Source: an optimization exercise on an open RTL-to-GDS flow (aim: small area). Production flows keep margins and buffers that such runs may drop. Only simulation tests tie the RTL to the original design; equivalence was not proved. The series may have gaps, and a smaller design here may also do less where the tests do not look. No activity file was given, so power comes from the tool's default toggle rates.

==> run_1/drive_strength.png <==
The bar under the picture is 50 um long.
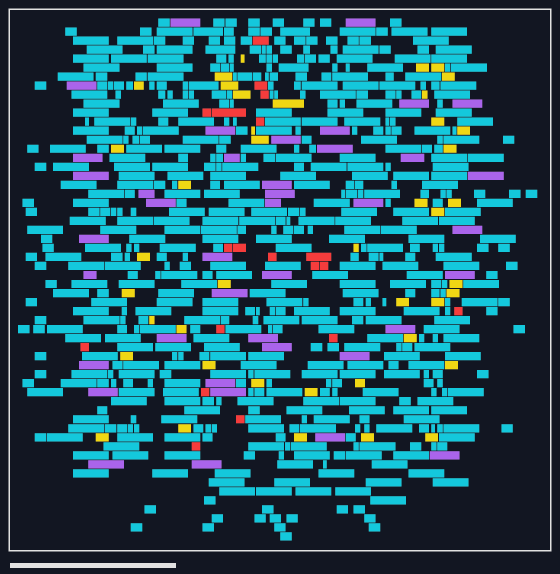
==> run_1/pdn.png <==
The bar under the picture is 50 um long. Pins as bars on the die edge.
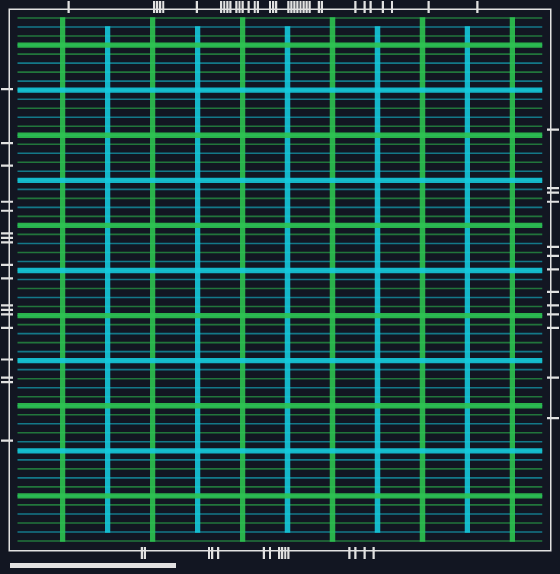
==> run_1/cts_layout.png <==
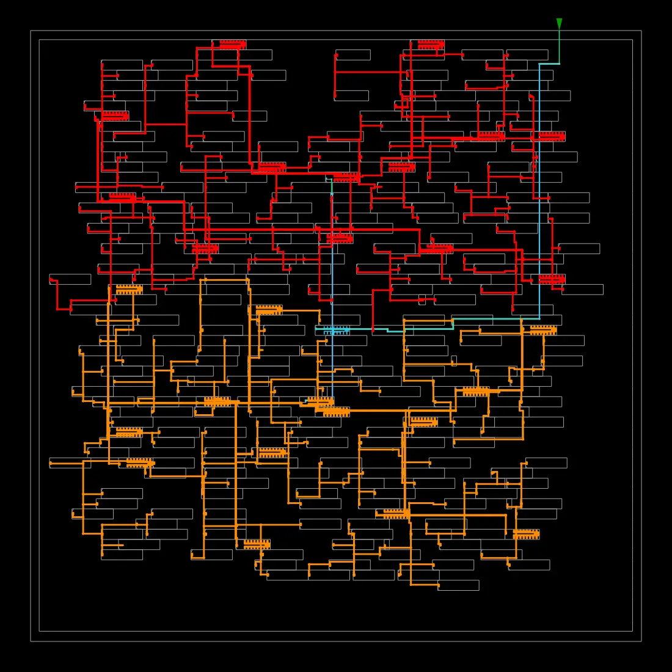
==> flow/design.v <==
module fifo(clk, reset_n, rd_en, wr_en, d_in, d_out, full, empty, wr_ack, wr_err, rd_ack, rd_err, data_count, next_data_count);
  input clk, reset_n, rd_en, wr_en;
  input [31:0] d_in;
  output full, empty, wr_ack, wr_err, rd_ack, rd_err;
  output [3:0] data_count, next_data_count;
  output [31:0] d_out;
  reg [3:0] cnt;
  reg wack, rack, err;
  reg [31:0] mem0, mem1, mem2, mem3, mem4, mem5, mem6, mem7;
  wire is_full  = cnt[3];
  wire is_empty = (cnt == 4'd0);
  wire do_wr = wr_en & ~is_full;
  wire do_rd = rd_en & ~is_empty & ~do_wr;
  wire do_err = (wr_en & is_full & ~rd_en) | (rd_en & is_empty & ~wr_en);
  assign next_data_count = do_wr ? cnt + 4'd1 : do_rd ? cnt - 4'd1 : cnt;
  always @(posedge clk or negedge reset_n) begin
    if (!reset_n) begin
      cnt  <= 4'd0;
      wack <= 1'b0;
      rack <= 1'b0;
      err  <= 1'b0;
    end else begin
      cnt  <= next_data_count;
      wack <= do_wr;
      rack <= do_rd;
      err  <= do_err;
    end
  end
  always @(posedge clk) begin
    if (do_wr) begin
      mem0 <= d_in;
      mem1 <= mem0;
      mem2 <= mem1;
      mem3 <= mem2;
      mem4 <= mem3;
      mem5 <= mem4;
      mem6 <= mem5;
      mem7 <= mem6;
    end
  end
  reg [31:0] rdata;
  always @(*) begin
    case (cnt[2:0])
      3'd0: rdata = mem0;
      3'd1: rdata = mem1;
      3'd2: rdata = mem2;
      3'd3: rdata = mem3;
      3'd4: rdata = mem4;
      3'd5: rdata = mem5;
      3'd6: rdata = mem6;
      default: rdata = mem7;
    endcase
  end
  assign d_out = rack ? rdata : 32'd0;
  assign data_count = cnt;
  assign full = is_full;
  assign empty = is_empty;
  assign wr_ack = wack;
  assign rd_ack = rack;
  assign wr_err = err & cnt[3];
  assign rd_err = err & ~cnt[3];
endmodule
==> flow/run.sh <==
#!/bin/bash
# synth_recipe.tcl (not shown) runs the flow's synth.tcl, then flattens the netlist and writes it again
# the make line also repeats each setting of config.mk as NAME=value (left out here)
make -C /OpenROAD-flow-scripts/flow DESIGN_CONFIG=/design/flow/config.mk WORK_HOME=/design/flow/orfs CLKGATE_MAP_FILE= SYNTH_SCRIPT=/design/flow/synth_recipe.tcl finish
==> flow/config.mk <==
export PLATFORM = sky130hd
export DESIGN_NAME = fifo
export DESIGN_NICKNAME = fifo
export VERILOG_FILES = /design/flow/design.v
export SDC_FILE = /design/flow/constraint.sdc
export NUM_CORES = 4
export LEC_CHECK = 0
export CAP_MARGIN = 20
export CORE_MARGIN = 2
export CORE_UTILIZATION = 40
export SLEW_MARGIN = 20
==> flow/constraint.sdc <==
create_clock -name core_clock -period 5.0 [get_ports {clk}]
set_input_delay 1.0000 -clock core_clock [delete_from_list [all_inputs] [get_ports {clk}]]
set_output_delay 1.0000 -clock core_clock [all_outputs]
set_load 0.01 [all_outputs]
==> impl_metrics.csv, run 1 <==
group,metric,value,unit
status,outcome,"no timing/DRC/antenna violations",
clocking,clk_latency,0.53,ns
grt,first_global_vias,5855,
logic_synthesis,synth_top_family_by_area,"compound AO/OA/AOI/OAI gates",
worst_setup_path,ff2ff_path_depth,3,
logic_synthesis,syn_inst,576,
clocking,holdBufCountCts,0,
clocking,htreeDepth,1,
grt,grt_overflow,0,
power,powerDensity,637,nW/um^2
min_path,hold_start,"mem6[29]",
logic_synthesis,syn_area,10100,sq um
timing,period_needed,4.58,ns
worst_setup_path,crit_chain,"inv_1 -> ha_2 -> or4_4 -> o21ai_1 -> a21oi_1 -> clkdlybuf4s50_1",
die,dieArea,26500,sq um
min_path,holdPathEnd,"mem7[29]",
power,vdd_drop_max,0.000304,V
min_path,hold_class,"reg -> reg",
final_layout,drive_above_1_share,0.149,
logic_synthesis,synthMuxAreaShare,0.0323,
timing,slew_viol_final,0,
detailed_routing,vias_per_cell,5.67,
grt,grt_pass1_wl,33600,um
logic_synthesis,yosysWarnings,1,
timing,min_period_over_period,0.915,
worst_setup_path,cpMaxStageDelayCell,"ha_2",
logic_synthesis,syn_nets,618,
run,drv_cap,0,
timing,clock-skew-final,0.00840,ns
logic_synthesis,yosysSeqAreaShare,0.778,
detailed_routing,routed_wl,21800,um
timing,hold_viol,0,
logic_synthesis,avgSynthCellArea,17.5,sq um
timing,setup_viol,0,
placement,place_inst,954,
logic_synthesis,synth-xor-area-share,0.000867,
worst_setup_path,worst_ep_required_time,4.00,ns
worst_setup_path,r2r_end,"mem5[28]",
die,coreArea,25000,sq um
final_layout,stdcell_count,1006,
timing,tightest_slew,1.21,ns
final_layout,regArea,7870,sq um
logic_synthesis,synthFlopType,"edfxtp_1",
timing,setup_tns,0,ns
logic_synthesis,yosys.area_share.simple,0.0147,
timing,max_freq,219,MHz
worst_setup_path,crit_path_end_kind,"output pin",
final_layout,multiInputGateArea,2000,sq um
grt,antenna_found_initial,0,
logic_synthesis,ys_seq_elements,263,
detailed_routing,dr.pass1.iters,5,
final_layout,final_net_count,696,
detailed_routing,wl_per_cell,21.7,um
clocking,clk_path_buf_depth,3,
final_layout,fillers,2103,
logic_synthesis,ys_async_sr_fraction,0.0266,
grt,grt_max_degree,208,
final_layout,areaGrowthSynthToFinish,21.2,%
worst_setup_path,critPathBufInv,2,
logic_synthesis,yosysTopAreaCellShare,0.761,
worst_setup_path,critPathTopFamily,"adder cells",
timing,slew_headroom,0.193,
logic_synthesis,synth_edf_count,256,
logic_synthesis,synth_cell_types,40,
die,dieHeight,163,um
logic_synthesis,netlist_top_cells_count,"256 x edfxtp_1, 40 x a21oi_1, 31 x a22o_1",
final_layout,insertedDiodeCount,0,
clocking,cts_setup_buffers,0,
worst_setup_path,startpoint_type,"flip-flop",
worst_setup_path,path_class,"reg -> out",
detailed_routing,drtAntennaViolNets,0,
die,pin_count,82,
detailed_routing,post-route-drc-count,0,
detailed_routing,vias,5708,
logic_synthesis,yosysTopAreaCell,"edfxtp_1",
logic_synthesis,synth-compound-area-share,0.141,
detailed_routing,drt_iter0_markers,547,
die,num_rows,58,
clocking,clk_pin_slew,0.06,ns
worst_setup_path,cp_max_fo,35,
logic_synthesis,synthTopCellsByArea,"edfxtp_1 76%, mux2_2 3.2%, a22o_1 2.7%, a221o_1 2.3%, a221oi_1 2.2%",
Back to the opening pictures, drive_strength.png:
[drive 2] yellow | cells: 42 | share: 6.2%
[drive 3 to 4] red | cells: 19 | share: 2.8%
[drive 6 and up] purple | cells: 40 | share: 5.9%
[drive 1 or less] cyan | cells: 575 | share: 85%

Back to the opening pictures, pdn.png:
[VDD] cyan
[VSS] green
met1 rails: 59
signal pins: 82
rows: 58
met5 straps: 11
met4 straps: 11

Back to the opening pictures, cts_layout.png:
Clock Sinks: 263
CTS root buf: clkbuf_16
CTS Buf Count: 28

[run 1: logic make-up after synthesis]
kind of cell               count (synthesis)
adders and majority gates                  6
DFF                                      263
and+or+nand+nor                           24
AOI/OAI and AO/OA                        203
buffers and inverters                     50
xor gates and xnor gates                   1
muxes                                     29
[run 1: per-layer routing]
layer	routed length, um	global-route usage	share of wire
met5	0	0	0
met4	495	0.0523	0.023
met3	1120	0.0237	0.051
met2	10600	0.262	0.49
met1	9570	0.227	0.44
[run 1: area by class of cell]
cell class              instances  area share
multi-input cells             263       0.164
repair buffers                 93      0.0746
inverters                       5     0.00153
flip-flops and latches        263       0.643
clock inverters                17      0.0199
well taps                     330      0.0337
clock buffers                  35      0.0636
[run 1: worst max path at each step]
stage,from,endpoint,slack (ns),depth (start not counted)
CTS,cnt[0],d_out[11],0.32,6
global placement,cnt[0],d_out[11],0.97,6
detailed placement,cnt[0],d_out[11],0.89,6
floorplan,wr_en,next_data_count[1],0.47,4
global route,cnt[0],d_out[11],0.24,6
finish,cnt[0],d_out[18],0.42,6
[run 1: layout by cell type (no fill, tap or decap), types with 9 or more instances in the layout]
cell             count
a22o_1              31
buf_4               11
a22oi_1             10
a21oi_1             40
o21ai_0             27
edfxtp_1           256
nand2_1              9
clkbuf_16           29
a221o_1             23
mux2_2              29
clkdlybuf4s50_1     81
o21ai_1             27
a221oi_1            25
[run 1: sequential cells by signal, summed over array words and instances (netlist names)]
register / flops
mem6: 32
wack: 1
mem4: 32
mem0: 32
err: 1
rack: 1
cnt: 4
mem2: 32
mem5: 32
mem3: 32
mem7: 32
mem1: 32
[run 1: metrics by stage]
step	worst slack (ns)	area [sq um]	hold slack, ns
finish	0.425	12200	0.447
global route	0.244	12200	0.450
CTS	0.318	12200	0.446
detailed placement	0.893	11200	0.431
global placement	0.968	11200	0.423
floorplan	0.468	10100	0.420
[run 1: power by group]
part	internal [mW]	total [mW]	switching, mW
clock	1.41	2.26	0.849
combinational	1.07	2.52	1.45
sequential	2.81	3.02	0.209
==> run_1/wire_density.png <==
The bar under the picture is 50 um long. 33 x 33 tiles, from white (low) to dark blue (high), scaled to the fullest tile. Values are wire area over tile area, all layers added.
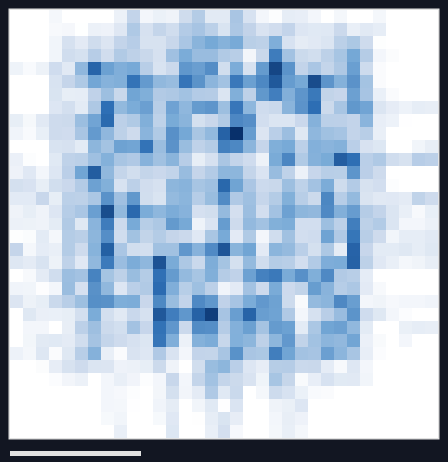

==> run 1 -> run 2 <==
--- a/flow/design.v
+++ b/flow/design.v
@@ -38,20 +38,17 @@
       mem7 <= mem6;
     end
   end
-  reg [31:0] rdata;
-  always @(*) begin
-    case (cnt[2:0])
-      3'd0: rdata = mem0;
-      3'd1: rdata = mem1;
-      3'd2: rdata = mem2;
-      3'd3: rdata = mem3;
-      3'd4: rdata = mem4;
-      3'd5: rdata = mem5;
-      3'd6: rdata = mem6;
-      default: rdata = mem7;
-    endcase
-  end
-  assign d_out = rack ? rdata : 32'd0;
+  wire [7:0] sel;
+  genvar gi;
+  generate for (gi = 0; gi < 8; gi = gi + 1) begin : g_sel
+    assign sel[gi] = rack & (cnt[2:0] == gi);
+  end endgenerate
+  genvar gb;
+  generate for (gb = 0; gb < 32; gb = gb + 1) begin : g_rd
+    fifo_rd_bit rd_bit(.sel(sel),
+                       .d({mem7[gb], mem6[gb], mem5[gb], mem4[gb], mem3[gb], mem2[gb], mem1[gb], mem0[gb]}),
+                       .q(d_out[gb]));
+  end endgenerate
   assign data_count = cnt;
   assign full = is_full;
   assign empty = is_empty;
@@ -60,3 +57,22 @@
   assign wr_err = err & cnt[3];
   assign rd_err = err & ~cnt[3];
 endmodule
+module fifo_rd_bit(sel, d, q);
+  input [7:0] sel, d;
+  output q;
+  wire n0, n1, n2;
+  fifo_aoi222 a0(.a(sel[2:0]), .b(d[2:0]), .y(n0));
+  fifo_aoi222 a1(.a(sel[5:3]), .b(d[5:3]), .y(n1));
+  fifo_aoi22  a2(.a(sel[7:6]), .b(d[7:6]), .y(n2));
+  assign q = ~(n0 & n1 & n2);
+endmodule
+module fifo_aoi222(a, b, y);
+  input [2:0] a, b;
+  output y;
+  assign y = ~|(a & b);
+endmodule
+module fifo_aoi22(a, b, y);
+  input [1:0] a, b;
+  output y;
+  assign y = ~|(a & b);
+endmodule
--- a/flow/config.mk
+++ b/flow/config.mk
@@ -9,3 +9,5 @@
 export CORE_MARGIN = 2
 export CORE_UTILIZATION = 40
 export SLEW_MARGIN = 20
+export SYNTH_HIERARCHICAL = 1
+export SYNTH_MINIMUM_KEEP_SIZE = 0
==> run_2/wire_density.png <==
The bar under the picture is 50 um long. 32 x 32 tiles, from white (low) to dark blue (high), scaled to the fullest tile. Values are wire area over tile area, all layers added.
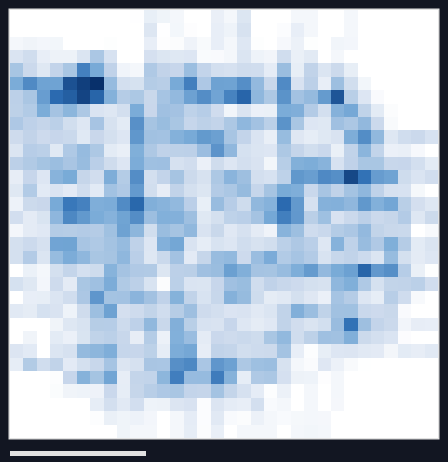
fullest tile: 0.55
nearly empty tiles: 20%
emptiest ninth of the die: bottom right
tiles over half the peak: 8.0%
mean over tiles: 0.12

==> run_2/gate_families.png <==
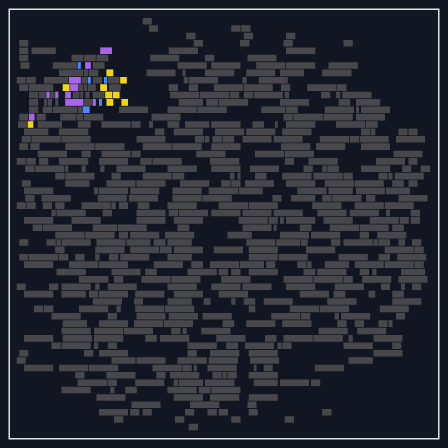
[NOR gates] purple | cells: 10 | most used: nor2_1 | where: top left
[AND and OR gates] yellow | cells: 9 | most used: and3_2 | where: top left
[inverters] blue | cells: 5 | most used: inv_1 | where: top left

==> run 2 against run 1 <==
Compared with the run above: clock skew is 0.0068 ns higher; core utilization is 0.15 points higher; critical path depth is 1 higher; critical endpoint is now d_out[13]; final area is 6.2% lower; flip-flop and latch count stayed put.
==> impl_metrics.csv, run 2 <==
group,metric,value,unit
grt,use_met1,0.225,
min_path,hold_class,"reg -> reg",
worst_setup_path,startpoint_type,"flip-flop",
power,switching_share,0.272,
detailed_routing,drtAntennaViolNets,0,
die,num_rows,56,
logic_synthesis,yosysSeqAreaShare,0.831,
run,drv_cap,0,
detailed_routing,wl_per_cell,21.5,um
logic_synthesis,synthTopCellsByArea,"edfxtp_1 81%, a222oi_1 6.8%, a22oi_2 4.2%, dfrtp_1 1.9%, nand3_1 1.8%",
logic_synthesis,syn_inst,444,
grt,antenna_found_initial,0,
placement,dp_worst_setup_slack,0.964,ns
die,dieArea,24900,sq um
logic_synthesis,synth-compound-area-share,0.118,
logic_synthesis,yosysTopAreaCell,"edfxtp_1",
grt,use_met3,0.0339,
timing,max_freq,224,MHz
detailed_routing,dr.pass1.iters,8,
timing,hold_viol,0,
grt,grt_pass1_wl,29800,um
logic_synthesis,yosys.area_share.simple,0.0350,
grt,grt_max_degree,177,
placement,place_area,10700,sq um
logic_synthesis,ys_async_sr_fraction,0.0266,
detailed_routing,vias,5055,
timing,clock-skew-final,0.0152,ns
logic_synthesis,yosysMostFrequentCell,"edfxtp_1",
detailed_routing,post-route-drc-count,0,
logic_synthesis,synth_top_family_by_area,"compound AO/OA/AOI/OAI gates",
detailed_routing,met2_length,8730,um
timing,setup_tns,0,ns
power,powerDensity,539,nW/um^2
logic_synthesis,ys_seq_elements,263,
die,dieHeight,158,um
final_layout,postLayoutCellArea,11500,sq um
logic_synthesis,syn_area,9460,sq um
timing,fin_hold_ws,0.443,ns
die,pin_count,82,
logic_synthesis,synth_cell_types,31,
power,p_int,4.51,mW
worst_setup_path,cp_max_fo,32,
grt,first_global_vias,5158,
logic_synthesis,synthFlopType,"edfxtp_1",
clocking,holdBufCountCts,0,
logic_synthesis,synth-xor-area-share,0.000926,
final_layout,insertedDiodeCount,0,
clocking,cts.sinks,263,
final_layout,areaGrowthSynthToFinish,21.2,%
detailed_routing,drt_iter0_markers,738,
clocking,clk_pin_slew,0.06,ns
power,p_switching,1.68,mW
logic_synthesis,synth_edf_count,256,
timing,period_needed,4.47,ns
power,power_frac_seq,0.488,
detailed_routing,vias_per_cell,5.71,
timing,fin_ws,0.531,ns
grt,grt.met2_usage,0.233,
power,vdd_drop_max,0.000395,V
grt,grt_overflow,0,
logic_synthesis,synthMuxAreaShare,0.00106,
detailed_routing,routed_wl,19000,um
status,outcome,"no timing/DRC/antenna violations",
timing,min_period_over_period,0.894,
power,p_comb_frac,0.225,
logic_synthesis,avgSynthCellArea,21.3,sq um
final_layout,final_net_count,599,
detailed_routing,wl_met1,8570,um
die,coreArea,23300,sq um
worst_setup_path,crit_path_end_kind,"output pin",
timing,tightest_slew,1.00,ns
grt,busiest_layer,"met2",
timing,slew_viol_final,0,
detailed_routing,top_layer,"met4",
clocking,clock-root-buffer,"clkbuf_16",
final_layout,drive_above_1_share,0.148,
==> run_2/cts_layout.png <==
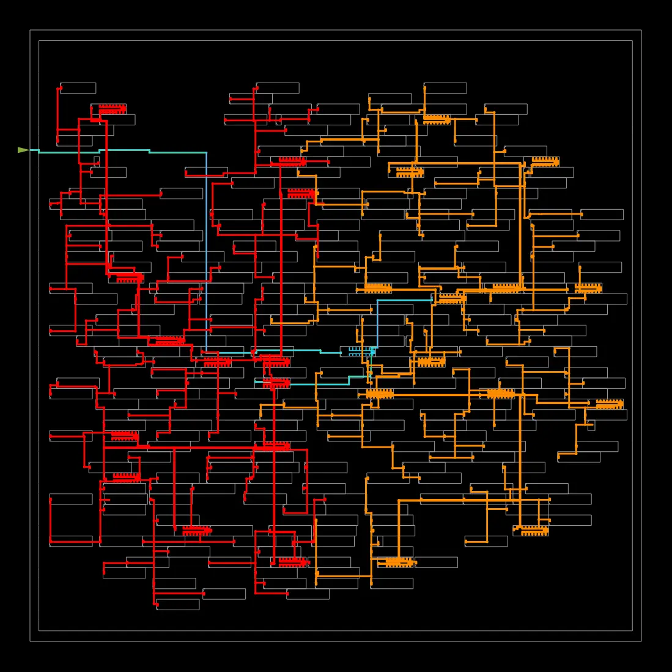
CTS Buf Count: 27
H-tree levels: 1
Seq Cell Count: 263

==> run_2/pdn.png <==
The bar under the picture is 50 um long. Pins as bars on the die edge.
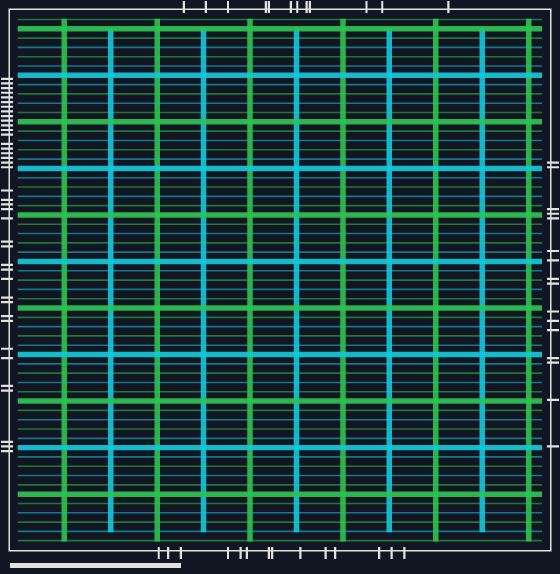
[VSS] green
[VDD] cyan
met1 rails: 57
met5 straps: 11
signal pins: 82
rows: 56

## run 2: cell count changes in the layout (fill, tap and decap cells not counted), sizes merged, moves of 23 or more
| cell | delta |
|---|---|
| a222oi | +64 |
| a221o | -23 |
| a22oi | +23 |
| nand3 | +32 |
| a221oi | -25 |
| o21ai | -53 |
| a22o | -31 |
| a21oi | -40 |
| mux2 | -29 |
## run 2: final cells by class
class	count	area, sq um
fillers	1913	11900
flip-flops and latches	263	7860
multi-input cells	172	1570
repair buffers	87	868
clock buffers	33	698
well taps	319	399
clock inverters	7	56.3
inverters	5	22.5
## run 2: power groups by stage
stage,clock network (mW),logic (mW),registers (mW)
6_report,1.77,1.39,3.02
5_1_grt,1.90,1.51,3.06
4_1_cts,1.82,1.42,3.02
3_5_place_dp,0,1.41,3.06
3_3_place_gp,0,1.39,3.04
2_1_floorplan,0,0.700,3.05
## run 2: worst max-delay path, stage by stage (launching register included)
cell and delay (ns):
dfrtp_1 0.45, inv_1 0.18, ha_1 0.26, nor2b_2 0.25, and2_2 0.78, a222oi_1 0.26, nand3_1 0.19, clkdlybuf4s50_1 0.56
## run 2: through the flow
stage	util	cells	power, mW
4_1_cts	0.492	886	6.26
2_1_floorplan	-	444	3.75
3_5_place_dp	0.459	846	4.47
5_1_grt	0.492	886	6.46
3_3_place_gp	0.459	846	4.43
6_report	0.492	886	6.18
## run 2: logic make-up after synthesis
| group | after synthesis |
|---|---|
| and+or+nand+nor | 57 |
| AOI/OAI and AO/OA | 106 |
| adders and majority gates | 7 |
| muxes | 1 |
| buffers and inverters | 9 |
| DFF | 263 |
| xor gates and xnor gates | 1 |
## run 2: modules after synthesis (local to each module, per instance)
module       times used  area, sq um  cells inside  flops+latches
fifo                  1         8260           316            263
fifo_aoi22           32         12.5             1              0
fifo_aoi222          64         10.0             1              0
fifo_rd_bit          32         5.00             1              0
## run 2: worst paths after layout
kind	from	to	slack, ns	depth (start not counted)
min in group asynchronous	reset_n	wack	0.74	1
hold / removal	mem3[23]	mem4[23]	0.44	0
setup reg to reg	cnt[3]	mem7[16]	1.94	4
hold reg to reg	mem3[23]	mem4[23]	0.44	0
max in group asynchronous	reset_n	cnt[0]	4.01	1
setup / recovery	cnt[0]	d_out[13]	0.53	7
==> run_2/drive_strength.png <==
The bar under the picture is 50 um long.
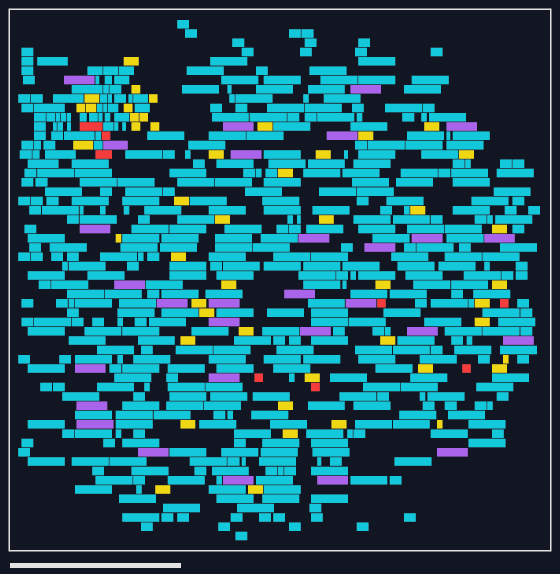

==> run 2 -> run 3 <==
==> flow/flow/run.sh (new file) <==
#!/bin/bash
# Standard ORFS layout with two changes: port buffers use the smallest buffer
# cell, and CTS adds no dummy load cells.
set -euo pipefail
export BUFFER_PORTS_ARGS="-buffer_cell sky130_fd_sc_hd__buf_1"
export CTS_ARGS="-sink_clustering_enable -repair_clock_nets -dont_use_dummy_load"
bash standard.sh > flow_make.log 2>&1
==> flow/standard.sh (new file) <==
#!/bin/bash
# synth_recipe.tcl (not shown) runs the flow's synth.tcl, then flattens the netlist and writes it again
# the make line also repeats each setting of config.mk as NAME=value (left out here)
make -C /OpenROAD-flow-scripts/flow DESIGN_CONFIG=/design/flow/config.mk WORK_HOME=/design/flow/orfs CLKGATE_MAP_FILE= SYNTH_SCRIPT=/design/flow/synth_recipe.tcl "${@:-finish}"
removed: flow/run.sh
==> run_3/drive_strength.png <==
The bar under the picture is 50 um long.
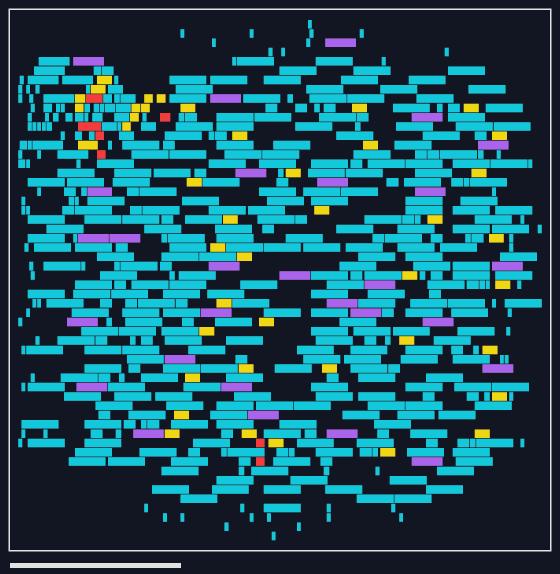
[drive 1 or less] cyan | cells: 474 | share: 86%
[drive 2] yellow | cells: 43 | share: 7.8%
[drive 3 to 4] red | cells: 7 | share: 1.3%
[drive 6 and up] purple | cells: 28 | share: 5.1%

==> run_3/wire_density.png <==
The bar under the picture is 50 um long. 32 x 32 tiles, from white (low) to dark blue (high), scaled to the fullest tile. Values are wire area over tile area, all layers added.
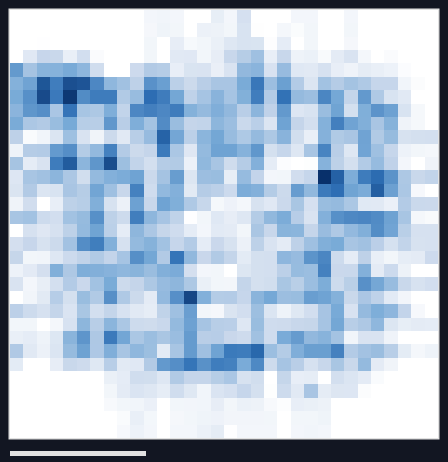
Vias: 4955
WL/cell: 21.4 um
final wirelength: 18700 um
Tot GR Track Use: 0.149

==> run 3 against run 2 <==
Compared with the run above: still clean; final cell count decreased by 1.7%; synthesized cell count is the same; critical path depth stayed put; via count is 2.0% lower; clock power is 6% lower; final area down 5.2%; setup slack better by 0.49 ns; global-route usage shrank 0.43 points; area after synthesis unchanged.
==> impl_metrics.csv, run 3 <==
group,metric,value,unit
power,p_leak,3.37,nW
detailed_routing,drt_iter0_markers,733,
worst_setup_path,worst_ep_required_time,4.00,ns
final_layout,multiInputGateArea,1570,sq um
power,vdd_drop_max,0.000347,V
final_layout,regArea,7860,sq um
logic_synthesis,synth_cell_types,31,
grt,grt_max_degree,187,
final_layout,final_net_count,597,
grt,grt_pass1_wl,28800,um
detailed_routing,top_layer,"met4",
logic_synthesis,netlist_top_cells_count,"256 x edfxtp_1, 64 x a222oi_1, 34 x nand3_1",
worst_setup_path,cp_max_fo,32,
timing,fin_hold_ws,0.375,ns
logic_synthesis,yosysTopAreaCellShare,0.812,
worst_setup_path,crit_chain,"inv_1 -> ha_1 -> nor2b_2 -> and2_2 -> a222oi_1 -> nand3_1 -> buf_1",
timing,setup_viol,0,
logic_synthesis,yosysTopAreaCell,"edfxtp_1",
clocking,clock-root-buffer,"clkbuf_16",
logic_synthesis,syn_area,9460,sq um
timing,period_needed,3.98,ns
final_layout,insertedDiodeCount,0,
timing,setup_tns,0,ns
final_layout,drive_above_1_share,0.141,
run,drv_cap,0,
grt,grt_overflow,0,
final_layout,areaGrowthSynthToFinish,14.9,%
final_layout,post-route-util,0.466,
logic_synthesis,ys_seq_elements,263,
grt,first_global_vias,5051,
grt,antenna_found_initial,0,
timing,tightest_slew,1.11,ns
die,num_rows,56,
logic_synthesis,syn_inst,444,
timing,slew_headroom,0.263,
logic_synthesis,yosysSeqAreaShare,0.831,
worst_setup_path,crit_path_end_kind,"output pin",
clocking,clk_latency,0.52,ns
timing,hold_viol,0,
power,powerDensity,531,nW/um^2
logic_synthesis,synthFlopType,"edfxtp_1",
detailed_routing,wl_met1,8590,um
detailed_routing,routed-wl-met3,1340,um
clocking,clk_pin_slew,0.05,ns
final_layout,final_cell_mix,"256 x edfxtp_1, 81 x buf_1, 64 x a222oi_1",
logic_synthesis,synth_edf_count,256,
die,dieHeight,158,um
die,coreArea,23300,sq um
detailed_routing,vias_per_cell,5.69,
logic_synthesis,ys_async_sr_fraction,0.0266,
logic_synthesis,avgSynthCellArea,21.3,sq um
detailed_routing,dr.pass1.iters,5,
timing,max_freq,251,MHz
placement,place_inst,844,
logic_synthesis,syn_nets,487,
die,pin_count,82,
die,dieArea,24900,sq um
worst_setup_path,crit_path_max_incr_delay,0.70,ns
min_path,hold_class,"in -> async",
final_layout,fillers,1959,
worst_setup_path,cpMaxStageDelayCell,"and2_2",
worst_setup_path,path_class,"reg -> out",
status,outcome,"no timing/DRC/antenna violations",
clocking,cts_setup_buffers,0,
clocking,cts.sinks,263,
detailed_routing,drtAntennaViolNets,0,
timing,slew_viol_final,0,
logic_synthesis,yosysWarnings,7,
clocking,htreeDepth,1,
worst_setup_path,startpoint_type,"flip-flop",
clocking,clk_path_buf_depth,3,
==> run_3/gate_families.png <==
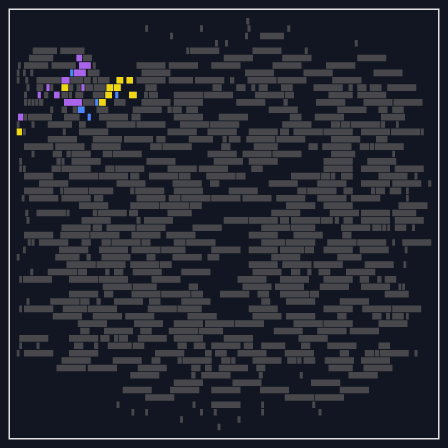
fraction of area in multi-input gates: 0.144
Finished Layout Cells: 871
commonest non-fill, non-tap cell in the layout: edfxtp_1

==> run_3/cts_layout.png <==
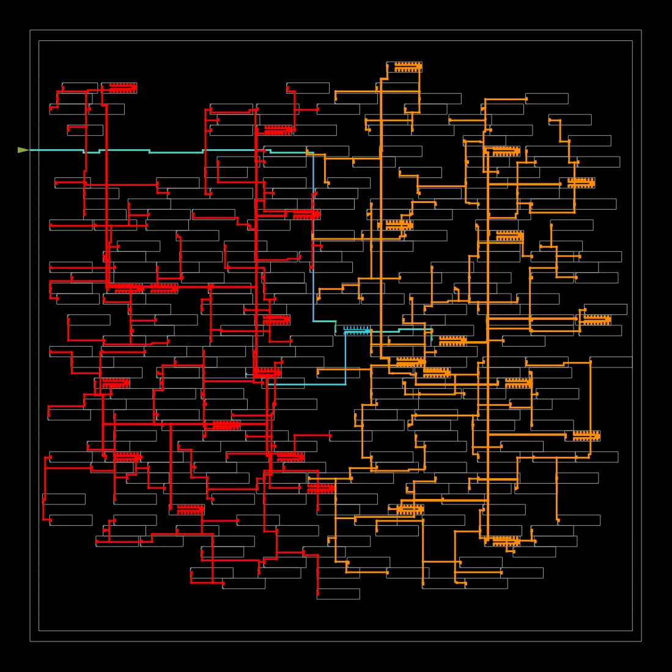

## run 3: cell counts after synthesis
Identical to the previous run, type by type.
## run 3: layer usage
layer  up-vias  GRT usage
met1      2517      0.228
met5         -          0
met2       220      0.221
li1       2187          -
met3        31     0.0274
met4         0     0.0385
## run 3: worst paths after layout
kind,startpoint,to,slack [ns],cells past startpoint
setup / recovery,cnt[0],d_out[1],1.02,7
hold / removal,reset_n,err,0.37,1
setup reg to reg,cnt[3],mem6[29],2.80,3
hold reg to reg,mem3[12],mem4[12],0.44,0
max in group asynchronous,reset_n,rack,4.36,1
min in group core_clock,mem3[12],mem4[12],0.44,0
## run 3: where the power goes
group          internal, mW  leakage [nW]  switching, mW  total, mW
Combinational         0.355         0.606          0.733       1.09
Clock                 0.942         0.333          0.726       1.67
Sequential             2.84          2.43          0.183       3.02
Total                  4.14          3.37           1.64       5.78
## run 3: cell type report
class / count / area share
well taps: 319 / 0.0367
multi-input cells: 172 / 0.144
inverters: 5 / 0.00207
clock buffers: 27 / 0.0621
flip-flops and latches: 263 / 0.723
repair buffers: 85 / 0.0319
## run 3: Yosys stat by module (local to each module, per instance)
module       cells inside  area, sq um  flip-flops and latches
fifo_aoi222             1         10.0                       0
fifo                  316         8260                     263
fifo_aoi22              1         12.5                       0
fifo_rd_bit             1         5.00                       0
## run 3: per-stage QoR
step | area [sq um] | total power [mW]
3_5_place_dp | 10200 | 4.17
2_1_floorplan | 9480 | 3.75
5_1_grt | 10900 | 6.06
3_3_place_gp | 10200 | 4.13
6_report | 10900 | 5.78
4_1_cts | 10900 | 5.86
## run 3: cells by family (layout without fill, tap and decap cells)
logic type                 Yosys count  count (layout)  share of synthesized area
adders and majority gates            7               7                    0.00926
xor gates and xnor gates             1               1                   0.000926
DFF                                263             263                      0.831
and+or+nand+nor                     57              57                     0.0350
buffers and inverters                9             117                    0.00502
AOI/OAI and AO/OA                  106             106                      0.118
muxes                                1               1                    0.00106
## run 3: critical path: cells and delay by family (launching register included)
kind	cells	cell delay, ns
flip-flops	1	0.46
buffers and inverters	2	0.34
AO/OA/AOI/OAI	1	0.26
adder cells (fa/ha/maj)	1	0.25
AND/OR/NAND/NOR	3	1.13
==> run 3 -> run 4 <==
--- a/flow/design.v
+++ b/flow/design.v
@@ -8,11 +8,16 @@
   reg wack, rack, err;
   reg [31:0] mem0, mem1, mem2, mem3, mem4, mem5, mem6, mem7;
   wire is_full  = cnt[3];
-  wire is_empty = (cnt == 4'd0);
+  wire is_empty = ~(cnt[3] | cnt[2] | cnt[1] | cnt[0]);
   wire do_wr = wr_en & ~is_full;
   wire do_rd = rd_en & ~is_empty & ~do_wr;
   wire do_err = (wr_en & is_full & ~rd_en) | (rd_en & is_empty & ~wr_en);
-  assign next_data_count = do_wr ? cnt + 4'd1 : do_rd ? cnt - 4'd1 : cnt;
+  wire [3:0] tgl;
+  assign tgl[0] = do_wr | do_rd;
+  assign tgl[1] = (do_wr & cnt[0]) | (do_rd & ~cnt[0]);
+  assign tgl[2] = (do_wr & cnt[0] & cnt[1]) | (do_rd & ~cnt[0] & ~cnt[1]);
+  assign tgl[3] = (do_wr & cnt[0] & cnt[1] & cnt[2]) | (do_rd & cnt[3]);
+  assign next_data_count = cnt ^ tgl;
   always @(posedge clk or negedge reset_n) begin
     if (!reset_n) begin
       cnt  <= 4'd0;
@@ -60,19 +65,13 @@
 module fifo_rd_bit(sel, d, q);
   input [7:0] sel, d;
   output q;
-  wire n0, n1, n2;
+  wire n0, n1;
   fifo_aoi222 a0(.a(sel[2:0]), .b(d[2:0]), .y(n0));
   fifo_aoi222 a1(.a(sel[5:3]), .b(d[5:3]), .y(n1));
-  fifo_aoi22  a2(.a(sel[7:6]), .b(d[7:6]), .y(n2));
-  assign q = ~(n0 & n1 & n2);
+  assign q = ~(n0 & n1) | (sel[6] & d[6]) | (sel[7] & d[7]);
 endmodule
 module fifo_aoi222(a, b, y);
   input [2:0] a, b;
   output y;
   assign y = ~|(a & b);
 endmodule
-module fifo_aoi22(a, b, y);
-  input [1:0] a, b;
-  output y;
-  assign y = ~|(a & b);
-endmodule
==> flow/flow/run.sh (replaced) <==
#!/bin/bash
# Standard ORFS layout with these changes: port buffers use the smallest buffer
# cell, and CTS uses chosen clock buffers, larger sink clusters and no dummy loads.
set -euo pipefail
export BUFFER_PORTS_ARGS="-buffer_cell sky130_fd_sc_hd__buf_1"
export CTS_ARGS="-sink_clustering_enable -repair_clock_nets -dont_use_dummy_load -buf_list {sky130_fd_sc_hd__clkbuf_16} -sink_clustering_size 35 -sink_clustering_max_diameter 60"
bash standard.sh > flow_make.log 2>&1
==> run_4/wire_density.png <==
The bar under the picture is 50 um long. 31 x 31 tiles, from white (low) to dark blue (high), scaled to the fullest tile. Values are wire area over tile area, all layers added.
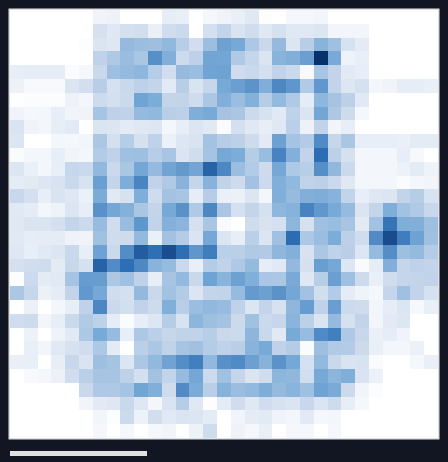
tiles over half the peak: 9.8%
mean over tiles: 0.12
nearly empty tiles: 16%
fullest tile: 0.53
densest ninth of the die: middle

==> run_4/gate_families.png <==
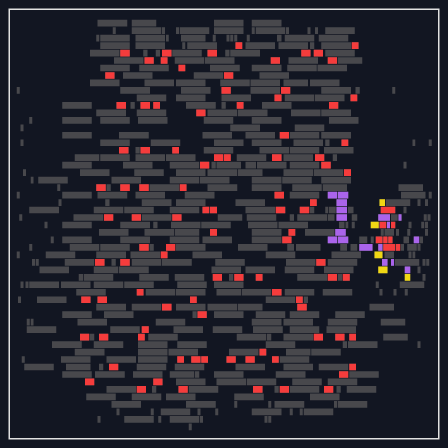
[AND and OR gates] yellow | cells: 5 | where: right middle
[NOR gates] purple | cells: 17 | most used: nor2_4 | where: right middle
[inverting AOI/OAI gates] red | cells: 104 | most used: a222oi_1

==> run_4/cts_layout.png <==
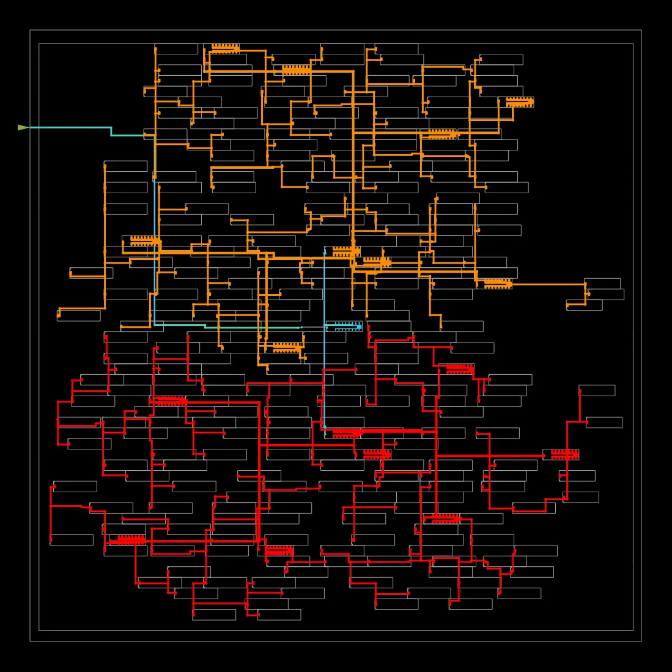
CTS Buf Count: 18

==> run_4/pdn.png <==
The bar under the picture is 50 um long. Pins as bars on the die edge.
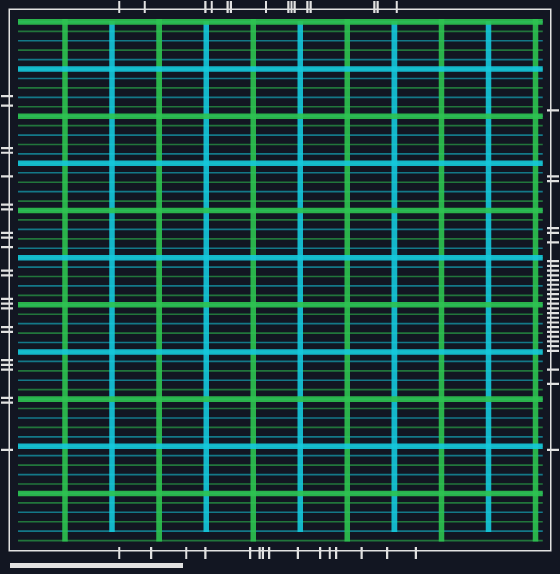
DIE WIDTH: 156 um
Die Y: 156 um
worst vdd ir: 0.000231 V
Core Region: 22600 sq um

==> run 4 against run 3 <==
Compared with the run above: final area fell by 4.3%; first-iteration DRC count rose by 11%; largest cell class unchanged; clock power fell by 23%; highest routed layer unchanged; still clean on timing, DRC and antenna; sequential share of layout area rose by 3.2 points.
==> impl_metrics.csv, run 4 <==
group,metric,value,unit
status,outcome,"no timing/DRC/antenna violations",
logic_synthesis,syn_inst,441,
clocking,cts_resized,0,
min_path,hold_class,"in -> async",
worst_setup_path,startpoint_type,"flip-flop",
logic_synthesis,ys_seq_elements,263,
final_layout,final_common_cell,"edfxtp_1",
placement,hpwl,9930,um
grt,grt_max_degree,96,
clocking,cts_tree,"done",
clocking,cts.sinks,263,
logic_synthesis,synthFlopType,"edfxtp_1",
timing,slew_headroom,0.267,
timing,rsz0062_at_grt,"false",
detailed_routing,drtAntennaViolNets,0,
logic_synthesis,yosysMostFrequentCell,"edfxtp_1",
timing,clock-skew-final,0.0499,ns
logic_synthesis,yosysTopAreaCellShare,0.835,
placement,dp_worst_setup_slack,1.50,ns
detailed_routing,drt_iter0_markers,813,
worst_setup_path,critPathArrivalTime,2.93,ns
logic_synthesis,netlist_top_cells_count,"256 x edfxtp_1, 64 x a222oi_1, 32 x a22oi_1, 32 x nand3_1, 9 x nor2_1",
worst_setup_path,r2r_end,"mem7[12]",
worst_setup_path,worstReg2RegStart,"cnt[3]",
die,num_rows,55,
die,dieArea,24300,sq um
detailed_routing,wl_per_cell,22.1,um
logic_synthesis,yosysTopAreaCell,"edfxtp_1",
clocking,holdBufCountCts,0,
grt,grt_overflow,0,
worst_setup_path,crit_path_end_kind,"output pin",
timing,slew_viol_final,0,
logic_synthesis,avgSynthCellArea,20.9,sq um
worst_setup_path,crit_chain,"nand2_1 -> nor2_4 -> a22oi_1 -> nand3_1 -> buf_1",
detailed_routing,routed_wl,18200,um
power,powerDensity,467,nW/um^2
clocking,clock-root-buffer,"clkbuf_16",
timing,tightest_slew,1.10,ns
logic_synthesis,syn_area,9210,sq um
worst_setup_path,worst_ep_required_time,4.00,ns
logic_synthesis,synth_edf_count,256,
timing,min_period_over_period,0.786,
final_layout,areaGrowthSynthToFinish,13.0,%
final_layout,drive_above_1_share,0.0684,
timing,max_freq,255,MHz
worst_setup_path,ff2ff_path_depth,3,
grt,grt_pass1_wl,28000,um
logic_synthesis,ys_async_sr_fraction,0.0266,
worst_setup_path,path_class,"reg -> out",
worst_setup_path,cpMaxStageDelayCell,"nor2_4",
clocking,htreeDepth,1,
grt,first_global_vias,4815,
timing,setup_viol,0,
detailed_routing,vias,4891,
worst_setup_path,r2r_slack,2.52,ns
logic_synthesis,syn_nets,477,
clocking,clk_pin_slew,0.07,ns
logic_synthesis,yosysSeqAreaShare,0.854,
logic_synthesis,synthTopCellsByArea,"edfxtp_1 83%, a222oi_1 7.0%, a22oi_1 2.6%, dfrtp_1 1.9%, nand3_1 1.7%",
timing,period_needed,3.93,ns
die,pin_count,82,
final_layout,final_net_count,579,
clocking,cts_setup_buffers,0,
power,p_leak,3.34,nW
logic_synthesis,yosysWarnings,7,
timing,fin_ws,1.07,ns
detailed_routing,dr.pass1.iters,5,
placement,port_buffers,81,
grt,grt_util_all_layers,0.147,
die,start_util,0.407,
run,drv_cap,0,
detailed_routing,vias_per_cell,5.92,
worst_setup_path,crit_path_max_incr_delay,0.86,ns
timing,hold_viol,0,
placement,place.gp.congestion,0.732,
timing,setup_tns,0,ns
worst_setup_path,cp_max_fo,32,
logic_synthesis,synth_cell_types,32,
final_layout,insertedDiodeCount,0,
final_layout,final_cell_mix,"256 x edfxtp_1, 81 x buf_1, 64 x a222oi_1",
clocking,clk_latency,0.50,ns
grt,antenna_found_initial,0,
clocking,clk_path_buf_depth,3,
detailed_routing,post-route-drc-count,0,
[run 4: changes by cell type in the layout (fill, tap and decap cells not counted), sizes merged, moves of 3 or more]
cell,previous run,this run
and2,4,1
and3,5,0
clkbuf,27,18
ha,7,0
nor2,3,9
nor3,0,3
[run 4: power by group]
group / total, mW / internal, mW / switching, mW
clock: 1.29 / 0.639 / 0.650
combinational: 0.638 / 0.208 / 0.430
sequential: 2.93 / 2.76 / 0.174
total: 4.86 / 3.61 / 1.25
[run 4: layer usage]
metal,up-vias,global-route usage,share of wire
li1,2169,-,-
met1,2494,0.228,0.45
met2,211,0.221,0.46
met3,17,0.0269,0.083
met4,0,0.0297,0.012
met5,-,0,0
[run 4: modules after synthesis, one instance, submodules excluded]
module	cell area, sq um	times used
fifo	8170	1
fifo_aoi222	10.0	64
fifo_rd_bit	12.5	32
[run 4: worst max path at each step]
| stage | from | to | slack, ns | cells past startpoint |
|---|---|---|---|---|
| 6_report | cnt[0] | d_out[3] | 1.07 | 5 |
| 3_5_place_dp | wr_en | mem0[11] | 1.50 | 4 |
| 3_3_place_gp | cnt[0] | d_out[15] | 1.55 | 5 |
| 2_1_floorplan | wr_en | next_data_count[2] | -1.38 | 3 |
| 4_1_cts | cnt[0] | d_out[15] | 1.0 | 5 |
| 5_1_grt | cnt[0] | d_out[10] | 0.86 | 5 |
[run 4: worst max-delay path: cells and delay by family, from the launching register on]
kind	cells	cell delay [ns]
flops	1	0.63
simple gates	3	1.39
compound gates	1	0.26
buf+inv	1	0.17
[run 4: metrics by stage]
step | cells | area (sq um) | power, mW | util | hold slack (ns)
after detailed placement | 808 | 9950 | 3.63 | 0.440 | 0.432
after CTS | 826 | 10400 | 4.93 | 0.460 | 0.398
after global routing | 826 | 10400 | 5.09 | 0.460 | 0.409
final | 826 | 10400 | 4.86 | 0.460 | 0.398
after global placement | 808 | 9950 | 3.60 | 0.440 | 0.430
after floorplan | 441 | 9220 | 3.34 | - | 0.425
[run 4: cell type report]
class	count	area, sq um
clock buffer	18	450
timing repair buffer	87	353
multi-input combinational	171	1380
tap	285	357
sequential	263	7860
fill	1903	12200
inverter	2	7.51
[run 4: kinds of logic after synthesis]
group / Yosys count / share of synthesized area
AO/OA/AOI/OAI: 107 / 0.105
XOR/XNOR: 1 / 0.000951
flip-flops: 263 / 0.854
buffers and inverters: 7 / 0.00380
multiplexers: 1 / 0.00109
AND/OR/NAND/NOR: 62 / 0.0357
==> run_4/drive_strength.png <==
The bar under the picture is 50 um long.
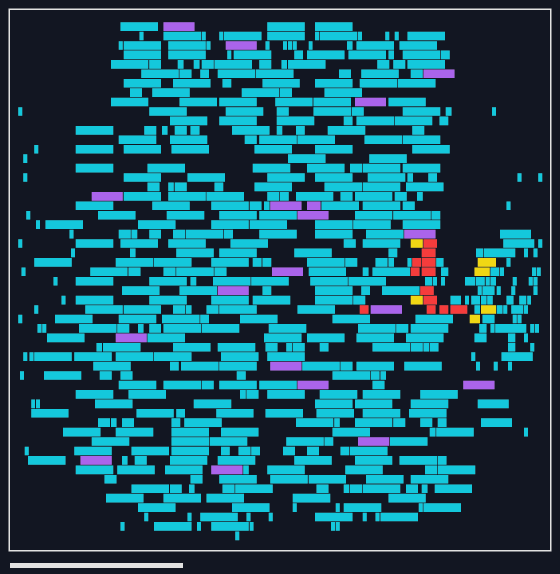

==> run 4 -> run 5 <==
==> flow/flow/run.sh (replaced) <==
#!/bin/bash
# Standard ORFS layout with these changes: port buffers use the smallest buffer
# cell, and CTS uses chosen clock buffers, larger sink clusters and no dummy loads.
set -euo pipefail
export BUFFER_PORTS_ARGS="-buffer_cell sky130_fd_sc_hd__buf_1"
export CTS_ARGS="-sink_clustering_enable -repair_clock_nets -dont_use_dummy_load -buf_list {sky130_fd_sc_hd__clkbuf_16} -sink_clustering_size 32 -sink_clustering_max_diameter 100"
bash standard.sh > flow_make.log 2>&1
==> run_5/drive_strength.png <==
The bar under the picture is 50 um long.
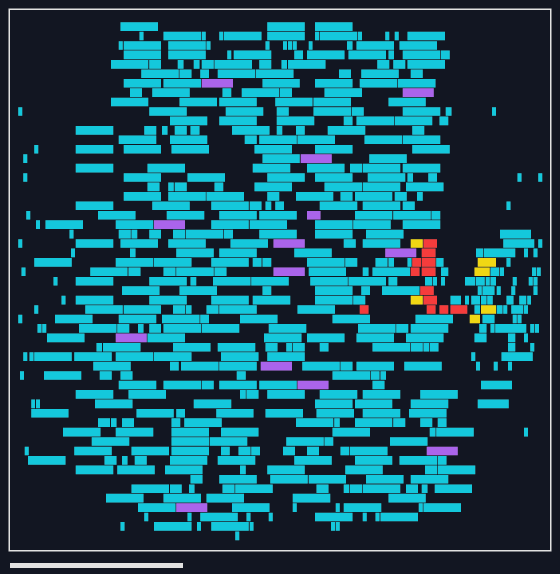
[drive 1 or less] cyan | cells: 504 | share: 94%
[drive 2] yellow | cells: 6 | share: 1.1%
[drive 6 and up] purple | cells: 13 | share: 2.4%
[drive 3 to 4] red | cells: 12 | share: 2.2%

==> run_5/wire_density.png <==
The bar under the picture is 50 um long. 31 x 31 tiles, from white (low) to dark blue (high), scaled to the fullest tile. Values are wire area over tile area, all layers added.
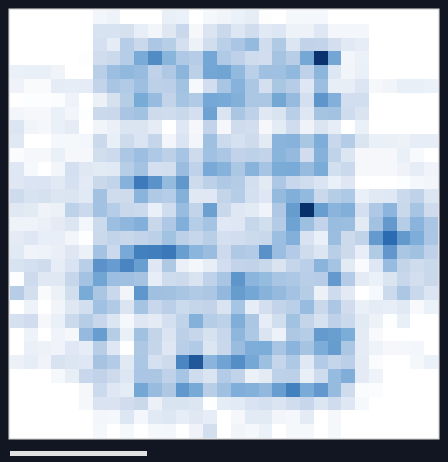
tiles over half the peak: 5.5%
densest ninth of the die: middle
nearly empty tiles: 18%

==> run 5 against run 4 <==
Compared with the run above: area after synthesis unchanged; critical path depth did not move; clock power is 19% lower; hold slack about the same; global-route usage shrank 0.15 points; final cell count down 0.73%; non-clock buffer count is the same; core utilization fell by 0.66 points; die area unchanged; sequential power hardly changed; critical path type unchanged; largest cell class unchanged; largest power group unchanged.
==> impl_metrics.csv, run 5 <==
group,metric,value,unit
logic_synthesis,synth_cell_types,32,
power,powerDensity,449,nW/um^2
logic_synthesis,synth_edf_count,256,
final_layout,areaGrowthSynthToFinish,11.4,%
detailed_routing,met2_length,8260,um
status,outcome,"no timing/DRC/antenna violations",
worst_setup_path,crit_path_max_incr_delay,0.86,ns
clocking,cts_resized,0,
placement,dp_worst_setup_slack,1.50,ns
grt,use_met3,0.0233,
die,start_util,0.407,
worst_setup_path,path_class,"reg -> out",
final_layout,regArea,7860,sq um
logic_synthesis,syn_inst,441,
logic_synthesis,yosysSeqAreaShare,0.854,
clocking,holdBufCountCts,0,
logic_synthesis,synth_top_family_by_area,"compound AO/OA/AOI/OAI gates",
timing,period_needed,3.94,ns
grt,use_met1,0.228,
grt,antenna_found_initial,0,
timing,slew_headroom,0.252,
logic_synthesis,yosys.area_share.simple,0.0357,
logic_synthesis,synth-xor-area-share,0.000951,
logic_synthesis,avgSynthCellArea,20.9,sq um
clocking,htreeDepth,1,
die,dieArea,24300,sq um
final_layout,final_net_count,573,
logic_synthesis,ys_seq_elements,263,
timing,clock-skew-final,0.0352,ns
worst_setup_path,cpMaxStageDelayCell,"nor2_4",
power,vdd_drop_max,0.000177,V
detailed_routing,routed-wl-met3,1400,um
detailed_routing,drt_iter0_markers,789,
power,p_int,3.40,mW
final_layout,multiInputGateArea,1380,sq um
die,die_w,156,um
die,num_rows,55,
final_layout,fillers,1922,
die,coreArea,22600,sq um
grt,grt_util_all_layers,0.146,
clocking,clock-root-buffer,"clkbuf_16",
logic_synthesis,ys_async_sr_fraction,0.0266,
detailed_routing,vias,4883,
logic_synthesis,synth-compound-area-share,0.105,
final_layout,drive_above_1_share,0.0579,
detailed_routing,drtAntennaViolNets,0,
run,drv_cap,0,
timing,min_period_over_period,0.789,
detailed_routing,vias_per_cell,5.95,
clocking,clk_path_buf_depth,3,
clocking,cts_tree,"done",
logic_synthesis,syn_nets,477,
logic_synthesis,netlist_top_cells_count,"256 x edfxtp_1, 64 x a222oi_1, 32 x a22oi_1, 32 x nand3_1, 9 x nor2_1",
grt,grt_pass1_wl,27800,um
grt,busiest_layer,"met1",
logic_synthesis,yosysTopAreaCell,"edfxtp_1",
clocking,clk_pin_slew,0.11,ns
worst_setup_path,r2r_slack,2.50,ns
power,switching_share,0.262,
detailed_routing,post-route-drc-count,0,
worst_setup_path,cp_max_fo,32,
detailed_routing,wl_met1,8260,um
power,clkPwrFrac,0.225,
timing,hold_viol,0,
worst_setup_path,critPathTopFamily,"simple AND/OR/NAND/NOR gates",
logic_synthesis,yosysMostFrequentCell,"edfxtp_1",
power,power_frac_seq,0.636,
grt,first_global_vias,4767,
logic_synthesis,synthTopCellsByArea,"edfxtp_1 83%, a222oi_1 7.0%, a22oi_1 2.6%, dfrtp_1 1.9%, nand3_1 1.7%",
logic_synthesis,synthMuxAreaShare,0.00109,
final_layout,insertedDiodeCount,0,
clocking,cts.sinks,263,
power,p_leak,3.27,nW
worst_setup_path,crit_path_end_kind,"output pin",
final_layout,final_cell_mix,"256 x edfxtp_1, 81 x buf_1, 64 x a222oi_1",
min_path,hold_class,"in -> async",
grt,grt_overflow,0,
worst_setup_path,critPathArrivalTime,2.94,ns
placement,place.gp.congestion,0.732,
detailed_routing,routed_wl,18100,um
timing,slew_viol_final,0,
detailed_routing,top_layer,"met4",
worst_setup_path,critPathBufInv,1,
power,p_comb_frac,0.139,
logic_synthesis,syn_area,9210,sq um
timing,max_freq,254,MHz
clocking,cts_setup_buffers,0,
timing,setup_viol,0,
die,pin_count,82,
clocking,clk_latency,0.48,ns
timing,rsz0062_at_grt,"false",
timing,setup_tns,0,ns
grt,grt.met2_usage,0.221,
detailed_routing,wl_per_cell,22.1,um
worst_setup_path,worst_ep_required_time,4.00,ns
logic_synthesis,yosysWarnings,7,
placement,port_buffers,81,
grt,grt_max_degree,96,
timing,tightest_slew,1.12,ns
logic_synthesis,yosysTopAreaCellShare,0.835,
detailed_routing,dr.pass1.iters,6,
worst_setup_path,crit_chain,"nand2_1 -> nor2_4 -> a22oi_1 -> nand3_1 -> buf_1",
power,p_switching,1.21,mW
final_layout,final_common_cell,"edfxtp_1",
logic_synthesis,synthAdderAreaFrac,0,
placement,hpwl,9930,um
worst_setup_path,startpoint_type,"flip-flop",
logic_synthesis,synthFlopType,"edfxtp_1",
timing,fin_ws,1.06,ns
die,dieHeight,156,um
==> run_5/cts_layout.png <==
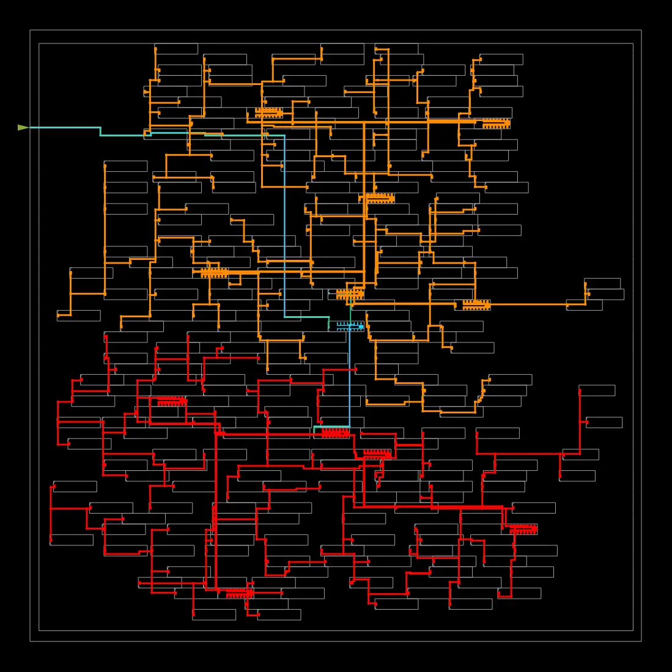
CTS Buf Count: 12

==> run_5/gate_families.png <==
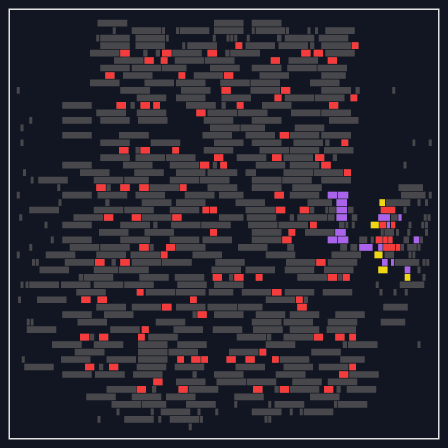
[AND and OR gates] yellow | cells: 5 | where: right middle
[inverting AOI/OAI gates] red | cells: 104 | most used: a222oi_1
[NOR gates] purple | cells: 17 | most used: nor2_4 | where: right middle

## run 5: cell counts after synthesis
No cell type changed its count.
## run 5: per-stage QoR
| stage | area (sq um) | std cells | hold slack (ns) | total power, mW | utilization |
|---|---|---|---|---|---|
| 2_1_floorplan | 9220 | 441 | 0.425 | 3.34 | - |
| 3_3_place_gp | 9950 | 808 | 0.430 | 3.60 | 0.440 |
| 3_5_place_dp | 9950 | 808 | 0.432 | 3.63 | 0.440 |
| 4_1_cts | 10300 | 820 | 0.397 | 4.66 | 0.453 |
| 5_1_grt | 10300 | 820 | 0.411 | 4.82 | 0.453 |
| 6_report | 10300 | 820 | 0.398 | 4.61 | 0.453 |
## run 5: path summary, 6_finish.rpt
| check | startpoint | end | depth (start not counted) |
|---|---|---|---|
| max in group asynchronous | reset_n | wack | 1 |
| min in group core_clock | mem2[28] | mem3[28] | 0 |
| min reg2reg | mem2[28] | mem3[28] | 0 |
| max | cnt[0] | d_out[3] | 5 |
| max reg2reg | cnt[3] | mem7[0] | 3 |
| min | reset_n | cnt[1] | 1 |
## run 5: layout make-up
cell class	count	share of cell area
clock buffer	12	0.0293
inverter	2	0.000732
multi-input combinational	171	0.134
sequential	263	0.766
tap	285	0.0348
timing repair buffer	87	0.0344
## run 5: logic make-up after synthesis
family / after synthesis
XOR/XNOR: 1
flip-flops: 263
AND/OR/NAND/NOR: 62
multiplexers: 1
AO/OA/AOI/OAI: 107
buffers and inverters: 7
## run 5: Yosys stat by module, one instance, submodules excluded
module,cell area [sq um],times used,flip-flops and latches
fifo,8170,1,263
fifo_rd_bit,12.5,32,0
fifo_aoi222,10.0,64,0
## run 5: power by group through the flow
| stage | Combinational [mW] | Clock, mW | Sequential (mW) |
|---|---|---|---|
| finish | 0.642 | 1.04 | 2.93 |
| floorplan | 0.415 | 0 | 2.92 |
| global route | 0.705 | 1.15 | 2.97 |
| detailed placement | 0.650 | 0 | 2.98 |
| CTS | 0.651 | 1.08 | 2.93 |
| global placement | 0.642 | 0 | 2.96 |
## run 5: worst register-to-register path: cells and delay by family (launching register included)
family / cells / cell delay, ns
buffers and inverters: 2 / 1.31
DFF: 1 / 0.58
and+or+nand+nor: 1 / 0.19
==> run 5 -> run 6 <==
==> flow/flow/run.sh (replaced) <==
#!/bin/bash
# Standard ORFS layout with these changes: port buffers use the smallest buffer
# cell, and CTS uses chosen clock buffers, larger sink clusters and no dummy loads.
set -euo pipefail
export BUFFER_PORTS_ARGS="-buffer_cell sky130_fd_sc_hd__buf_1"
export CTS_ARGS="-sink_clustering_enable -repair_clock_nets -dont_use_dummy_load -buf_list {sky130_fd_sc_hd__clkbuf_8} -sink_clustering_size 18 -sink_clustering_max_diameter 60"
bash standard.sh > flow_make.log 2>&1
==> run_6/wire_density.png <==
The bar under the picture is 50 um long. 31 x 31 tiles, from white (low) to dark blue (high), scaled to the fullest tile. Values are wire area over tile area, all layers added.
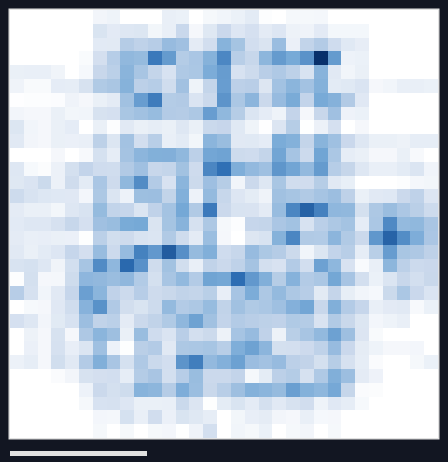
tiles over half the peak: 6.3%
densest ninth of the die: middle
fullest tile: 0.59
mean over tiles: 0.12
nearly empty tiles: 18%

==> run_6/gate_families.png <==
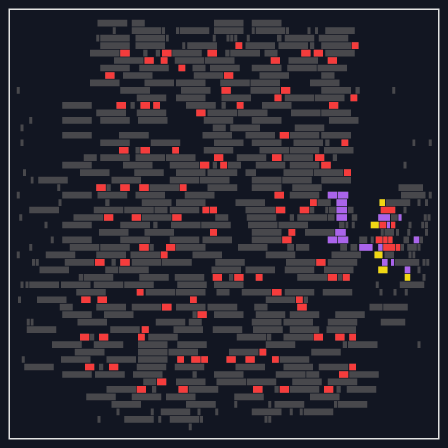
[NOR gates] purple | cells: 17 | most used: nor2_4 | where: right middle
[inverting AOI/OAI gates] red | cells: 104 | most used: a222oi_1
[AND and OR gates] yellow | cells: 5 | where: right middle

==> run_6/cts_layout.png <==
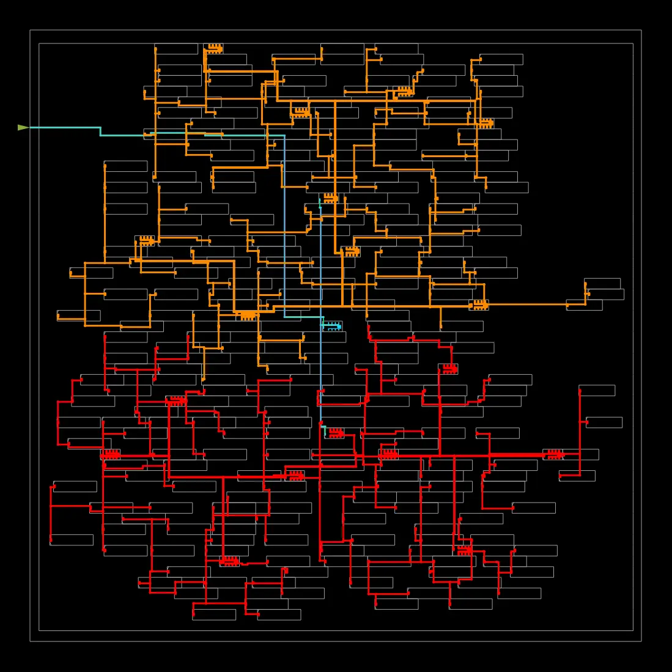
CTS root buf: clkbuf_8
CTS Buf Count: 19

==> run_6/drive_strength.png <==
The bar under the picture is 50 um long.
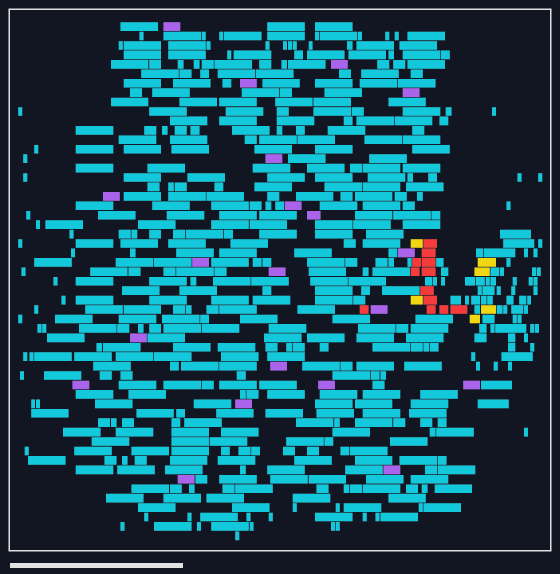
[drive 3 to 4] red | cells: 12 | share: 2.2%
[drive 1 or less] cyan | cells: 504 | share: 93%
[drive 2] yellow | cells: 6 | share: 1.1%
[drive 6 and up] purple | cells: 20 | share: 3.7%

==> run 6 against run 5 <==
Compared with the run above: final area is 0.38% lower; register-to-register slack better by 0.03 ns; hold slack lost 0.044 ns; routed wire length up 1.1%; still clean on timing, DRC and antenna; area after synthesis did not move; largest cell class unchanged.
==> impl_metrics.csv, run 6 <==
group,metric,value,unit
timing,min_period_over_period,0.798,
final_layout,drive_above_1_share,0.0701,
logic_synthesis,yosysSeqAreaShare,0.854,
run,drv_cap,0,
power,p_int,3.31,mW
die,start_util,0.407,
worst_setup_path,ff2ff_path_depth,3,
logic_synthesis,ys_seq_elements,263,
worst_setup_path,r2r_end,"mem3[0]",
clocking,cts_tree,"done",
placement,port_buffers,81,
worst_setup_path,crit_path_end_kind,"output pin",
timing,setup_tns,0,ns
final_layout,areaGrowthSynthToFinish,10.9,%
power,p_comb_frac,0.142,
placement,place_inst,808,
final_layout,final_cell_mix,"256 x edfxtp_1, 81 x buf_1, 64 x a222oi_1",
clocking,holdBufCountCts,0,
timing,period_needed,3.99,ns
power,switching_share,0.269,
power,total_power,4.53,mW
clocking,htreeDepth,1,
logic_synthesis,syn_area,9210,sq um
logic_synthesis,syn_nets,477,
placement,hpwl,9930,um
clocking,cts.sinks,263,
final_layout,insertedDiodeCount,0,
clocking,cts_setup_buffers,0,
power,powerDensity,443,nW/um^2
grt,grt_pass1_wl,28100,um
timing,slew_viol_final,0,
detailed_routing,wl_per_cell,22.1,um
logic_synthesis,synthFlopType,"edfxtp_1",
logic_synthesis,syn_inst,441,
power,p_switching,1.22,mW
grt,grt_util_all_layers,0.148,
timing,max_freq,251,MHz
worst_setup_path,r2r_slack,2.53,ns
logic_synthesis,yosysMostFrequentCell,"edfxtp_1",
power,power_frac_seq,0.648,
timing,setup_viol,0,
logic_synthesis,synth_edf_count,256,
power,p_leak,3.26,nW
placement,dp_worst_setup_slack,1.50,ns
worst_setup_path,worstReg2RegStart,"cnt[3]",
final_layout,final_net_count,580,
die,pin_count,82,
worst_setup_path,path_class,"reg -> out",
detailed_routing,drt_iter0_markers,743,
timing,tightest_slew,1.12,ns
worst_setup_path,cpMaxStageDelayCell,"nor2_4",
final_layout,final_common_cell,"edfxtp_1",
worst_setup_path,cp-endpoint,"d_out[10]",
timing,clock-skew-final,0.0450,ns
die,coreArea,22600,sq um
status,outcome,"no timing/DRC/antenna violations",
clocking,cts_resized,0,
detailed_routing,post-route-drc-count,0,
clocking,clk_path_buf_depth,3,
logic_synthesis,yosysTopAreaCellShare,0.835,
worst_setup_path,critPathArrivalTime,2.99,ns
logic_synthesis,netlist_top_cells_count,"256 x edfxtp_1, 64 x a222oi_1, 32 x a22oi_1, 32 x nand3_1, 9 x nor2_1",
grt,antenna_found_initial,0,
worst_setup_path,crit_path_max_incr_delay,0.89,ns
grt,grt_max_degree,96,
clocking,clk_pin_slew,0.11,ns
logic_synthesis,yosysTopAreaCell,"edfxtp_1",
worst_setup_path,cp_max_fo,32,
die,die_w,156,um
logic_synthesis,avgSynthCellArea,20.9,sq um
logic_synthesis,yosysWarnings,7,
grt,grt_overflow,0,
logic_synthesis,synthTopCellsByArea,"edfxtp_1 83%, a222oi_1 7.0%, a22oi_1 2.6%, dfrtp_1 1.9%, nand3_1 1.7%",
detailed_routing,vias,4949,
power,clkPwrFrac,0.210,
timing,rsz0062_at_grt,"false",
timing,hold_viol,0,
run 6: cell counts after synthesis:
Identical to the previous run, type by type.
run 6: stage by stage:
step	hold slack [ns]	utilization	instance area (sq um)
after floorplan	0.425	-	9220
after global placement	0.430	0.440	9950
after detailed placement	0.432	0.440	9950
after CTS	0.337	0.451	10200
after global routing	0.354	0.451	10200
final	0.354	0.451	10200
run 6: how the worst min path moves through the flow:
stage | slack (ns) | from | end
final | 0.35 | reset_n | cnt[1]
after global routing | 0.35 | reset_n | cnt[2]
after CTS | 0.34 | reset_n | cnt[1]
after detailed placement | 0.43 | mem3[22] | mem4[22]
after global placement | 0.43 | mem6[17] | mem7[17]
after floorplan | 0.43 | mem0[0] | mem1[0]
run 6: layer usage:
metal,GRT usage,share of wire,vias up
met3,0.0278,0.088,23
met5,0,0,-
met4,0.0319,0.014,0
met1,0.229,0.45,2511
met2,0.220,0.45,246
li1,-,-,2169
run 6: power groups by stage:
stage	clock, mW	sequential (mW)	combinational, mW
finish	0.952	2.93	0.642
global route	1.08	2.97	0.705
CTS	1.00	2.93	0.651
detailed placement	0	2.98	0.650
global placement	0	2.96	0.642
floorplan	0	2.92	0.415
run 6: worst max-delay path: cells and delay by family, from the launching register on:
kind            cells  cell delay (ns)
buf+inv             1             0.20
flops               1             0.71
simple gates        3             1.28
compound gates      1             0.26
run 6: kinds of logic after synthesis:
family | synth area share
flip-flops | 0.854
AO/OA/AOI/OAI | 0.105
AND/OR/NAND/NOR | 0.0357
buffers and inverters | 0.00380
XOR/XNOR | 0.000951
multiplexers | 0.00109
run 6: final cells by class:
cell class	count	area, sq um
Fill cell	1931	12400
Sequential cell	263	7860
Multi-Input combinational cell	171	1380
Tap cell	285	357
Timing Repair Buffer	87	353
Clock buffer	19	262
Inverter	2	7.51
run 6: modules after synthesis (local to each module, per instance):
module       area (sq um)  cells  flops+latches  copies in the design
fifo_aoi222          10.0      1              0                    64
fifo_rd_bit          12.5      2              0                    32
fifo                 8170    313            263                     1
==> run 6 -> run 7 <==
==> flow/flow/run.sh (replaced) <==
#!/bin/bash
# Standard ORFS layout with these changes: after floorplan, synthesis buffers
# are removed and cells set to their smallest size (downsize.tcl); port buffers
# use the smallest buffer cell; CTS uses clkbuf_8, larger sink clusters and no
# dummy loads.
set -euo pipefail
here=$(cd "$(dirname "$0")" && pwd)
export POST_FLOORPLAN_TCL="$here/downsize.tcl"
export BUFFER_PORTS_ARGS="-buffer_cell sky130_fd_sc_hd__buf_1"
export CTS_ARGS="-sink_clustering_enable -repair_clock_nets -dont_use_dummy_load -buf_list {sky130_fd_sc_hd__clkbuf_4} -sink_clustering_size 12 -sink_clustering_max_diameter 50"
bash standard.sh > flow_make.log 2>&1
==> flow/flow/downsize.tcl (new file) <==
# After floorplan: drop the buffers synthesis inserted and give every
# combinational cell its smallest drive strength. Placement's repair_design and
# the later repair_timing passes add back whatever drive the layout needs.
remove_buffers
set n 0
foreach inst [get_cells *] {
  set master [get_property $inst ref_name]
  if {![regexp {^(sky130_fd_sc_hd__[a-z0-9]+)_([0-9]+)$} $master -> base sz]} { continue }
  if {[regexp {__(df|edf|sdf|dl|tap|fill|decap|conb|clk)} $base]} { continue }
  if {$sz <= 1} { continue }
  set lc [get_lib_cells -quiet ${base}_1]
  if {$lc == ""} { continue }
  replace_cell $inst $lc
  incr n
}
puts "downsize.tcl: resized $n cells to drive strength 1"
--- a/flow/config.mk
+++ b/flow/config.mk
@@ -7,7 +7,7 @@
 export LEC_CHECK = 0
 export CAP_MARGIN = 20
 export CORE_MARGIN = 2
-export CORE_UTILIZATION = 40
+export CORE_UTILIZATION = 65
 export SLEW_MARGIN = 20
 export SYNTH_HIERARCHICAL = 1
 export SYNTH_MINIMUM_KEEP_SIZE = 0
==> run_7/pdn.png <==
The bar under the picture is 20 um long. Pins as bars on the die edge.
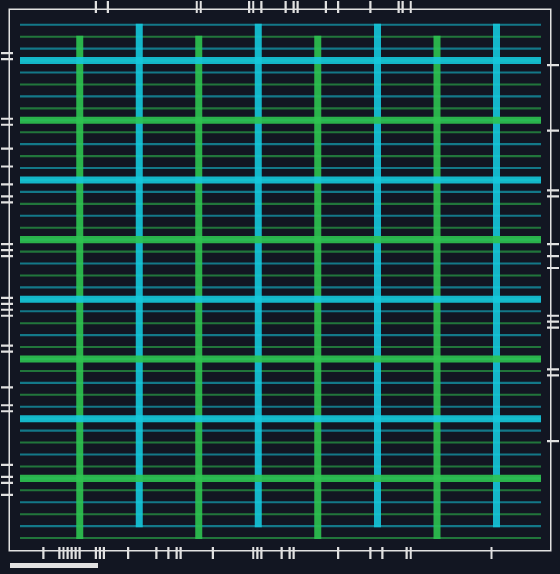
Core Region: 13900 sq um
worst vdd ir: 0.000323 V
Die Y: 123 um

==> run_7/wire_density.png <==
The bar under the picture is 20 um long. 25 x 25 tiles, from white (low) to dark blue (high), scaled to the fullest tile. Values are wire area over tile area, all layers added.
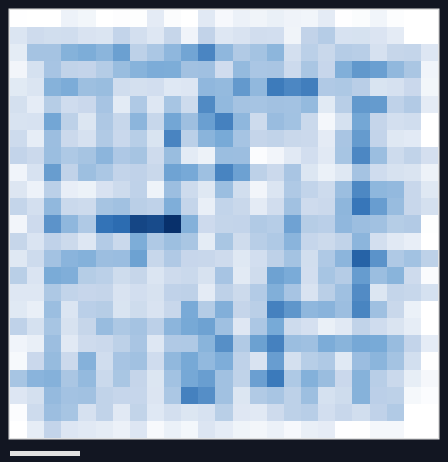
Vias: 4880
Tot GR Track Use: 0.223
WL/cell: 23.0 um
final wirelength: 16700 um

==> run_7/gate_families.png <==
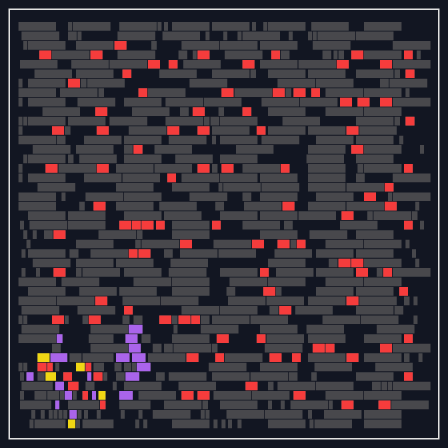
Finished Layout Cells: 728
fraction of area in multi-input gates: 0.136

==> run_7/cts_layout.png <==
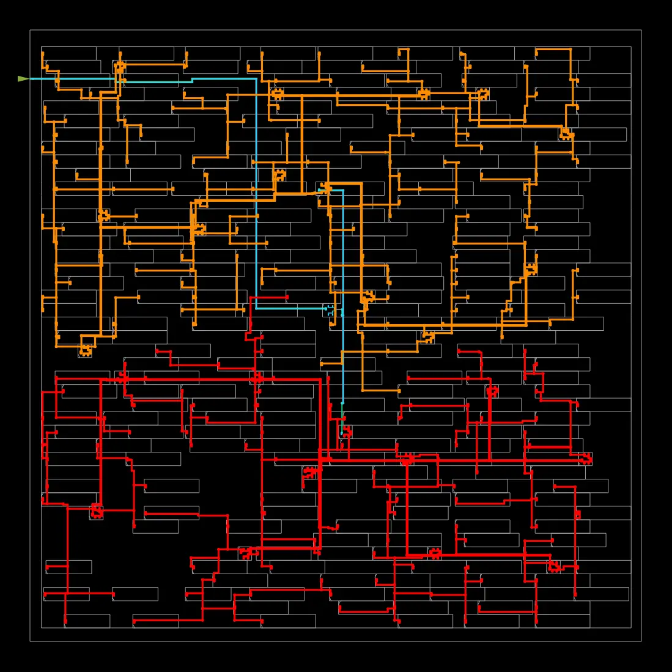
CTS root buf: clkbuf_4
CTS Buf Count: 25

==> run 7 against run 6 <==
Compared with the run above: still clean; maximum frequency down 1.3%; core utilization rose by 27 points; critical path depth did not move; register-to-register slack improved by 0.40 ns; global-route usage is 7.5 points higher; non-clock buffer count did not move; final area shrank 2.1%; synthesized cell count unchanged; sequential share of layout area up 1.6 points; final cell count decreased by 12%; critical endpoint is now d_out[7].
==> impl_metrics.csv, run 7 <==
group,metric,value,unit
run,drv_cap,0,
power,powerClk,832,uW
power,p_switching,1.18,mW
power,power_sequential,2.93,mW
worst_setup_path,startpoint_type,"flip-flop",
detailed_routing,vias_per_cell,6.70,
worst_setup_path,worstReg2RegStart,"cnt[3]",
clocking,cts_resized,0,
final_layout,areaGrowthSynthToFinish,8.62,%
clocking,htreeDepth,1,
timing,max_freq,247,MHz
grt,antenna_found_initial,0,
logic_synthesis,synth_edf_count,256,
placement,port_buffers,81,
final_layout,final_net_count,586,
timing,slew_viol_final,0,
timing,period_needed,4.04,ns
clocking,cts_setup_buffers,0,
clocking,cts.sinks,263,
clocking,clk_latency,0.65,ns
power,pg_comb,613,uW
worst_setup_path,r2r_slack,2.93,ns
detailed_routing,dr.pass1.iters,8,
grt,first_global_vias,4819,
clocking,clk_path_buf_depth,3,
detailed_routing,post-route-drc-count,0,
grt,grt_max_degree,193,
grt,grt_pass1_wl,25700,um
logic_synthesis,yosysSeqAreaShare,0.854,
worst_setup_path,cpMaxStageDelayCell,"nor2_4",
power,power.group.top,"sequential cells",
placement,dp_worst_setup_slack,1.65,ns
grt,grt_overflow,0,
timing,hold_viol,0,
power,switching_share,0.269,
final_layout,final_cell_mix,"256 x edfxtp_1, 81 x buf_1, 64 x a222oi_1",
logic_synthesis,syn_inst,441,
clocking,clk_pin_slew,0.12,ns
power,p_leak,3.24,nW
final_layout,postLayoutCellArea,10000,sq um
detailed_routing,drtAntennaViolNets,0,
die,die_w,123,um
timing,slew_headroom,0.296,
logic_synthesis,synthFlopType,"edfxtp_1",
clocking,cts_tree,"done",
power,powerDensity,437,nW/um^2
power,p_int,3.20,mW
logic_synthesis,synthTopCellsByArea,"edfxtp_1 83%, a222oi_1 7.0%, a22oi_1 2.6%, dfrtp_1 1.9%, nand3_1 1.7%",
placement,place_area,9820,sq um
detailed_routing,drt_iter0_markers,795,
worst_setup_path,crit_path_max_incr_delay,0.85,ns
logic_synthesis,synth_cell_types,32,
timing,clock-skew-final,0.0315,ns
logic_synthesis,syn_area,9210,sq um
die,num_rows,43,
logic_synthesis,yosysMostFrequentCell,"edfxtp_1",
placement,place.gp.congestion,0.767,
status,outcome,"no timing/DRC/antenna violations",
die,dieArea,15100,sq um
logic_synthesis,yosysTopAreaCellShare,0.835,
final_layout,fillers,873,
timing,min_period_over_period,0.808,
timing,setup_viol,0,
logic_synthesis,yosysTopAreaCell,"edfxtp_1",
logic_synthesis,ys_async_sr_fraction,0.0266,
die,start_util,0.664,
worst_setup_path,critPathTopFamily,"simple AND/OR/NAND/NOR gates",
min_path,hold_class,"in -> async",
worst_setup_path,path_class,"reg -> out",
placement,hpwl,9000,um
logic_synthesis,syn_nets,477,
worst_setup_path,worst_ep_required_time,4.00,ns
timing,fin_ws,0.958,ns
logic_synthesis,avgSynthCellArea,20.9,sq um
worst_setup_path,r2r_end,"mem3[22]",
worst_setup_path,crit_path_end_kind,"output pin",
final_layout,final_common_cell,"edfxtp_1",
power,p_comb_frac,0.140,
die,pin_count,82,
timing,rsz0062_at_grt,"false",
final_layout,insertedDiodeCount,0,
logic_synthesis,yosysWarnings,7,
final_layout,drive_above_1_share,0.0730,
timing,tightest_slew,1.05,ns
worst_setup_path,ff2ff_path_depth,2,
worst_setup_path,crit_chain,"nand2_1 -> nor2_4 -> a222oi_1 -> nand3_1 -> buf_1",
power,clkPwrFrac,0.190,
logic_synthesis,netlist_top_cells_count,"256 x edfxtp_1, 64 x a222oi_1, 32 x a22oi_1, 32 x nand3_1, 9 x nor2_1",
worst_setup_path,cp_max_fo,32,
worst_setup_path,critPathBufInv,1,
clocking,holdBufCountCts,0,
logic_synthesis,ys_seq_elements,263,
power,power_frac_seq,0.670,
worst_setup_path,critPathArrivalTime,3.04,ns
==> run 7: cell count changes in the layout (fill, tap and decap cells not counted) <==
cell / previous run / this run
and2b_2: 1 / 0
nor3b_1: 0 / 1
buf_12: 0 / 1
a211oi_1: 1 / 2
clkbuf_8: 19 / 0
buf_6: 1 / 0
clkbuf_4: 0 / 25
a221oi_2: 1 / 0
and2b_1: 0 / 1
a221oi_1: 0 / 1
a211oi_2: 1 / 0
nor3b_2: 1 / 0
==> run 7: area by class of cell <==
cell class	count	area, sq um	share of cell area
tap	180	225	0.0225
timing repair buffer	87	362	0.0361
inverter	2	7.51	0.000750
multi-input combinational	171	1360	0.136
clock buffer	25	188	0.0188
sequential	263	7860	0.786
==> run 7: metrics by stage <==
step / hold slack, ns / TNS (ns) / power, mW / utilization / instances
2_1_floorplan: 0.425 / -87.17 / 3.34 / - / 441
3_3_place_gp: 0.430 / 0 / 3.56 / 0.707 / 703
3_5_place_dp: 0.431 / 0 / 3.60 / 0.707 / 703
4_1_cts: 0.214 / 0 / 4.42 / 0.721 / 728
5_1_grt: 0.242 / 0 / 4.58 / 0.721 / 728
6_report: 0.252 / 0 / 4.37 / 0.721 / 728
==> run 7: per-layer routing <==
layer | routed length, um | track usage | share of wire | up-vias
met5 | 0 | 0 | 0 | -
met4 | 326 | 0.0646 | 0.019 | 0
met3 | 1300 | 0.0360 | 0.078 | 27
met2 | 8050 | 0.342 | 0.48 | 233
met1 | 7050 | 0.340 | 0.42 | 2427
li1 | - | - | - | 2193
==> run 7: kinds of logic after synthesis <==
| logic type | synth area share |
|---|---|
| compound gates | 0.105 |
| xor+xnor | 0.000951 |
| buf+inv | 0.00380 |
| flops | 0.854 |
| mux | 0.00109 |
| simple gates | 0.0357 |
==> run 7: worst max path at each step <==
| stage | slack (ns) | to | start | cells after the start |
|---|---|---|---|---|
| 2_1_floorplan | -1.38 | next_data_count[2] | wr_en | 3 |
| 4_1_cts | 0.92 | d_out[7] | cnt[0] | 5 |
| 5_1_grt | 0.68 | d_out[3] | cnt[0] | 5 |
| 3_5_place_dp | 1.65 | d_out[7] | cnt[0] | 5 |
| 6_report | 0.96 | d_out[7] | cnt[0] | 5 |
| 3_3_place_gp | 1.71 | d_out[0] | cnt[0] | 5 |
==> run_7/drive_strength.png <==
The bar under the picture is 20 um long.
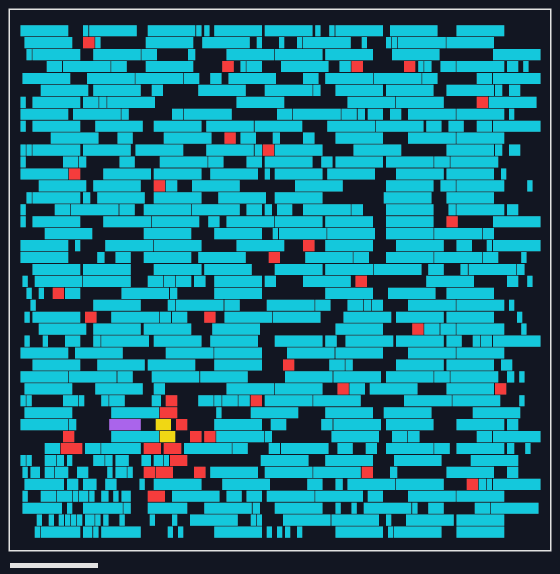

==> run 7 -> run 8 <==
--- a/flow/flow/run.sh
+++ b/flow/flow/run.sh
@@ -7,5 +7,5 @@
 here=$(cd "$(dirname "$0")" && pwd)
 export POST_FLOORPLAN_TCL="$here/downsize.tcl"
 export BUFFER_PORTS_ARGS="-buffer_cell sky130_fd_sc_hd__buf_1"
-export CTS_ARGS="-sink_clustering_enable -repair_clock_nets -dont_use_dummy_load -buf_list {sky130_fd_sc_hd__clkbuf_4} -sink_clustering_size 12 -sink_clustering_max_diameter 50"
+export CTS_ARGS="-sink_clustering_enable -repair_clock_nets -dont_use_dummy_load -buf_list {sky130_fd_sc_hd__clkbuf_8} -sink_clustering_size 21 -sink_clustering_max_diameter 60"
 bash standard.sh > flow_make.log 2>&1
--- a/flow/config.mk
+++ b/flow/config.mk
@@ -7,7 +7,7 @@
 export LEC_CHECK = 0
 export CAP_MARGIN = 20
 export CORE_MARGIN = 2
-export CORE_UTILIZATION = 65
+export CORE_UTILIZATION = 50
 export SLEW_MARGIN = 20
 export SYNTH_HIERARCHICAL = 1
 export SYNTH_MINIMUM_KEEP_SIZE = 0
==> run_8/drive_strength.png <==
The bar under the picture is 50 um long.
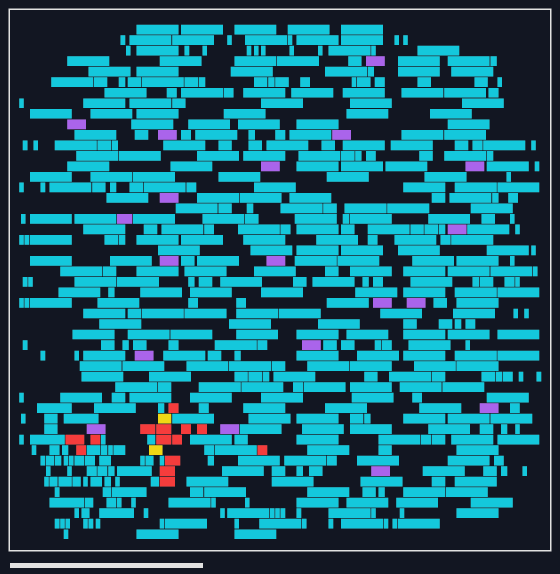
[drive 1 or less] cyan | cells: 508 | share: 94%
[drive 3 to 4] red | cells: 14 | share: 2.6%
[drive 2] yellow | cells: 2 | share: 0.37%
[drive 6 and up] purple | cells: 19 | share: 3.5%

==> run_8/pdn.png <==
The bar under the picture is 50 um long. Pins as bars on the die edge.
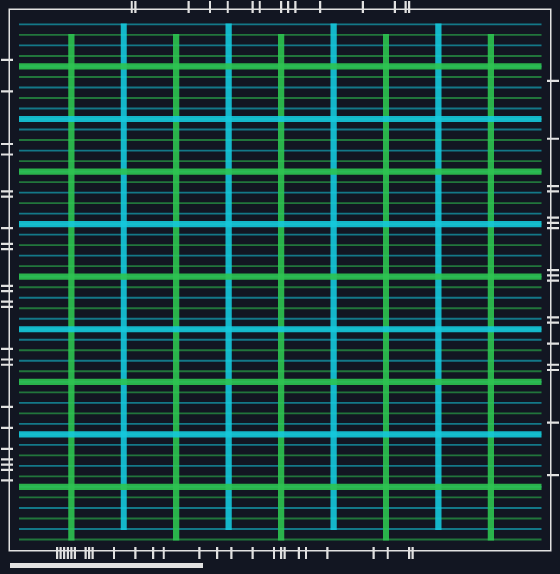
[VDD] cyan
[VSS] green
rows: 49
signal pins: 82
met1 rails: 50

==> run 8 against run 7 <==
Compared with the run above: non-clock buffer count grew 2; clock skew grew 0.022 ns; critical path depth is the same; sequential power is essentially flat; clock-buffer cell count shrank 7; flip-flop and latch count is the same; highest routed layer unchanged; final area grew 1.3%; largest cell class unchanged.
==> impl_metrics.csv, run 8 <==
group,metric,value,unit
timing,slew_viol_final,0,
run,drv_cap,0,
grt,grt_overflow,0,
logic_synthesis,synthTopCellsByArea,"edfxtp_1 83%, a222oi_1 7.0%, a22oi_1 2.6%, dfrtp_1 1.9%, nand3_1 1.7%",
logic_synthesis,syn_area,9210,sq um
worst_setup_path,cp-endpoint,"d_out[23]",
final_layout,final_common_cell,"edfxtp_1",
logic_synthesis,yosysTopAreaCellShare,0.835,
clocking,cts_setup_buffers,0,
timing,setup_tns,0,ns
logic_synthesis,synth_edf_count,256,
min_path,hold_class,"in -> async",
timing,fin_hold_ws,0.384,ns
logic_synthesis,yosysMostFrequentCell,"edfxtp_1",
power,vdd_drop_max,0.000273,V
logic_synthesis,syn_inst,441,
grt,grt_util_all_layers,0.178,
die,dieArea,19500,sq um
power,total_power,4.48,mW
logic_synthesis,yosysWarnings,7,
grt,grt_max_degree,92,
clocking,cts.sinks,263,
timing,hold_viol,0,
placement,port_buffers,81,
clocking,clk_pin_slew,0.11,ns
logic_synthesis,avgSynthCellArea,20.9,sq um
detailed_routing,drtAntennaViolNets,0,
final_layout,stdcell_count,772,
logic_synthesis,ys_seq_elements,263,
final_layout,post-route-util,0.562,
worst_setup_path,r2r_slack,2.36,ns
worst_setup_path,critPathBufInv,1,
worst_setup_path,crit_path_max_incr_delay,0.89,ns
timing,min_period_over_period,0.794,
final_layout,areaGrowthSynthToFinish,10.0,%
timing,max_freq,252,MHz
power,powerDensity,442,nW/um^2
timing,clock-skew-final,0.0534,ns
placement,hpwl,9430,um
logic_synthesis,syn_nets,477,
worst_setup_path,worstReg2RegStart,"cnt[3]",
die,dieHeight,140,um
clocking,cts_resized,0,
die,coreArea,18000,sq um
placement,place.gp.congestion,0.756,
worst_setup_path,crit_path_end_kind,"output pin",
grt,first_global_vias,4845,
logic_synthesis,netlist_top_cells_count,"256 x edfxtp_1, 64 x a222oi_1, 32 x a22oi_1, 32 x nand3_1, 9 x nor2_1",
detailed_routing,post-route-drc-count,0,
worst_setup_path,ff2ff_path_depth,3,
clocking,cts_tree,"done",
power,p_leak,3.26,nW
grt,grt_pass1_wl,27500,um
final_layout,insertedDiodeCount,0,
clocking,holdBufCountCts,0,
clocking,clk_path_buf_depth,3,
worst_setup_path,worst_ep_required_time,4.00,ns
detailed_routing,wl_per_cell,23.0,um
final_layout,final_cell_mix,"256 x edfxtp_1, 81 x buf_1, 64 x a222oi_1",
final_layout,drive_above_1_share,0.0645,
final_layout,fillers,1432,
logic_synthesis,yosysTopAreaCell,"edfxtp_1",
logic_synthesis,synthFlopType,"edfxtp_1",
timing,tightest_slew,1.09,ns
timing,setup_viol,0,
final_layout,final_net_count,581,
grt,antenna_found_initial,0,
worst_setup_path,path_class,"reg -> out",
timing,period_needed,3.97,ns
die,pin_count,82,
worst_setup_path,cp_max_fo,32,
detailed_routing,vias_per_cell,6.32,
worst_setup_path,critPathTopFamily,"simple AND/OR/NAND/NOR gates",
status,outcome,"no timing/DRC/antenna violations",
worst_setup_path,r2r_end,"mem5[5]",
logic_synthesis,yosysSeqAreaShare,0.854,
placement,place_inst,754,
worst_setup_path,critPathArrivalTime,2.97,ns
logic_synthesis,synth_cell_types,32,
die,start_util,0.511,
worst_setup_path,startpoint_type,"flip-flop",
timing,slew_headroom,0.273,
detailed_routing,dr.pass1.iters,6,
die,num_rows,49,
clocking,htreeDepth,1,
clocking,clk_latency,0.53,ns
worst_setup_path,crit_chain,"nand2_1 -> nor2_4 -> a222oi_1 -> nand3_1 -> buf_1",
detailed_routing,drt_iter0_markers,689,
worst_setup_path,cpMaxStageDelayCell,"nor2_4",
logic_synthesis,ys_async_sr_fraction,0.0266,
die,die_w,140,um
worst_setup_path,cp.depth,5,
worst_setup_path,crit_path_start,"cnt[0]",
timing,rsz0062_at_grt,"false",
==> run_8/wire_density.png <==
The bar under the picture is 50 um long. 28 x 28 tiles, from white (low) to dark blue (high), scaled to the fullest tile. Values are wire area over tile area, all layers added.
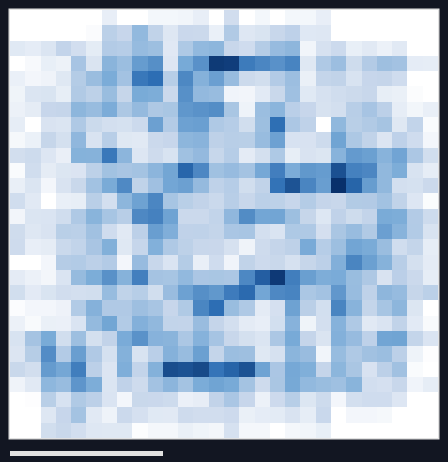
Vias: 4879
final wirelength: 17700 um

==> run_8/cts_layout.png <==
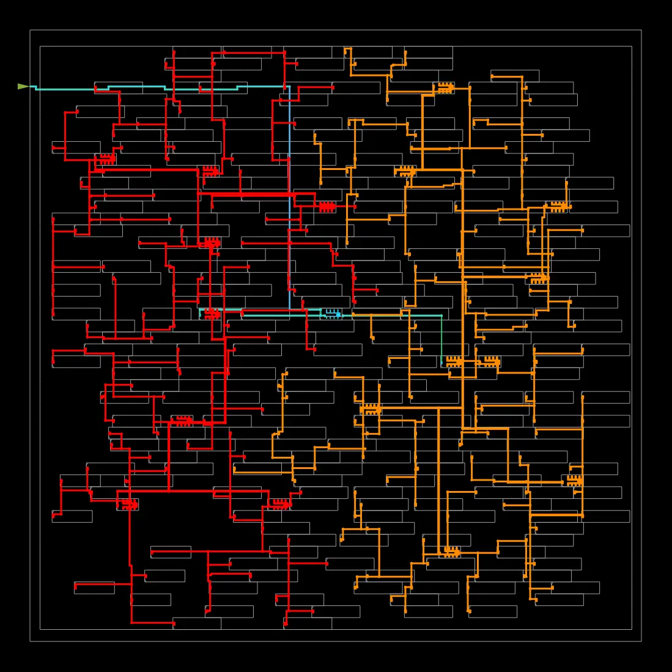
CTS root buf: clkbuf_8
CTS Buf Count: 18

[run 8: through the flow]
step / area [sq um] / worst slack (ns)
finish: 10100 / 1.03
global route: 10100 / 0.860
CTS: 10100 / 1.04
detailed placement: 9880 / 1.31
global placement: 9880 / 1.42
floorplan: 9220 / -1.38
[run 8: metal layers]
metal  GRT usage  part of all wire  vias up
met4      0.0342             0.012        0
li1            -                 -     2173
met3      0.0310             0.080       19
met2       0.276              0.47      216
met5           0                 0        -
met1       0.273              0.44     2471
[run 8: worst reg2reg max path, cell delays in order (launching register included)]
cell and delay, ns:
dfrtp_1 0.57, nor2b_4 0.21, buf_4 0.69, buf_6 0.75
[run 8: layout make-up]
| type | instances | area (sq um) | share of cell area |
|---|---|---|---|
| Clock buffer | 18 | 248 | 0.0244 |
| Sequential cell | 263 | 7860 | 0.776 |
| Tap cell | 229 | 287 | 0.0283 |
| Inverter | 2 | 7.51 | 0.000741 |
| Multi-Input combinational cell | 171 | 1360 | 0.134 |
| Timing Repair Buffer | 89 | 368 | 0.0363 |
[run 8: kinds of logic after synthesis]
group	Yosys count	share of synthesized area
DFF	263	0.854
AOI/OAI and AO/OA	107	0.105
and+or+nand+nor	62	0.0357
buffers and inverters	7	0.00380
xor gates and xnor gates	1	0.000951
muxes	1	0.00109
[run 8: worst min-delay path by stage]
stage                     cells after the start  slack (ns)       end
after floorplan                               0        0.43   mem1[0]
after global placement                        0        0.43  mem4[10]
after detailed placement                      0        0.43  mem5[27]
after CTS                                     1        0.36      rack
after global routing                          1        0.38      rack
final                                         1        0.38      rack
[run 8: where the power goes]
group	switching [mW]	internal [mW]
combinational	0.419	0.207
sequential	0.168	2.76
clock	0.602	0.327
[run 8: per-module statistics from Yosys, one instance, submodules excluded]
module | flip-flops and latches | times used | cell area (sq um) | cells inside
fifo | 263 | 1 | 8170 | 313
fifo_aoi222 | 0 | 64 | 10.0 | 1
fifo_rd_bit | 0 | 32 | 12.5 | 2
==> run_8/gate_families.png <==
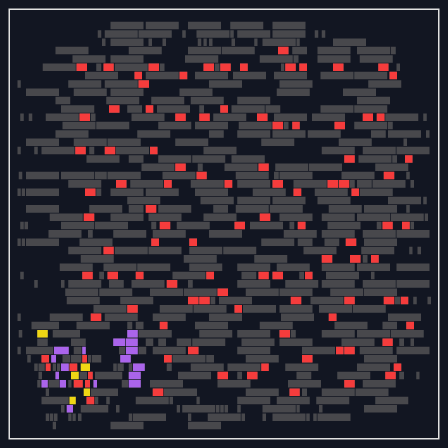

==> run 8 -> run 9 <==
--- a/flow/flow/run.sh
+++ b/flow/flow/run.sh
@@ -7,5 +7,5 @@
 here=$(cd "$(dirname "$0")" && pwd)
 export POST_FLOORPLAN_TCL="$here/downsize.tcl"
 export BUFFER_PORTS_ARGS="-buffer_cell sky130_fd_sc_hd__buf_1"
-export CTS_ARGS="-sink_clustering_enable -repair_clock_nets -dont_use_dummy_load -buf_list {sky130_fd_sc_hd__clkbuf_8} -sink_clustering_size 21 -sink_clustering_max_diameter 60"
+export CTS_ARGS="-sink_clustering_enable -repair_clock_nets -dont_use_dummy_load -buf_list {sky130_fd_sc_hd__clkbuf_8} -sink_clustering_size 20 -sink_clustering_max_diameter 70"
 bash standard.sh > flow_make.log 2>&1
==> flow/config.mk (replaced) <==
export PLATFORM = sky130hd
export DESIGN_NAME = fifo
export DESIGN_NICKNAME = fifo
export VERILOG_FILES = /design/flow/design.v
export SDC_FILE = /design/flow/constraint.sdc
export NUM_CORES = 4
export LEC_CHECK = 0
export CAP_MARGIN = 0
export CORE_MARGIN = 2
export CORE_UTILIZATION = 40
export SLEW_MARGIN = 0
export SYNTH_HIERARCHICAL = 1
export SYNTH_MINIMUM_KEEP_SIZE = 0
==> run_9/gate_families.png <==
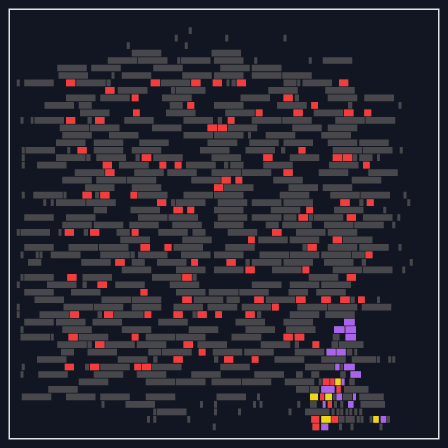
[inverting AOI/OAI gates] red | cells: 104 | most used: a222oi_1
[AND and OR gates] yellow | cells: 5 | where: bottom right
[NOR gates] purple | cells: 17 | most used: nor2_4 | where: bottom right

==> run_9/cts_layout.png <==
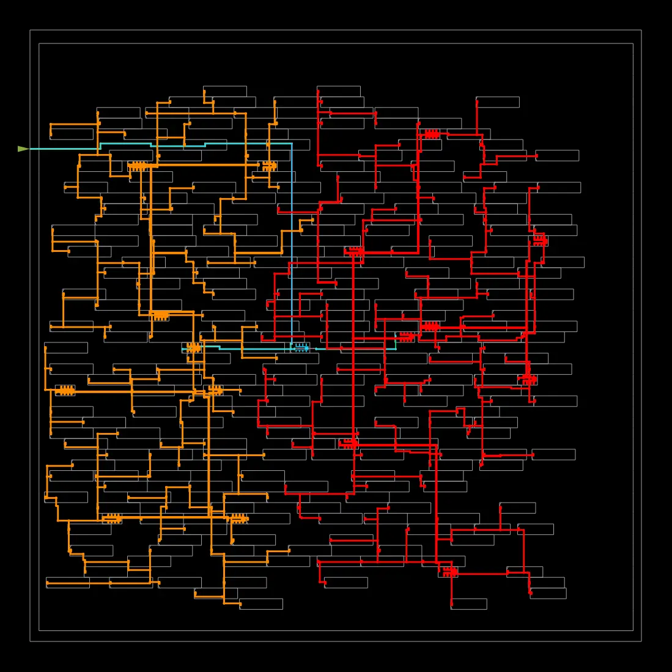
CTS Buf Count: 17

==> run_9/pdn.png <==
The bar under the picture is 50 um long. Pins as bars on the die edge.
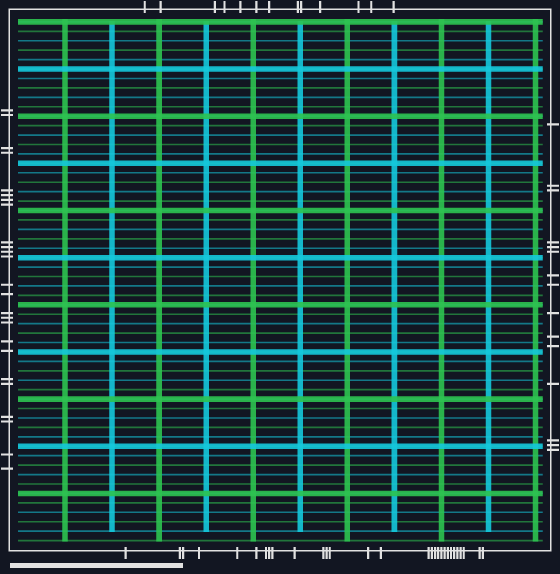
[VDD] cyan
[VSS] green
met1 rails: 56
rows: 55
met5 straps: 11
signal pins: 82

==> run_9/drive_strength.png <==
The bar under the picture is 50 um long.
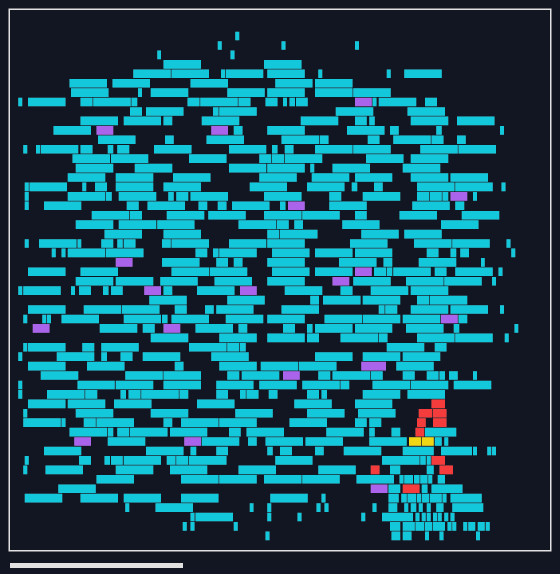
[drive 3 to 4] red | cells: 10 | share: 1.9%
[drive 1 or less] cyan | cells: 508 | share: 94%
[drive 2] yellow | cells: 2 | share: 0.37%
[drive 6 and up] purple | cells: 18 | share: 3.3%

==> run 9 against run 8 <==
Compared with the run above: still clean; critical path depth unchanged; combinational power grew 2%; routed wire length increased by 4.3%; clock skew is 0.015 ns higher; setup slack got worse by 0.077 ns; register-to-register slack worse by 0.21 ns; first-iteration DRC count up 3.3%; power about the same; die area grew 24%; area after synthesis did not move.
==> impl_metrics.csv, run 9 <==
group,metric,value,unit
clocking,cts_setup_buffers,0,
worst_setup_path,path_class,"reg -> out",
logic_synthesis,avgSynthCellArea,20.9,sq um
logic_synthesis,yosys.area_share.simple,0.0357,
timing,setup_viol,0,
clocking,htreeDepth,1,
logic_synthesis,synth_edf_count,256,
detailed_routing,post-route-drc-count,0,
timing,slew_viol_final,0,
clocking,cts_resized,0,
clocking,clk_pin_slew,0.11,ns
worst_setup_path,startpoint_type,"flip-flop",
detailed_routing,vias_per_cell,5.96,
timing,hold_viol,0,
grt,antenna_found_initial,0,
logic_synthesis,syn_area,9210,sq um
grt,grt_max_degree,195,
clocking,clk_latency,0.52,ns
placement,place.gp.congestion,0.719,
placement,hpwl,9600,um
die,coreArea,22600,sq um
die,die_w,156,um
logic_synthesis,yosysWarnings,7,
placement,place_inst,806,
clocking,holdBufCountCts,0,
power,powerDensity,441,nW/um^2
logic_synthesis,synthFlopType,"edfxtp_1",
worst_setup_path,critPathArrivalTime,3.05,ns
min_path,hold_class,"in -> async",
logic_synthesis,netlist_top_cells_count,"256 x edfxtp_1, 64 x a222oi_1, 32 x a22oi_1, 32 x nand3_1, 9 x nor2_1",
detailed_routing,wl_per_cell,22.5,um
logic_synthesis,synth-compound-area-share,0.105,
status,outcome,"no timing/DRC/antenna violations",
clocking,clock-root-buffer,"clkbuf_8",
clocking,clk_path_buf_depth,3,
grt,first_global_vias,4767,
detailed_routing,drtAntennaViolNets,0,
timing,min_period_over_period,0.809,
worst_setup_path,cp_max_fo,32,
final_layout,final_common_cell,"edfxtp_1",
final_layout,insertedDiodeCount,0,
timing,tightest_slew,1.10,ns
clocking,cts.sinks,263,
power,p_leak,3.23,nW
logic_synthesis,synthTopCellsByArea,"edfxtp_1 83%, a222oi_1 7.0%, a22oi_1 2.6%, dfrtp_1 1.9%, nand3_1 1.7%",
timing,setup_tns,0,ns
grt,grt_overflow,0,
die,pin_count,82,
power,vdd_drop_max,0.000202,V
placement,dp_worst_setup_slack,1.52,ns
grt,grt_pass1_wl,28400,um
logic_synthesis,yosysTopAreaCellShare,0.835,
die,dieArea,24300,sq um
final_layout,final_cell_mix,"256 x edfxtp_1, 81 x buf_1, 64 x a222oi_1",
logic_synthesis,synthMuxAreaShare,0.00109,
logic_synthesis,synth_top_family_by_area,"compound AO/OA/AOI/OAI gates",
power,total_power,4.48,mW
timing,max_freq,247,MHz
timing,rsz0062_at_grt,"false",
timing,clock-skew-final,0.0687,ns
run,drv_cap,0,
logic_synthesis,yosysTopAreaCell,"edfxtp_1",
die,dieHeight,156,um
worst_setup_path,crit_path_end_kind,"output pin",
logic_synthesis,syn_inst,441,
logic_synthesis,yosysMostFrequentCell,"edfxtp_1",
timing,slew_headroom,0.264,
detailed_routing,drt_iter0_markers,712,
clocking,cts_tree,"done",
logic_synthesis,syn_nets,477,
final_layout,drive_above_1_share,0.0558,
die,num_rows,55,
detailed_routing,routed_wl,18500,um
die,start_util,0.407,
logic_synthesis,synthAdderAreaFrac,0,
final_layout,final_net_count,576,
logic_synthesis,yosysSeqAreaShare,0.854,
grt,grt_util_all_layers,0.149,
logic_synthesis,ys_seq_elements,263,
final_layout,stdcell_count,823,
timing,fin_hold_ws,0.360,ns
timing,fin_ws,0.954,ns
logic_synthesis,synth-xor-area-share,0.000951,
worst_setup_path,worst_ep_required_time,4.00,ns
detailed_routing,dr.pass1.iters,5,
placement,port_buffers,81,
detailed_routing,vias,4907,
timing,period_needed,4.05,ns
logic_synthesis,ys_async_sr_fraction,0.0266,
final_layout,areaGrowthSynthToFinish,10.4,%
logic_synthesis,synth_cell_types,32,
==> run 9: per-module statistics from Yosys (local to each module, per instance) <==
module,cell area [sq um],times used,flops+latches
fifo,8170,1,263
fifo_aoi222,10.0,64,0
fifo_rd_bit,12.5,32,0
==> run 9: power breakdown <==
part | internal (mW) | leakage (nW) | total [mW] | switching, mW
combinational | 0.203 | 0.521 | 0.641 | 0.437
clock | 0.309 | 0.122 | 0.915 | 0.605
sequential | 2.76 | 2.59 | 2.93 | 0.170
==> run 9: path summary, 6_finish.rpt <==
path,start,endpoint,slack [ns],depth (start not counted)
min,reset_n,cnt[3],0.36,1
max reg2reg,cnt[3],mem0[31],2.15,3
max,cnt[0],d_out[11],0.95,5
min reg2reg,mem2[13],mem3[13],0.38,0
max in group asynchronous,reset_n,cnt[2],4.37,1
min in group core_clock,mem2[13],mem3[13],0.38,0
==> run 9: per-stage QoR <==
| step | util | area, sq um |
|---|---|---|
| 2_1_floorplan | - | 9220 |
| 3_3_place_gp | 0.439 | 9930 |
| 5_1_grt | 0.449 | 10200 |
| 4_1_cts | 0.449 | 10200 |
| 3_5_place_dp | 0.439 | 9930 |
| 6_report | 0.449 | 10200 |
==> run 9: routing by layer <==
layer | track usage | share of wire | vias up | wire [um]
li1 | - | - | 2161 | -
met4 | 0.0266 | 0.014 | 0 | 252
met3 | 0.0297 | 0.084 | 16 | 1550
met1 | 0.221 | 0.44 | 2489 | 8120
met5 | 0 | 0 | - | 0
met2 | 0.234 | 0.46 | 241 | 8580
==> run 9: layout make-up <==
cell class | count | area [sq um]
clock buffer | 17 | 234
fill | 1933 | 12500
inverter | 2 | 7.51
multi-input combinational | 171 | 1360
sequential | 263 | 7860
tap | 285 | 357
timing repair buffer | 85 | 347
==> run 9: kinds of logic after synthesis <==
logic type	count (synthesis)
simple gates	62
compound gates	107
buf+inv	7
mux	1
xor+xnor	1
flops	263
==> run 9: worst max-delay path, cell delays in order, from the launching register on <==
cell	delay, ns
dfrtp_1	0.61
nand2_1	0.31
nor2_4	0.90
a222oi_1	0.29
nand3_1	0.23
buf_1	0.18
==> run 9 -> run 10 <==
--- a/flow/config.mk
+++ b/flow/config.mk
@@ -5,9 +5,9 @@
 export SDC_FILE = /design/flow/constraint.sdc
 export NUM_CORES = 4
 export LEC_CHECK = 0
-export CAP_MARGIN = 0
+export CAP_MARGIN = 20
 export CORE_MARGIN = 2
 export CORE_UTILIZATION = 40
-export SLEW_MARGIN = 0
+export SLEW_MARGIN = 20
 export SYNTH_HIERARCHICAL = 1
 export SYNTH_MINIMUM_KEEP_SIZE = 0
==> run_10/wire_density.png <==
The bar under the picture is 50 um long. 31 x 31 tiles, from white (low) to dark blue (high), scaled to the fullest tile. Values are wire area over tile area, all layers added.
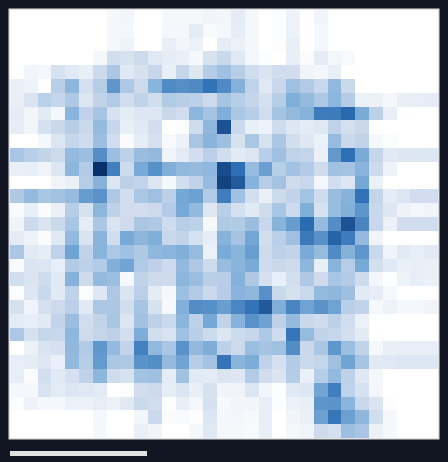
densest ninth of the die: middle
mean over tiles: 0.12
emptiest ninth of the die: top right
fullest tile: 0.57
tiles over half the peak: 8.4%
nearly empty tiles: 19%

==> run 10 against run 9 <==
Compared with the run above: area after synthesis stayed put; critical path depth stayed put; non-clock buffer count unchanged; power did not move; sequential share of layout area is the same; via count unchanged; clock-buffer cell count unchanged; flip-flop and latch count unchanged; global-route usage is the same; setup slack is the same; synthesized cell count is the same; highest routed layer unchanged; final cell count did not move.
==> impl_metrics.csv, run 10 <==
group,metric,value,unit
detailed_routing,wl_per_cell,22.5,um
die,start_util,0.407,
placement,dp_worst_setup_slack,1.52,ns
min_path,hold_class,"in -> async",
logic_synthesis,synth_cell_types,32,
final_layout,multiInputGateArea,1360,sq um
timing,tightest_slew,1.10,ns
detailed_routing,vias_per_cell,5.96,
timing,rsz0062_at_grt,"false",
worst_setup_path,crit_chain,"nand2_1 -> nor2_4 -> a222oi_1 -> nand3_1 -> buf_1",
worst_setup_path,r2r_end,"mem0[31]",
worst_setup_path,crit_path_start,"cnt[0]",
final_layout,drive_above_1_share,0.0558,
logic_synthesis,yosysWarnings,7,
final_layout,final_common_cell,"edfxtp_1",
logic_synthesis,synth_edf_count,256,
power,powerDensity,441,nW/um^2
die,dieHeight,156,um
detailed_routing,routed_wl,18500,um
worst_setup_path,cp-endpoint,"d_out[11]",
logic_synthesis,ys_seq_elements,263,
worst_setup_path,critPathArrivalTime,3.05,ns
die,num_rows,55,
timing,slew_viol_final,0,
timing,clock-skew-final,0.0687,ns
power,p_switching,1.21,mW
final_layout,areaGrowthSynthToFinish,10.4,%
worst_setup_path,cp.depth,5,
final_layout,insertedDiodeCount,0,
clocking,cts.sinks,263,
placement,port_buffers,81,
timing,setup_tns,0,ns
timing,fin_ws,0.954,ns
timing,max_freq,247,MHz
logic_synthesis,synthTopCellsByArea,"edfxtp_1 83%, a222oi_1 7.0%, a22oi_1 2.6%, dfrtp_1 1.9%, nand3_1 1.7%",
grt,grt_overflow,0,
logic_synthesis,yosysTopAreaCellShare,0.835,
grt,grt_pass1_wl,28400,um
timing,period_needed,4.05,ns
detailed_routing,drtAntennaViolNets,0,
status,outcome,"no timing/DRC/antenna violations",
grt,first_global_vias,4767,
power,switching_share,0.270,
power,vdd_drop_max,0.000202,V
detailed_routing,vias,4907,
clocking,clk_pin_slew,0.11,ns
die,pin_count,82,
grt,antenna_found_initial,0,
detailed_routing,drt_iter0_markers,712,
worst_setup_path,cpMaxStageDelayCell,"nor2_4",
worst_setup_path,path_class,"reg -> out",
detailed_routing,post-route-drc-count,0,
final_layout,final_cell_mix,"256 x edfxtp_1, 81 x buf_1, 64 x a222oi_1",
logic_synthesis,avgSynthCellArea,20.9,sq um
power,p_int,3.27,mW
logic_synthesis,syn_nets,477,
detailed_routing,dr.pass1.iters,5,
clocking,numCtsBuffers,17,
worst_setup_path,crit_path_max_incr_delay,0.90,ns
clocking,cts_setup_buffers,0,
worst_setup_path,r2r_slack,2.15,ns
run,drv_cap,0,
logic_synthesis,syn_area,9210,sq um
clocking,htreeDepth,1,
worst_setup_path,critPathTopFamily,"simple AND/OR/NAND/NOR gates",
grt,grt_max_degree,195,
power,power_frac_seq,0.653,
grt,grt_util_all_layers,0.149,
[run 10: layout make-up]
type	instances	area share
Sequential cell	263	0.773
Multi-Input combinational cell	171	0.134
Tap cell	285	0.0351
Timing Repair Buffer	85	0.0341
Clock buffer	17	0.0230
Inverter	2	0.000738
[run 10: how the worst min path moves through the flow]
stage | slack, ns | endpoint
finish | 0.36 | cnt[3]
global route | 0.37 | cnt[3]
CTS | 0.34 | cnt[3]
detailed placement | 0.43 | mem5[30]
global placement | 0.43 | mem3[0]
floorplan | 0.43 | mem1[0]
[run 10: power by group through the flow]
stage | combinational, mW | sequential, mW | clock [mW]
5_1_grt | 0.702 | 2.97 | 1.03
3_5_place_dp | 0.647 | 2.97 | 0
3_3_place_gp | 0.636 | 2.95 | 0
4_1_cts | 0.650 | 2.93 | 0.960
2_1_floorplan | 0.415 | 2.92 | 0
6_report | 0.641 | 2.93 | 0.915
[run 10: per-layer routing]
layer / GRT usage / up-vias / part of all wire
li1: - / 2161 / -
met1: 0.221 / 2489 / 0.44
met3: 0.0297 / 16 / 0.084
met5: 0 / - / 0
met4: 0.0266 / 0 / 0.014
met2: 0.234 / 241 / 0.46
[run 10: kinds of logic after synthesis]
group,Yosys count,synth area share
compound gates,107,0.105
xor+xnor,1,0.000951
buf+inv,7,0.00380
flops,263,0.854
mux,1,0.00109
simple gates,62,0.0357
[run 10: through the flow]
step | instance area [sq um] | hold slack (ns) | power (mW) | std cells
after floorplan | 9220 | 0.425 | 3.34 | 441
after global placement | 9930 | 0.428 | 3.59 | 806
after detailed placement | 9930 | 0.433 | 3.62 | 806
after CTS | 10200 | 0.345 | 4.54 | 823
after global routing | 10200 | 0.374 | 4.70 | 823
final | 10200 | 0.360 | 4.48 | 823
[run 10: per-module statistics from Yosys, one instance, submodules excluded]
| module | cell area (sq um) | times used | flip-flops and latches |
|---|---|---|---|
| fifo | 8170 | 1 | 263 |
| fifo_aoi222 | 10.0 | 64 | 0 |
| fifo_rd_bit | 12.5 | 32 | 0 |
==> run 10 -> run 11 <==
==> flow/flow/run.sh (replaced) <==
#!/bin/bash
# Standard ORFS layout with these changes: after floorplan, synthesis buffers
# are removed and cells set to their smallest size (downsize.tcl); port buffers
# use the smallest buffer cell; CTS uses small clock buffers in small sink
# clusters and adds no dummy loads.
set -euo pipefail
here=$(cd "$(dirname "$0")" && pwd)
export POST_FLOORPLAN_TCL="$here/downsize.tcl"
export BUFFER_PORTS_ARGS="-buffer_cell sky130_fd_sc_hd__buf_1"
export CTS_ARGS="-sink_clustering_enable -repair_clock_nets -dont_use_dummy_load -buf_list {sky130_fd_sc_hd__clkbuf_4} -sink_clustering_size 11 -sink_clustering_max_diameter 50"
bash standard.sh > flow_make.log 2>&1
==> run_11/gate_families.png <==
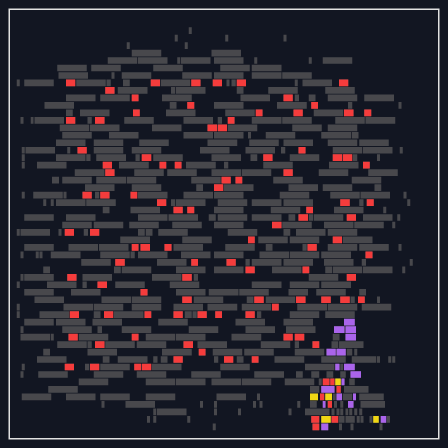
[inverting AOI/OAI gates] red | cells: 104 | most used: a222oi_1
[AND and OR gates] yellow | cells: 5 | where: bottom right
[NOR gates] purple | cells: 17 | most used: nor2_4 | where: bottom right

==> run_11/drive_strength.png <==
The bar under the picture is 50 um long.
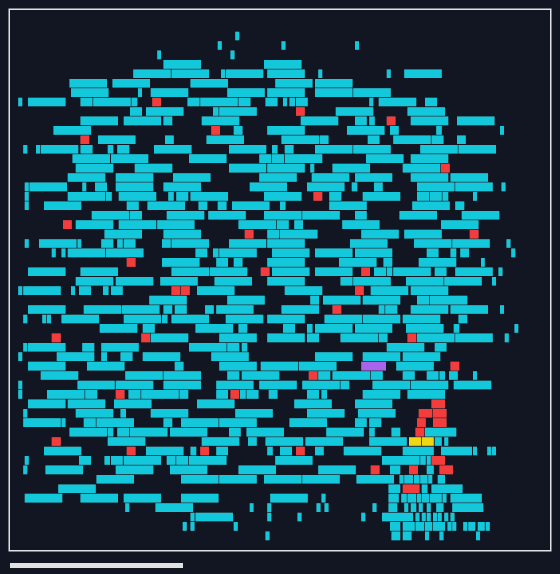
[drive 1 or less] cyan | cells: 508 | share: 92%
[drive 3 to 4] red | cells: 39 | share: 7.1%
[drive 2] yellow | cells: 2 | share: 0.36%
[drive 6 and up] purple | cells: 1 | share: 0.18%

==> run_11/wire_density.png <==
The bar under the picture is 50 um long. 31 x 31 tiles, from white (low) to dark blue (high), scaled to the fullest tile. Values are wire area over tile area, all layers added.
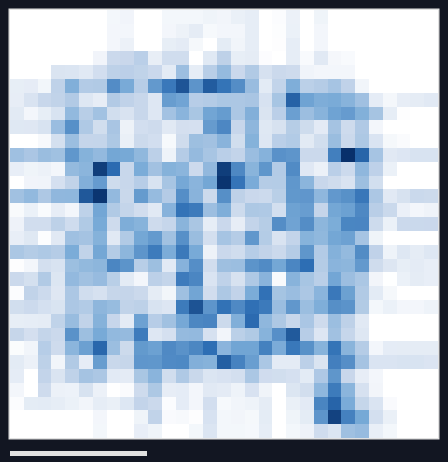
densest ninth of the die: middle
tiles over half the peak: 15%
mean over tiles: 0.13
nearly empty tiles: 18%

==> run_11/cts_layout.png <==
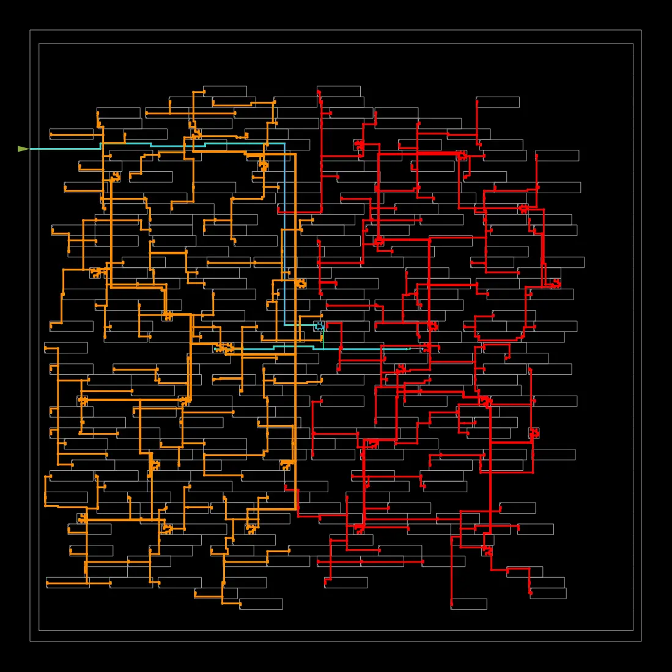
CTS Buf Count: 29
CTS root buf: clkbuf_4

==> run 11 against run 10 <==
Compared with the run above: still clean; global-route usage grew 0.15 points; routed wire length grew 1.3%; maximum frequency shrank 4.0%; power shrank 0.42%; via count grew 2.0%; final area shrank 0.16%; clock-buffer cell count grew 12; clock skew is essentially flat; hold slack lost 0.14 ns; register-to-register slack is essentially flat; largest power group unchanged.
==> impl_metrics.csv, run 11 <==
group,metric,value,unit
status,outcome,"no timing/DRC/antenna violations",
die,start_util,0.407,
logic_synthesis,synthFlopType,"edfxtp_1",
grt,grt_overflow,0,
timing,clock-skew-final,0.0685,ns
die,dieHeight,156,um
logic_synthesis,yosysMostFrequentCell,"edfxtp_1",
logic_synthesis,synth_edf_count,256,
clocking,clk_path_buf_depth,3,
min_path,hold_class,"in -> async",
placement,dp_worst_setup_slack,1.52,ns
detailed_routing,wl_per_cell,22.4,um
worst_setup_path,cp_max_fo,32,
timing,slew_viol_final,0,
final_layout,drive_above_1_share,0.0764,
worst_setup_path,cpMaxStageDelayCell,"nor2_4",
clocking,clk_latency,0.68,ns
logic_synthesis,yosysTopAreaCellShare,0.835,
grt,grt_util_all_layers,0.151,
timing,slew_headroom,0.238,
worst_setup_path,critPathBufInv,1,
clocking,cts_setup_buffers,0,
clocking,htreeDepth,1,
logic_synthesis,syn_inst,441,
die,coreArea,22600,sq um
worst_setup_path,critPathArrivalTime,3.21,ns
timing,tightest_slew,1.14,ns
timing,fin_ws,0.785,ns
worst_setup_path,worst_ep_required_time,4.00,ns
power,p_comb_frac,0.143,
final_layout,post-route-util,0.448,
placement,place_area,9930,sq um
grt,busiest_layer,"met2",
detailed_routing,drt_iter0_markers,808,
clocking,clk_pin_slew,0.12,ns
detailed_routing,vias_per_cell,5.99,
clocking,cts.sinks,263,
clocking,cts_resized,0,
die,dieArea,24300,sq um
worst_setup_path,crit_path_max_incr_delay,0.95,ns
final_layout,insertedDiodeCount,0,
logic_synthesis,synthTopCellsByArea,"edfxtp_1 83%, a222oi_1 7.0%, a22oi_1 2.6%, dfrtp_1 1.9%, nand3_1 1.7%",
detailed_routing,vias,5003,
grt,grt_max_degree,195,
logic_synthesis,yosysTopAreaCell,"edfxtp_1",
clocking,cts_tree,"done",
die,pin_count,82,
power,switching_share,0.277,
logic_synthesis,yosysSeqAreaShare,0.854,
worst_setup_path,startpoint_type,"flip-flop",
detailed_routing,dr.pass1.iters,8,
timing,max_freq,237,MHz
timing,fin_hold_ws,0.218,ns
logic_synthesis,syn_area,9210,sq um
timing,min_period_over_period,0.843,
logic_synthesis,ys_seq_elements,263,
detailed_routing,routed_wl,18700,um
die,die_w,156,um
grt,antenna_found_initial,0,
logic_synthesis,netlist_top_cells_count,"256 x edfxtp_1, 64 x a222oi_1, 32 x a22oi_1, 32 x nand3_1, 9 x nor2_1",
timing,rsz0062_at_grt,"false",
logic_synthesis,synth_cell_types,32,
logic_synthesis,ys_async_sr_fraction,0.0266,
final_layout,areaGrowthSynthToFinish,10.2,%
run,drv_cap,0,
logic_synthesis,yosysWarnings,7,
timing,hold_viol,0,
-- run 11: metal layers --
| layer | share of wire | up-vias |
|---|---|---|
| met3 | 0.088 | 26 |
| met5 | 0 | - |
| met1 | 0.43 | 2520 |
| li1 | - | 2192 |
| met2 | 0.47 | 265 |
| met4 | 0.017 | 0 |
-- run 11: logic make-up after synthesis --
logic type      Yosys count  share of synthesized area
flops                   263                      0.854
simple gates             62                     0.0357
compound gates          107                      0.105
mux                       1                    0.00109
buf+inv                   7                    0.00380
xor+xnor                  1                   0.000951
-- run 11: area by class of cell --
class	instances	area, sq um
inverter	2	7.51
fill	1939	12500
timing repair buffer	85	347
sequential	263	7860
tap	285	357
multi-input combinational	171	1360
clock buffer	29	218
-- run 11: modules after synthesis, one instance, submodules excluded --
module,area (sq um),flip-flops and latches
fifo,8170,263
fifo_aoi222,10.0,0
fifo_rd_bit,12.5,0
-- run 11: metrics by stage --
stage	std cells	power [mW]	setup TNS (ns)
global placement	806	3.59	0
finish	835	4.47	0
detailed placement	806	3.62	0
floorplan	441	3.34	-87.17
global route	835	4.68	0
CTS	835	4.52	0
-- run 11: worst paths after layout --
kind                            startpoint         to  slack, ns  cells past startpoint
worst max-delay path                cnt[0]  d_out[11]       0.79                      5
worst min-delay path               reset_n     cnt[0]       0.22                      1
worst max register to register      cnt[3]   mem0[10]       2.16                      3
worst min register to register    mem4[29]   mem5[29]       0.38                      0
max in group asynchronous          reset_n     cnt[2]       4.51                      1
min in group core_clock           mem4[29]   mem5[29]       0.38                      0
-- run 11: power groups by stage --
stage / Sequential [mW] / Clock [mW] / Combinational (mW)
after floorplan: 2.92 / 0 / 0.415
after global placement: 2.95 / 0 / 0.636
after detailed placement: 2.97 / 0 / 0.647
after CTS: 2.93 / 0.937 / 0.650
after global routing: 2.97 / 1.01 / 0.703
final: 2.93 / 0.897 / 0.641

## afterwards: timing with drivers on the ports
In the flow no input, the clock included, has a driving cell. The finished layouts below were timed again as built, in two steps.
Step 1: set_driving_cell puts a clkbuf_16 on clk and a buf_2 on each other input, an assumption about the parent block.
Step 2 also shifts input and output timing later by t, the mid clock arrival at the registers, as if the neighbouring blocks saw the same clock.
Three values: ideal, step 1, step 2; two values: the first two.
| run | shift t [ns] | setup slack, ns | clock arrival spread, ns | slew at the worst register clock pin (ns) | pins driven straight from the clock port |
|---|---|---|---|---|---|
| run 1 | 0.576 | 0.425 / 0.379 / 0.955 | 0.012 / 0.012 | 0.06 / 0.06 | 1 |
| run 2 | 0.562 | 0.531 / 0.483 / 0.920 | 0.018 / 0.018 | 0.06 / 0.06 | 1 |
| run 3 | 0.555 | 1.023 / 0.977 / 1.532 | 0.017 / 0.017 | 0.06 / 0.06 | 1 |
| run 4 | 0.521 | 1.071 / 1.028 / 1.549 | 0.054 / 0.054 | 0.10 / 0.10 | 1 |
| run 5 | 0.504 | 1.055 / 1.013 / 1.517 | 0.037 / 0.038 | 0.12 / 0.12 | 1 |
| run 6 | 0.538 | 1.011 / 0.973 / 1.511 | 0.045 / 0.045 | 0.11 / 0.11 | 1 |
| run 7 | 0.669 | 0.958 / 0.922 / 1.592 | 0.034 / 0.035 | 0.12 / 0.12 | 1 |
| run 8 | 0.543 | 1.031 / 0.993 / 1.334 | 0.054 / 0.054 | 0.12 / 0.12 | 1 |
| run 9 | 0.523 | 0.954 / 0.916 / 1.439 | 0.077 / 0.078 | 0.12 / 0.12 | 1 |
| run 10 | 0.523 | 0.954 / 0.916 / 1.439 | 0.077 / 0.078 | 0.12 / 0.12 | 1 |
| run 11 | 0.680 | 0.785 / 0.749 / 1.429 | 0.069 / 0.068 | 0.12 / 0.12 | 1 |
After both steps setup and hold are still met in every run listed.
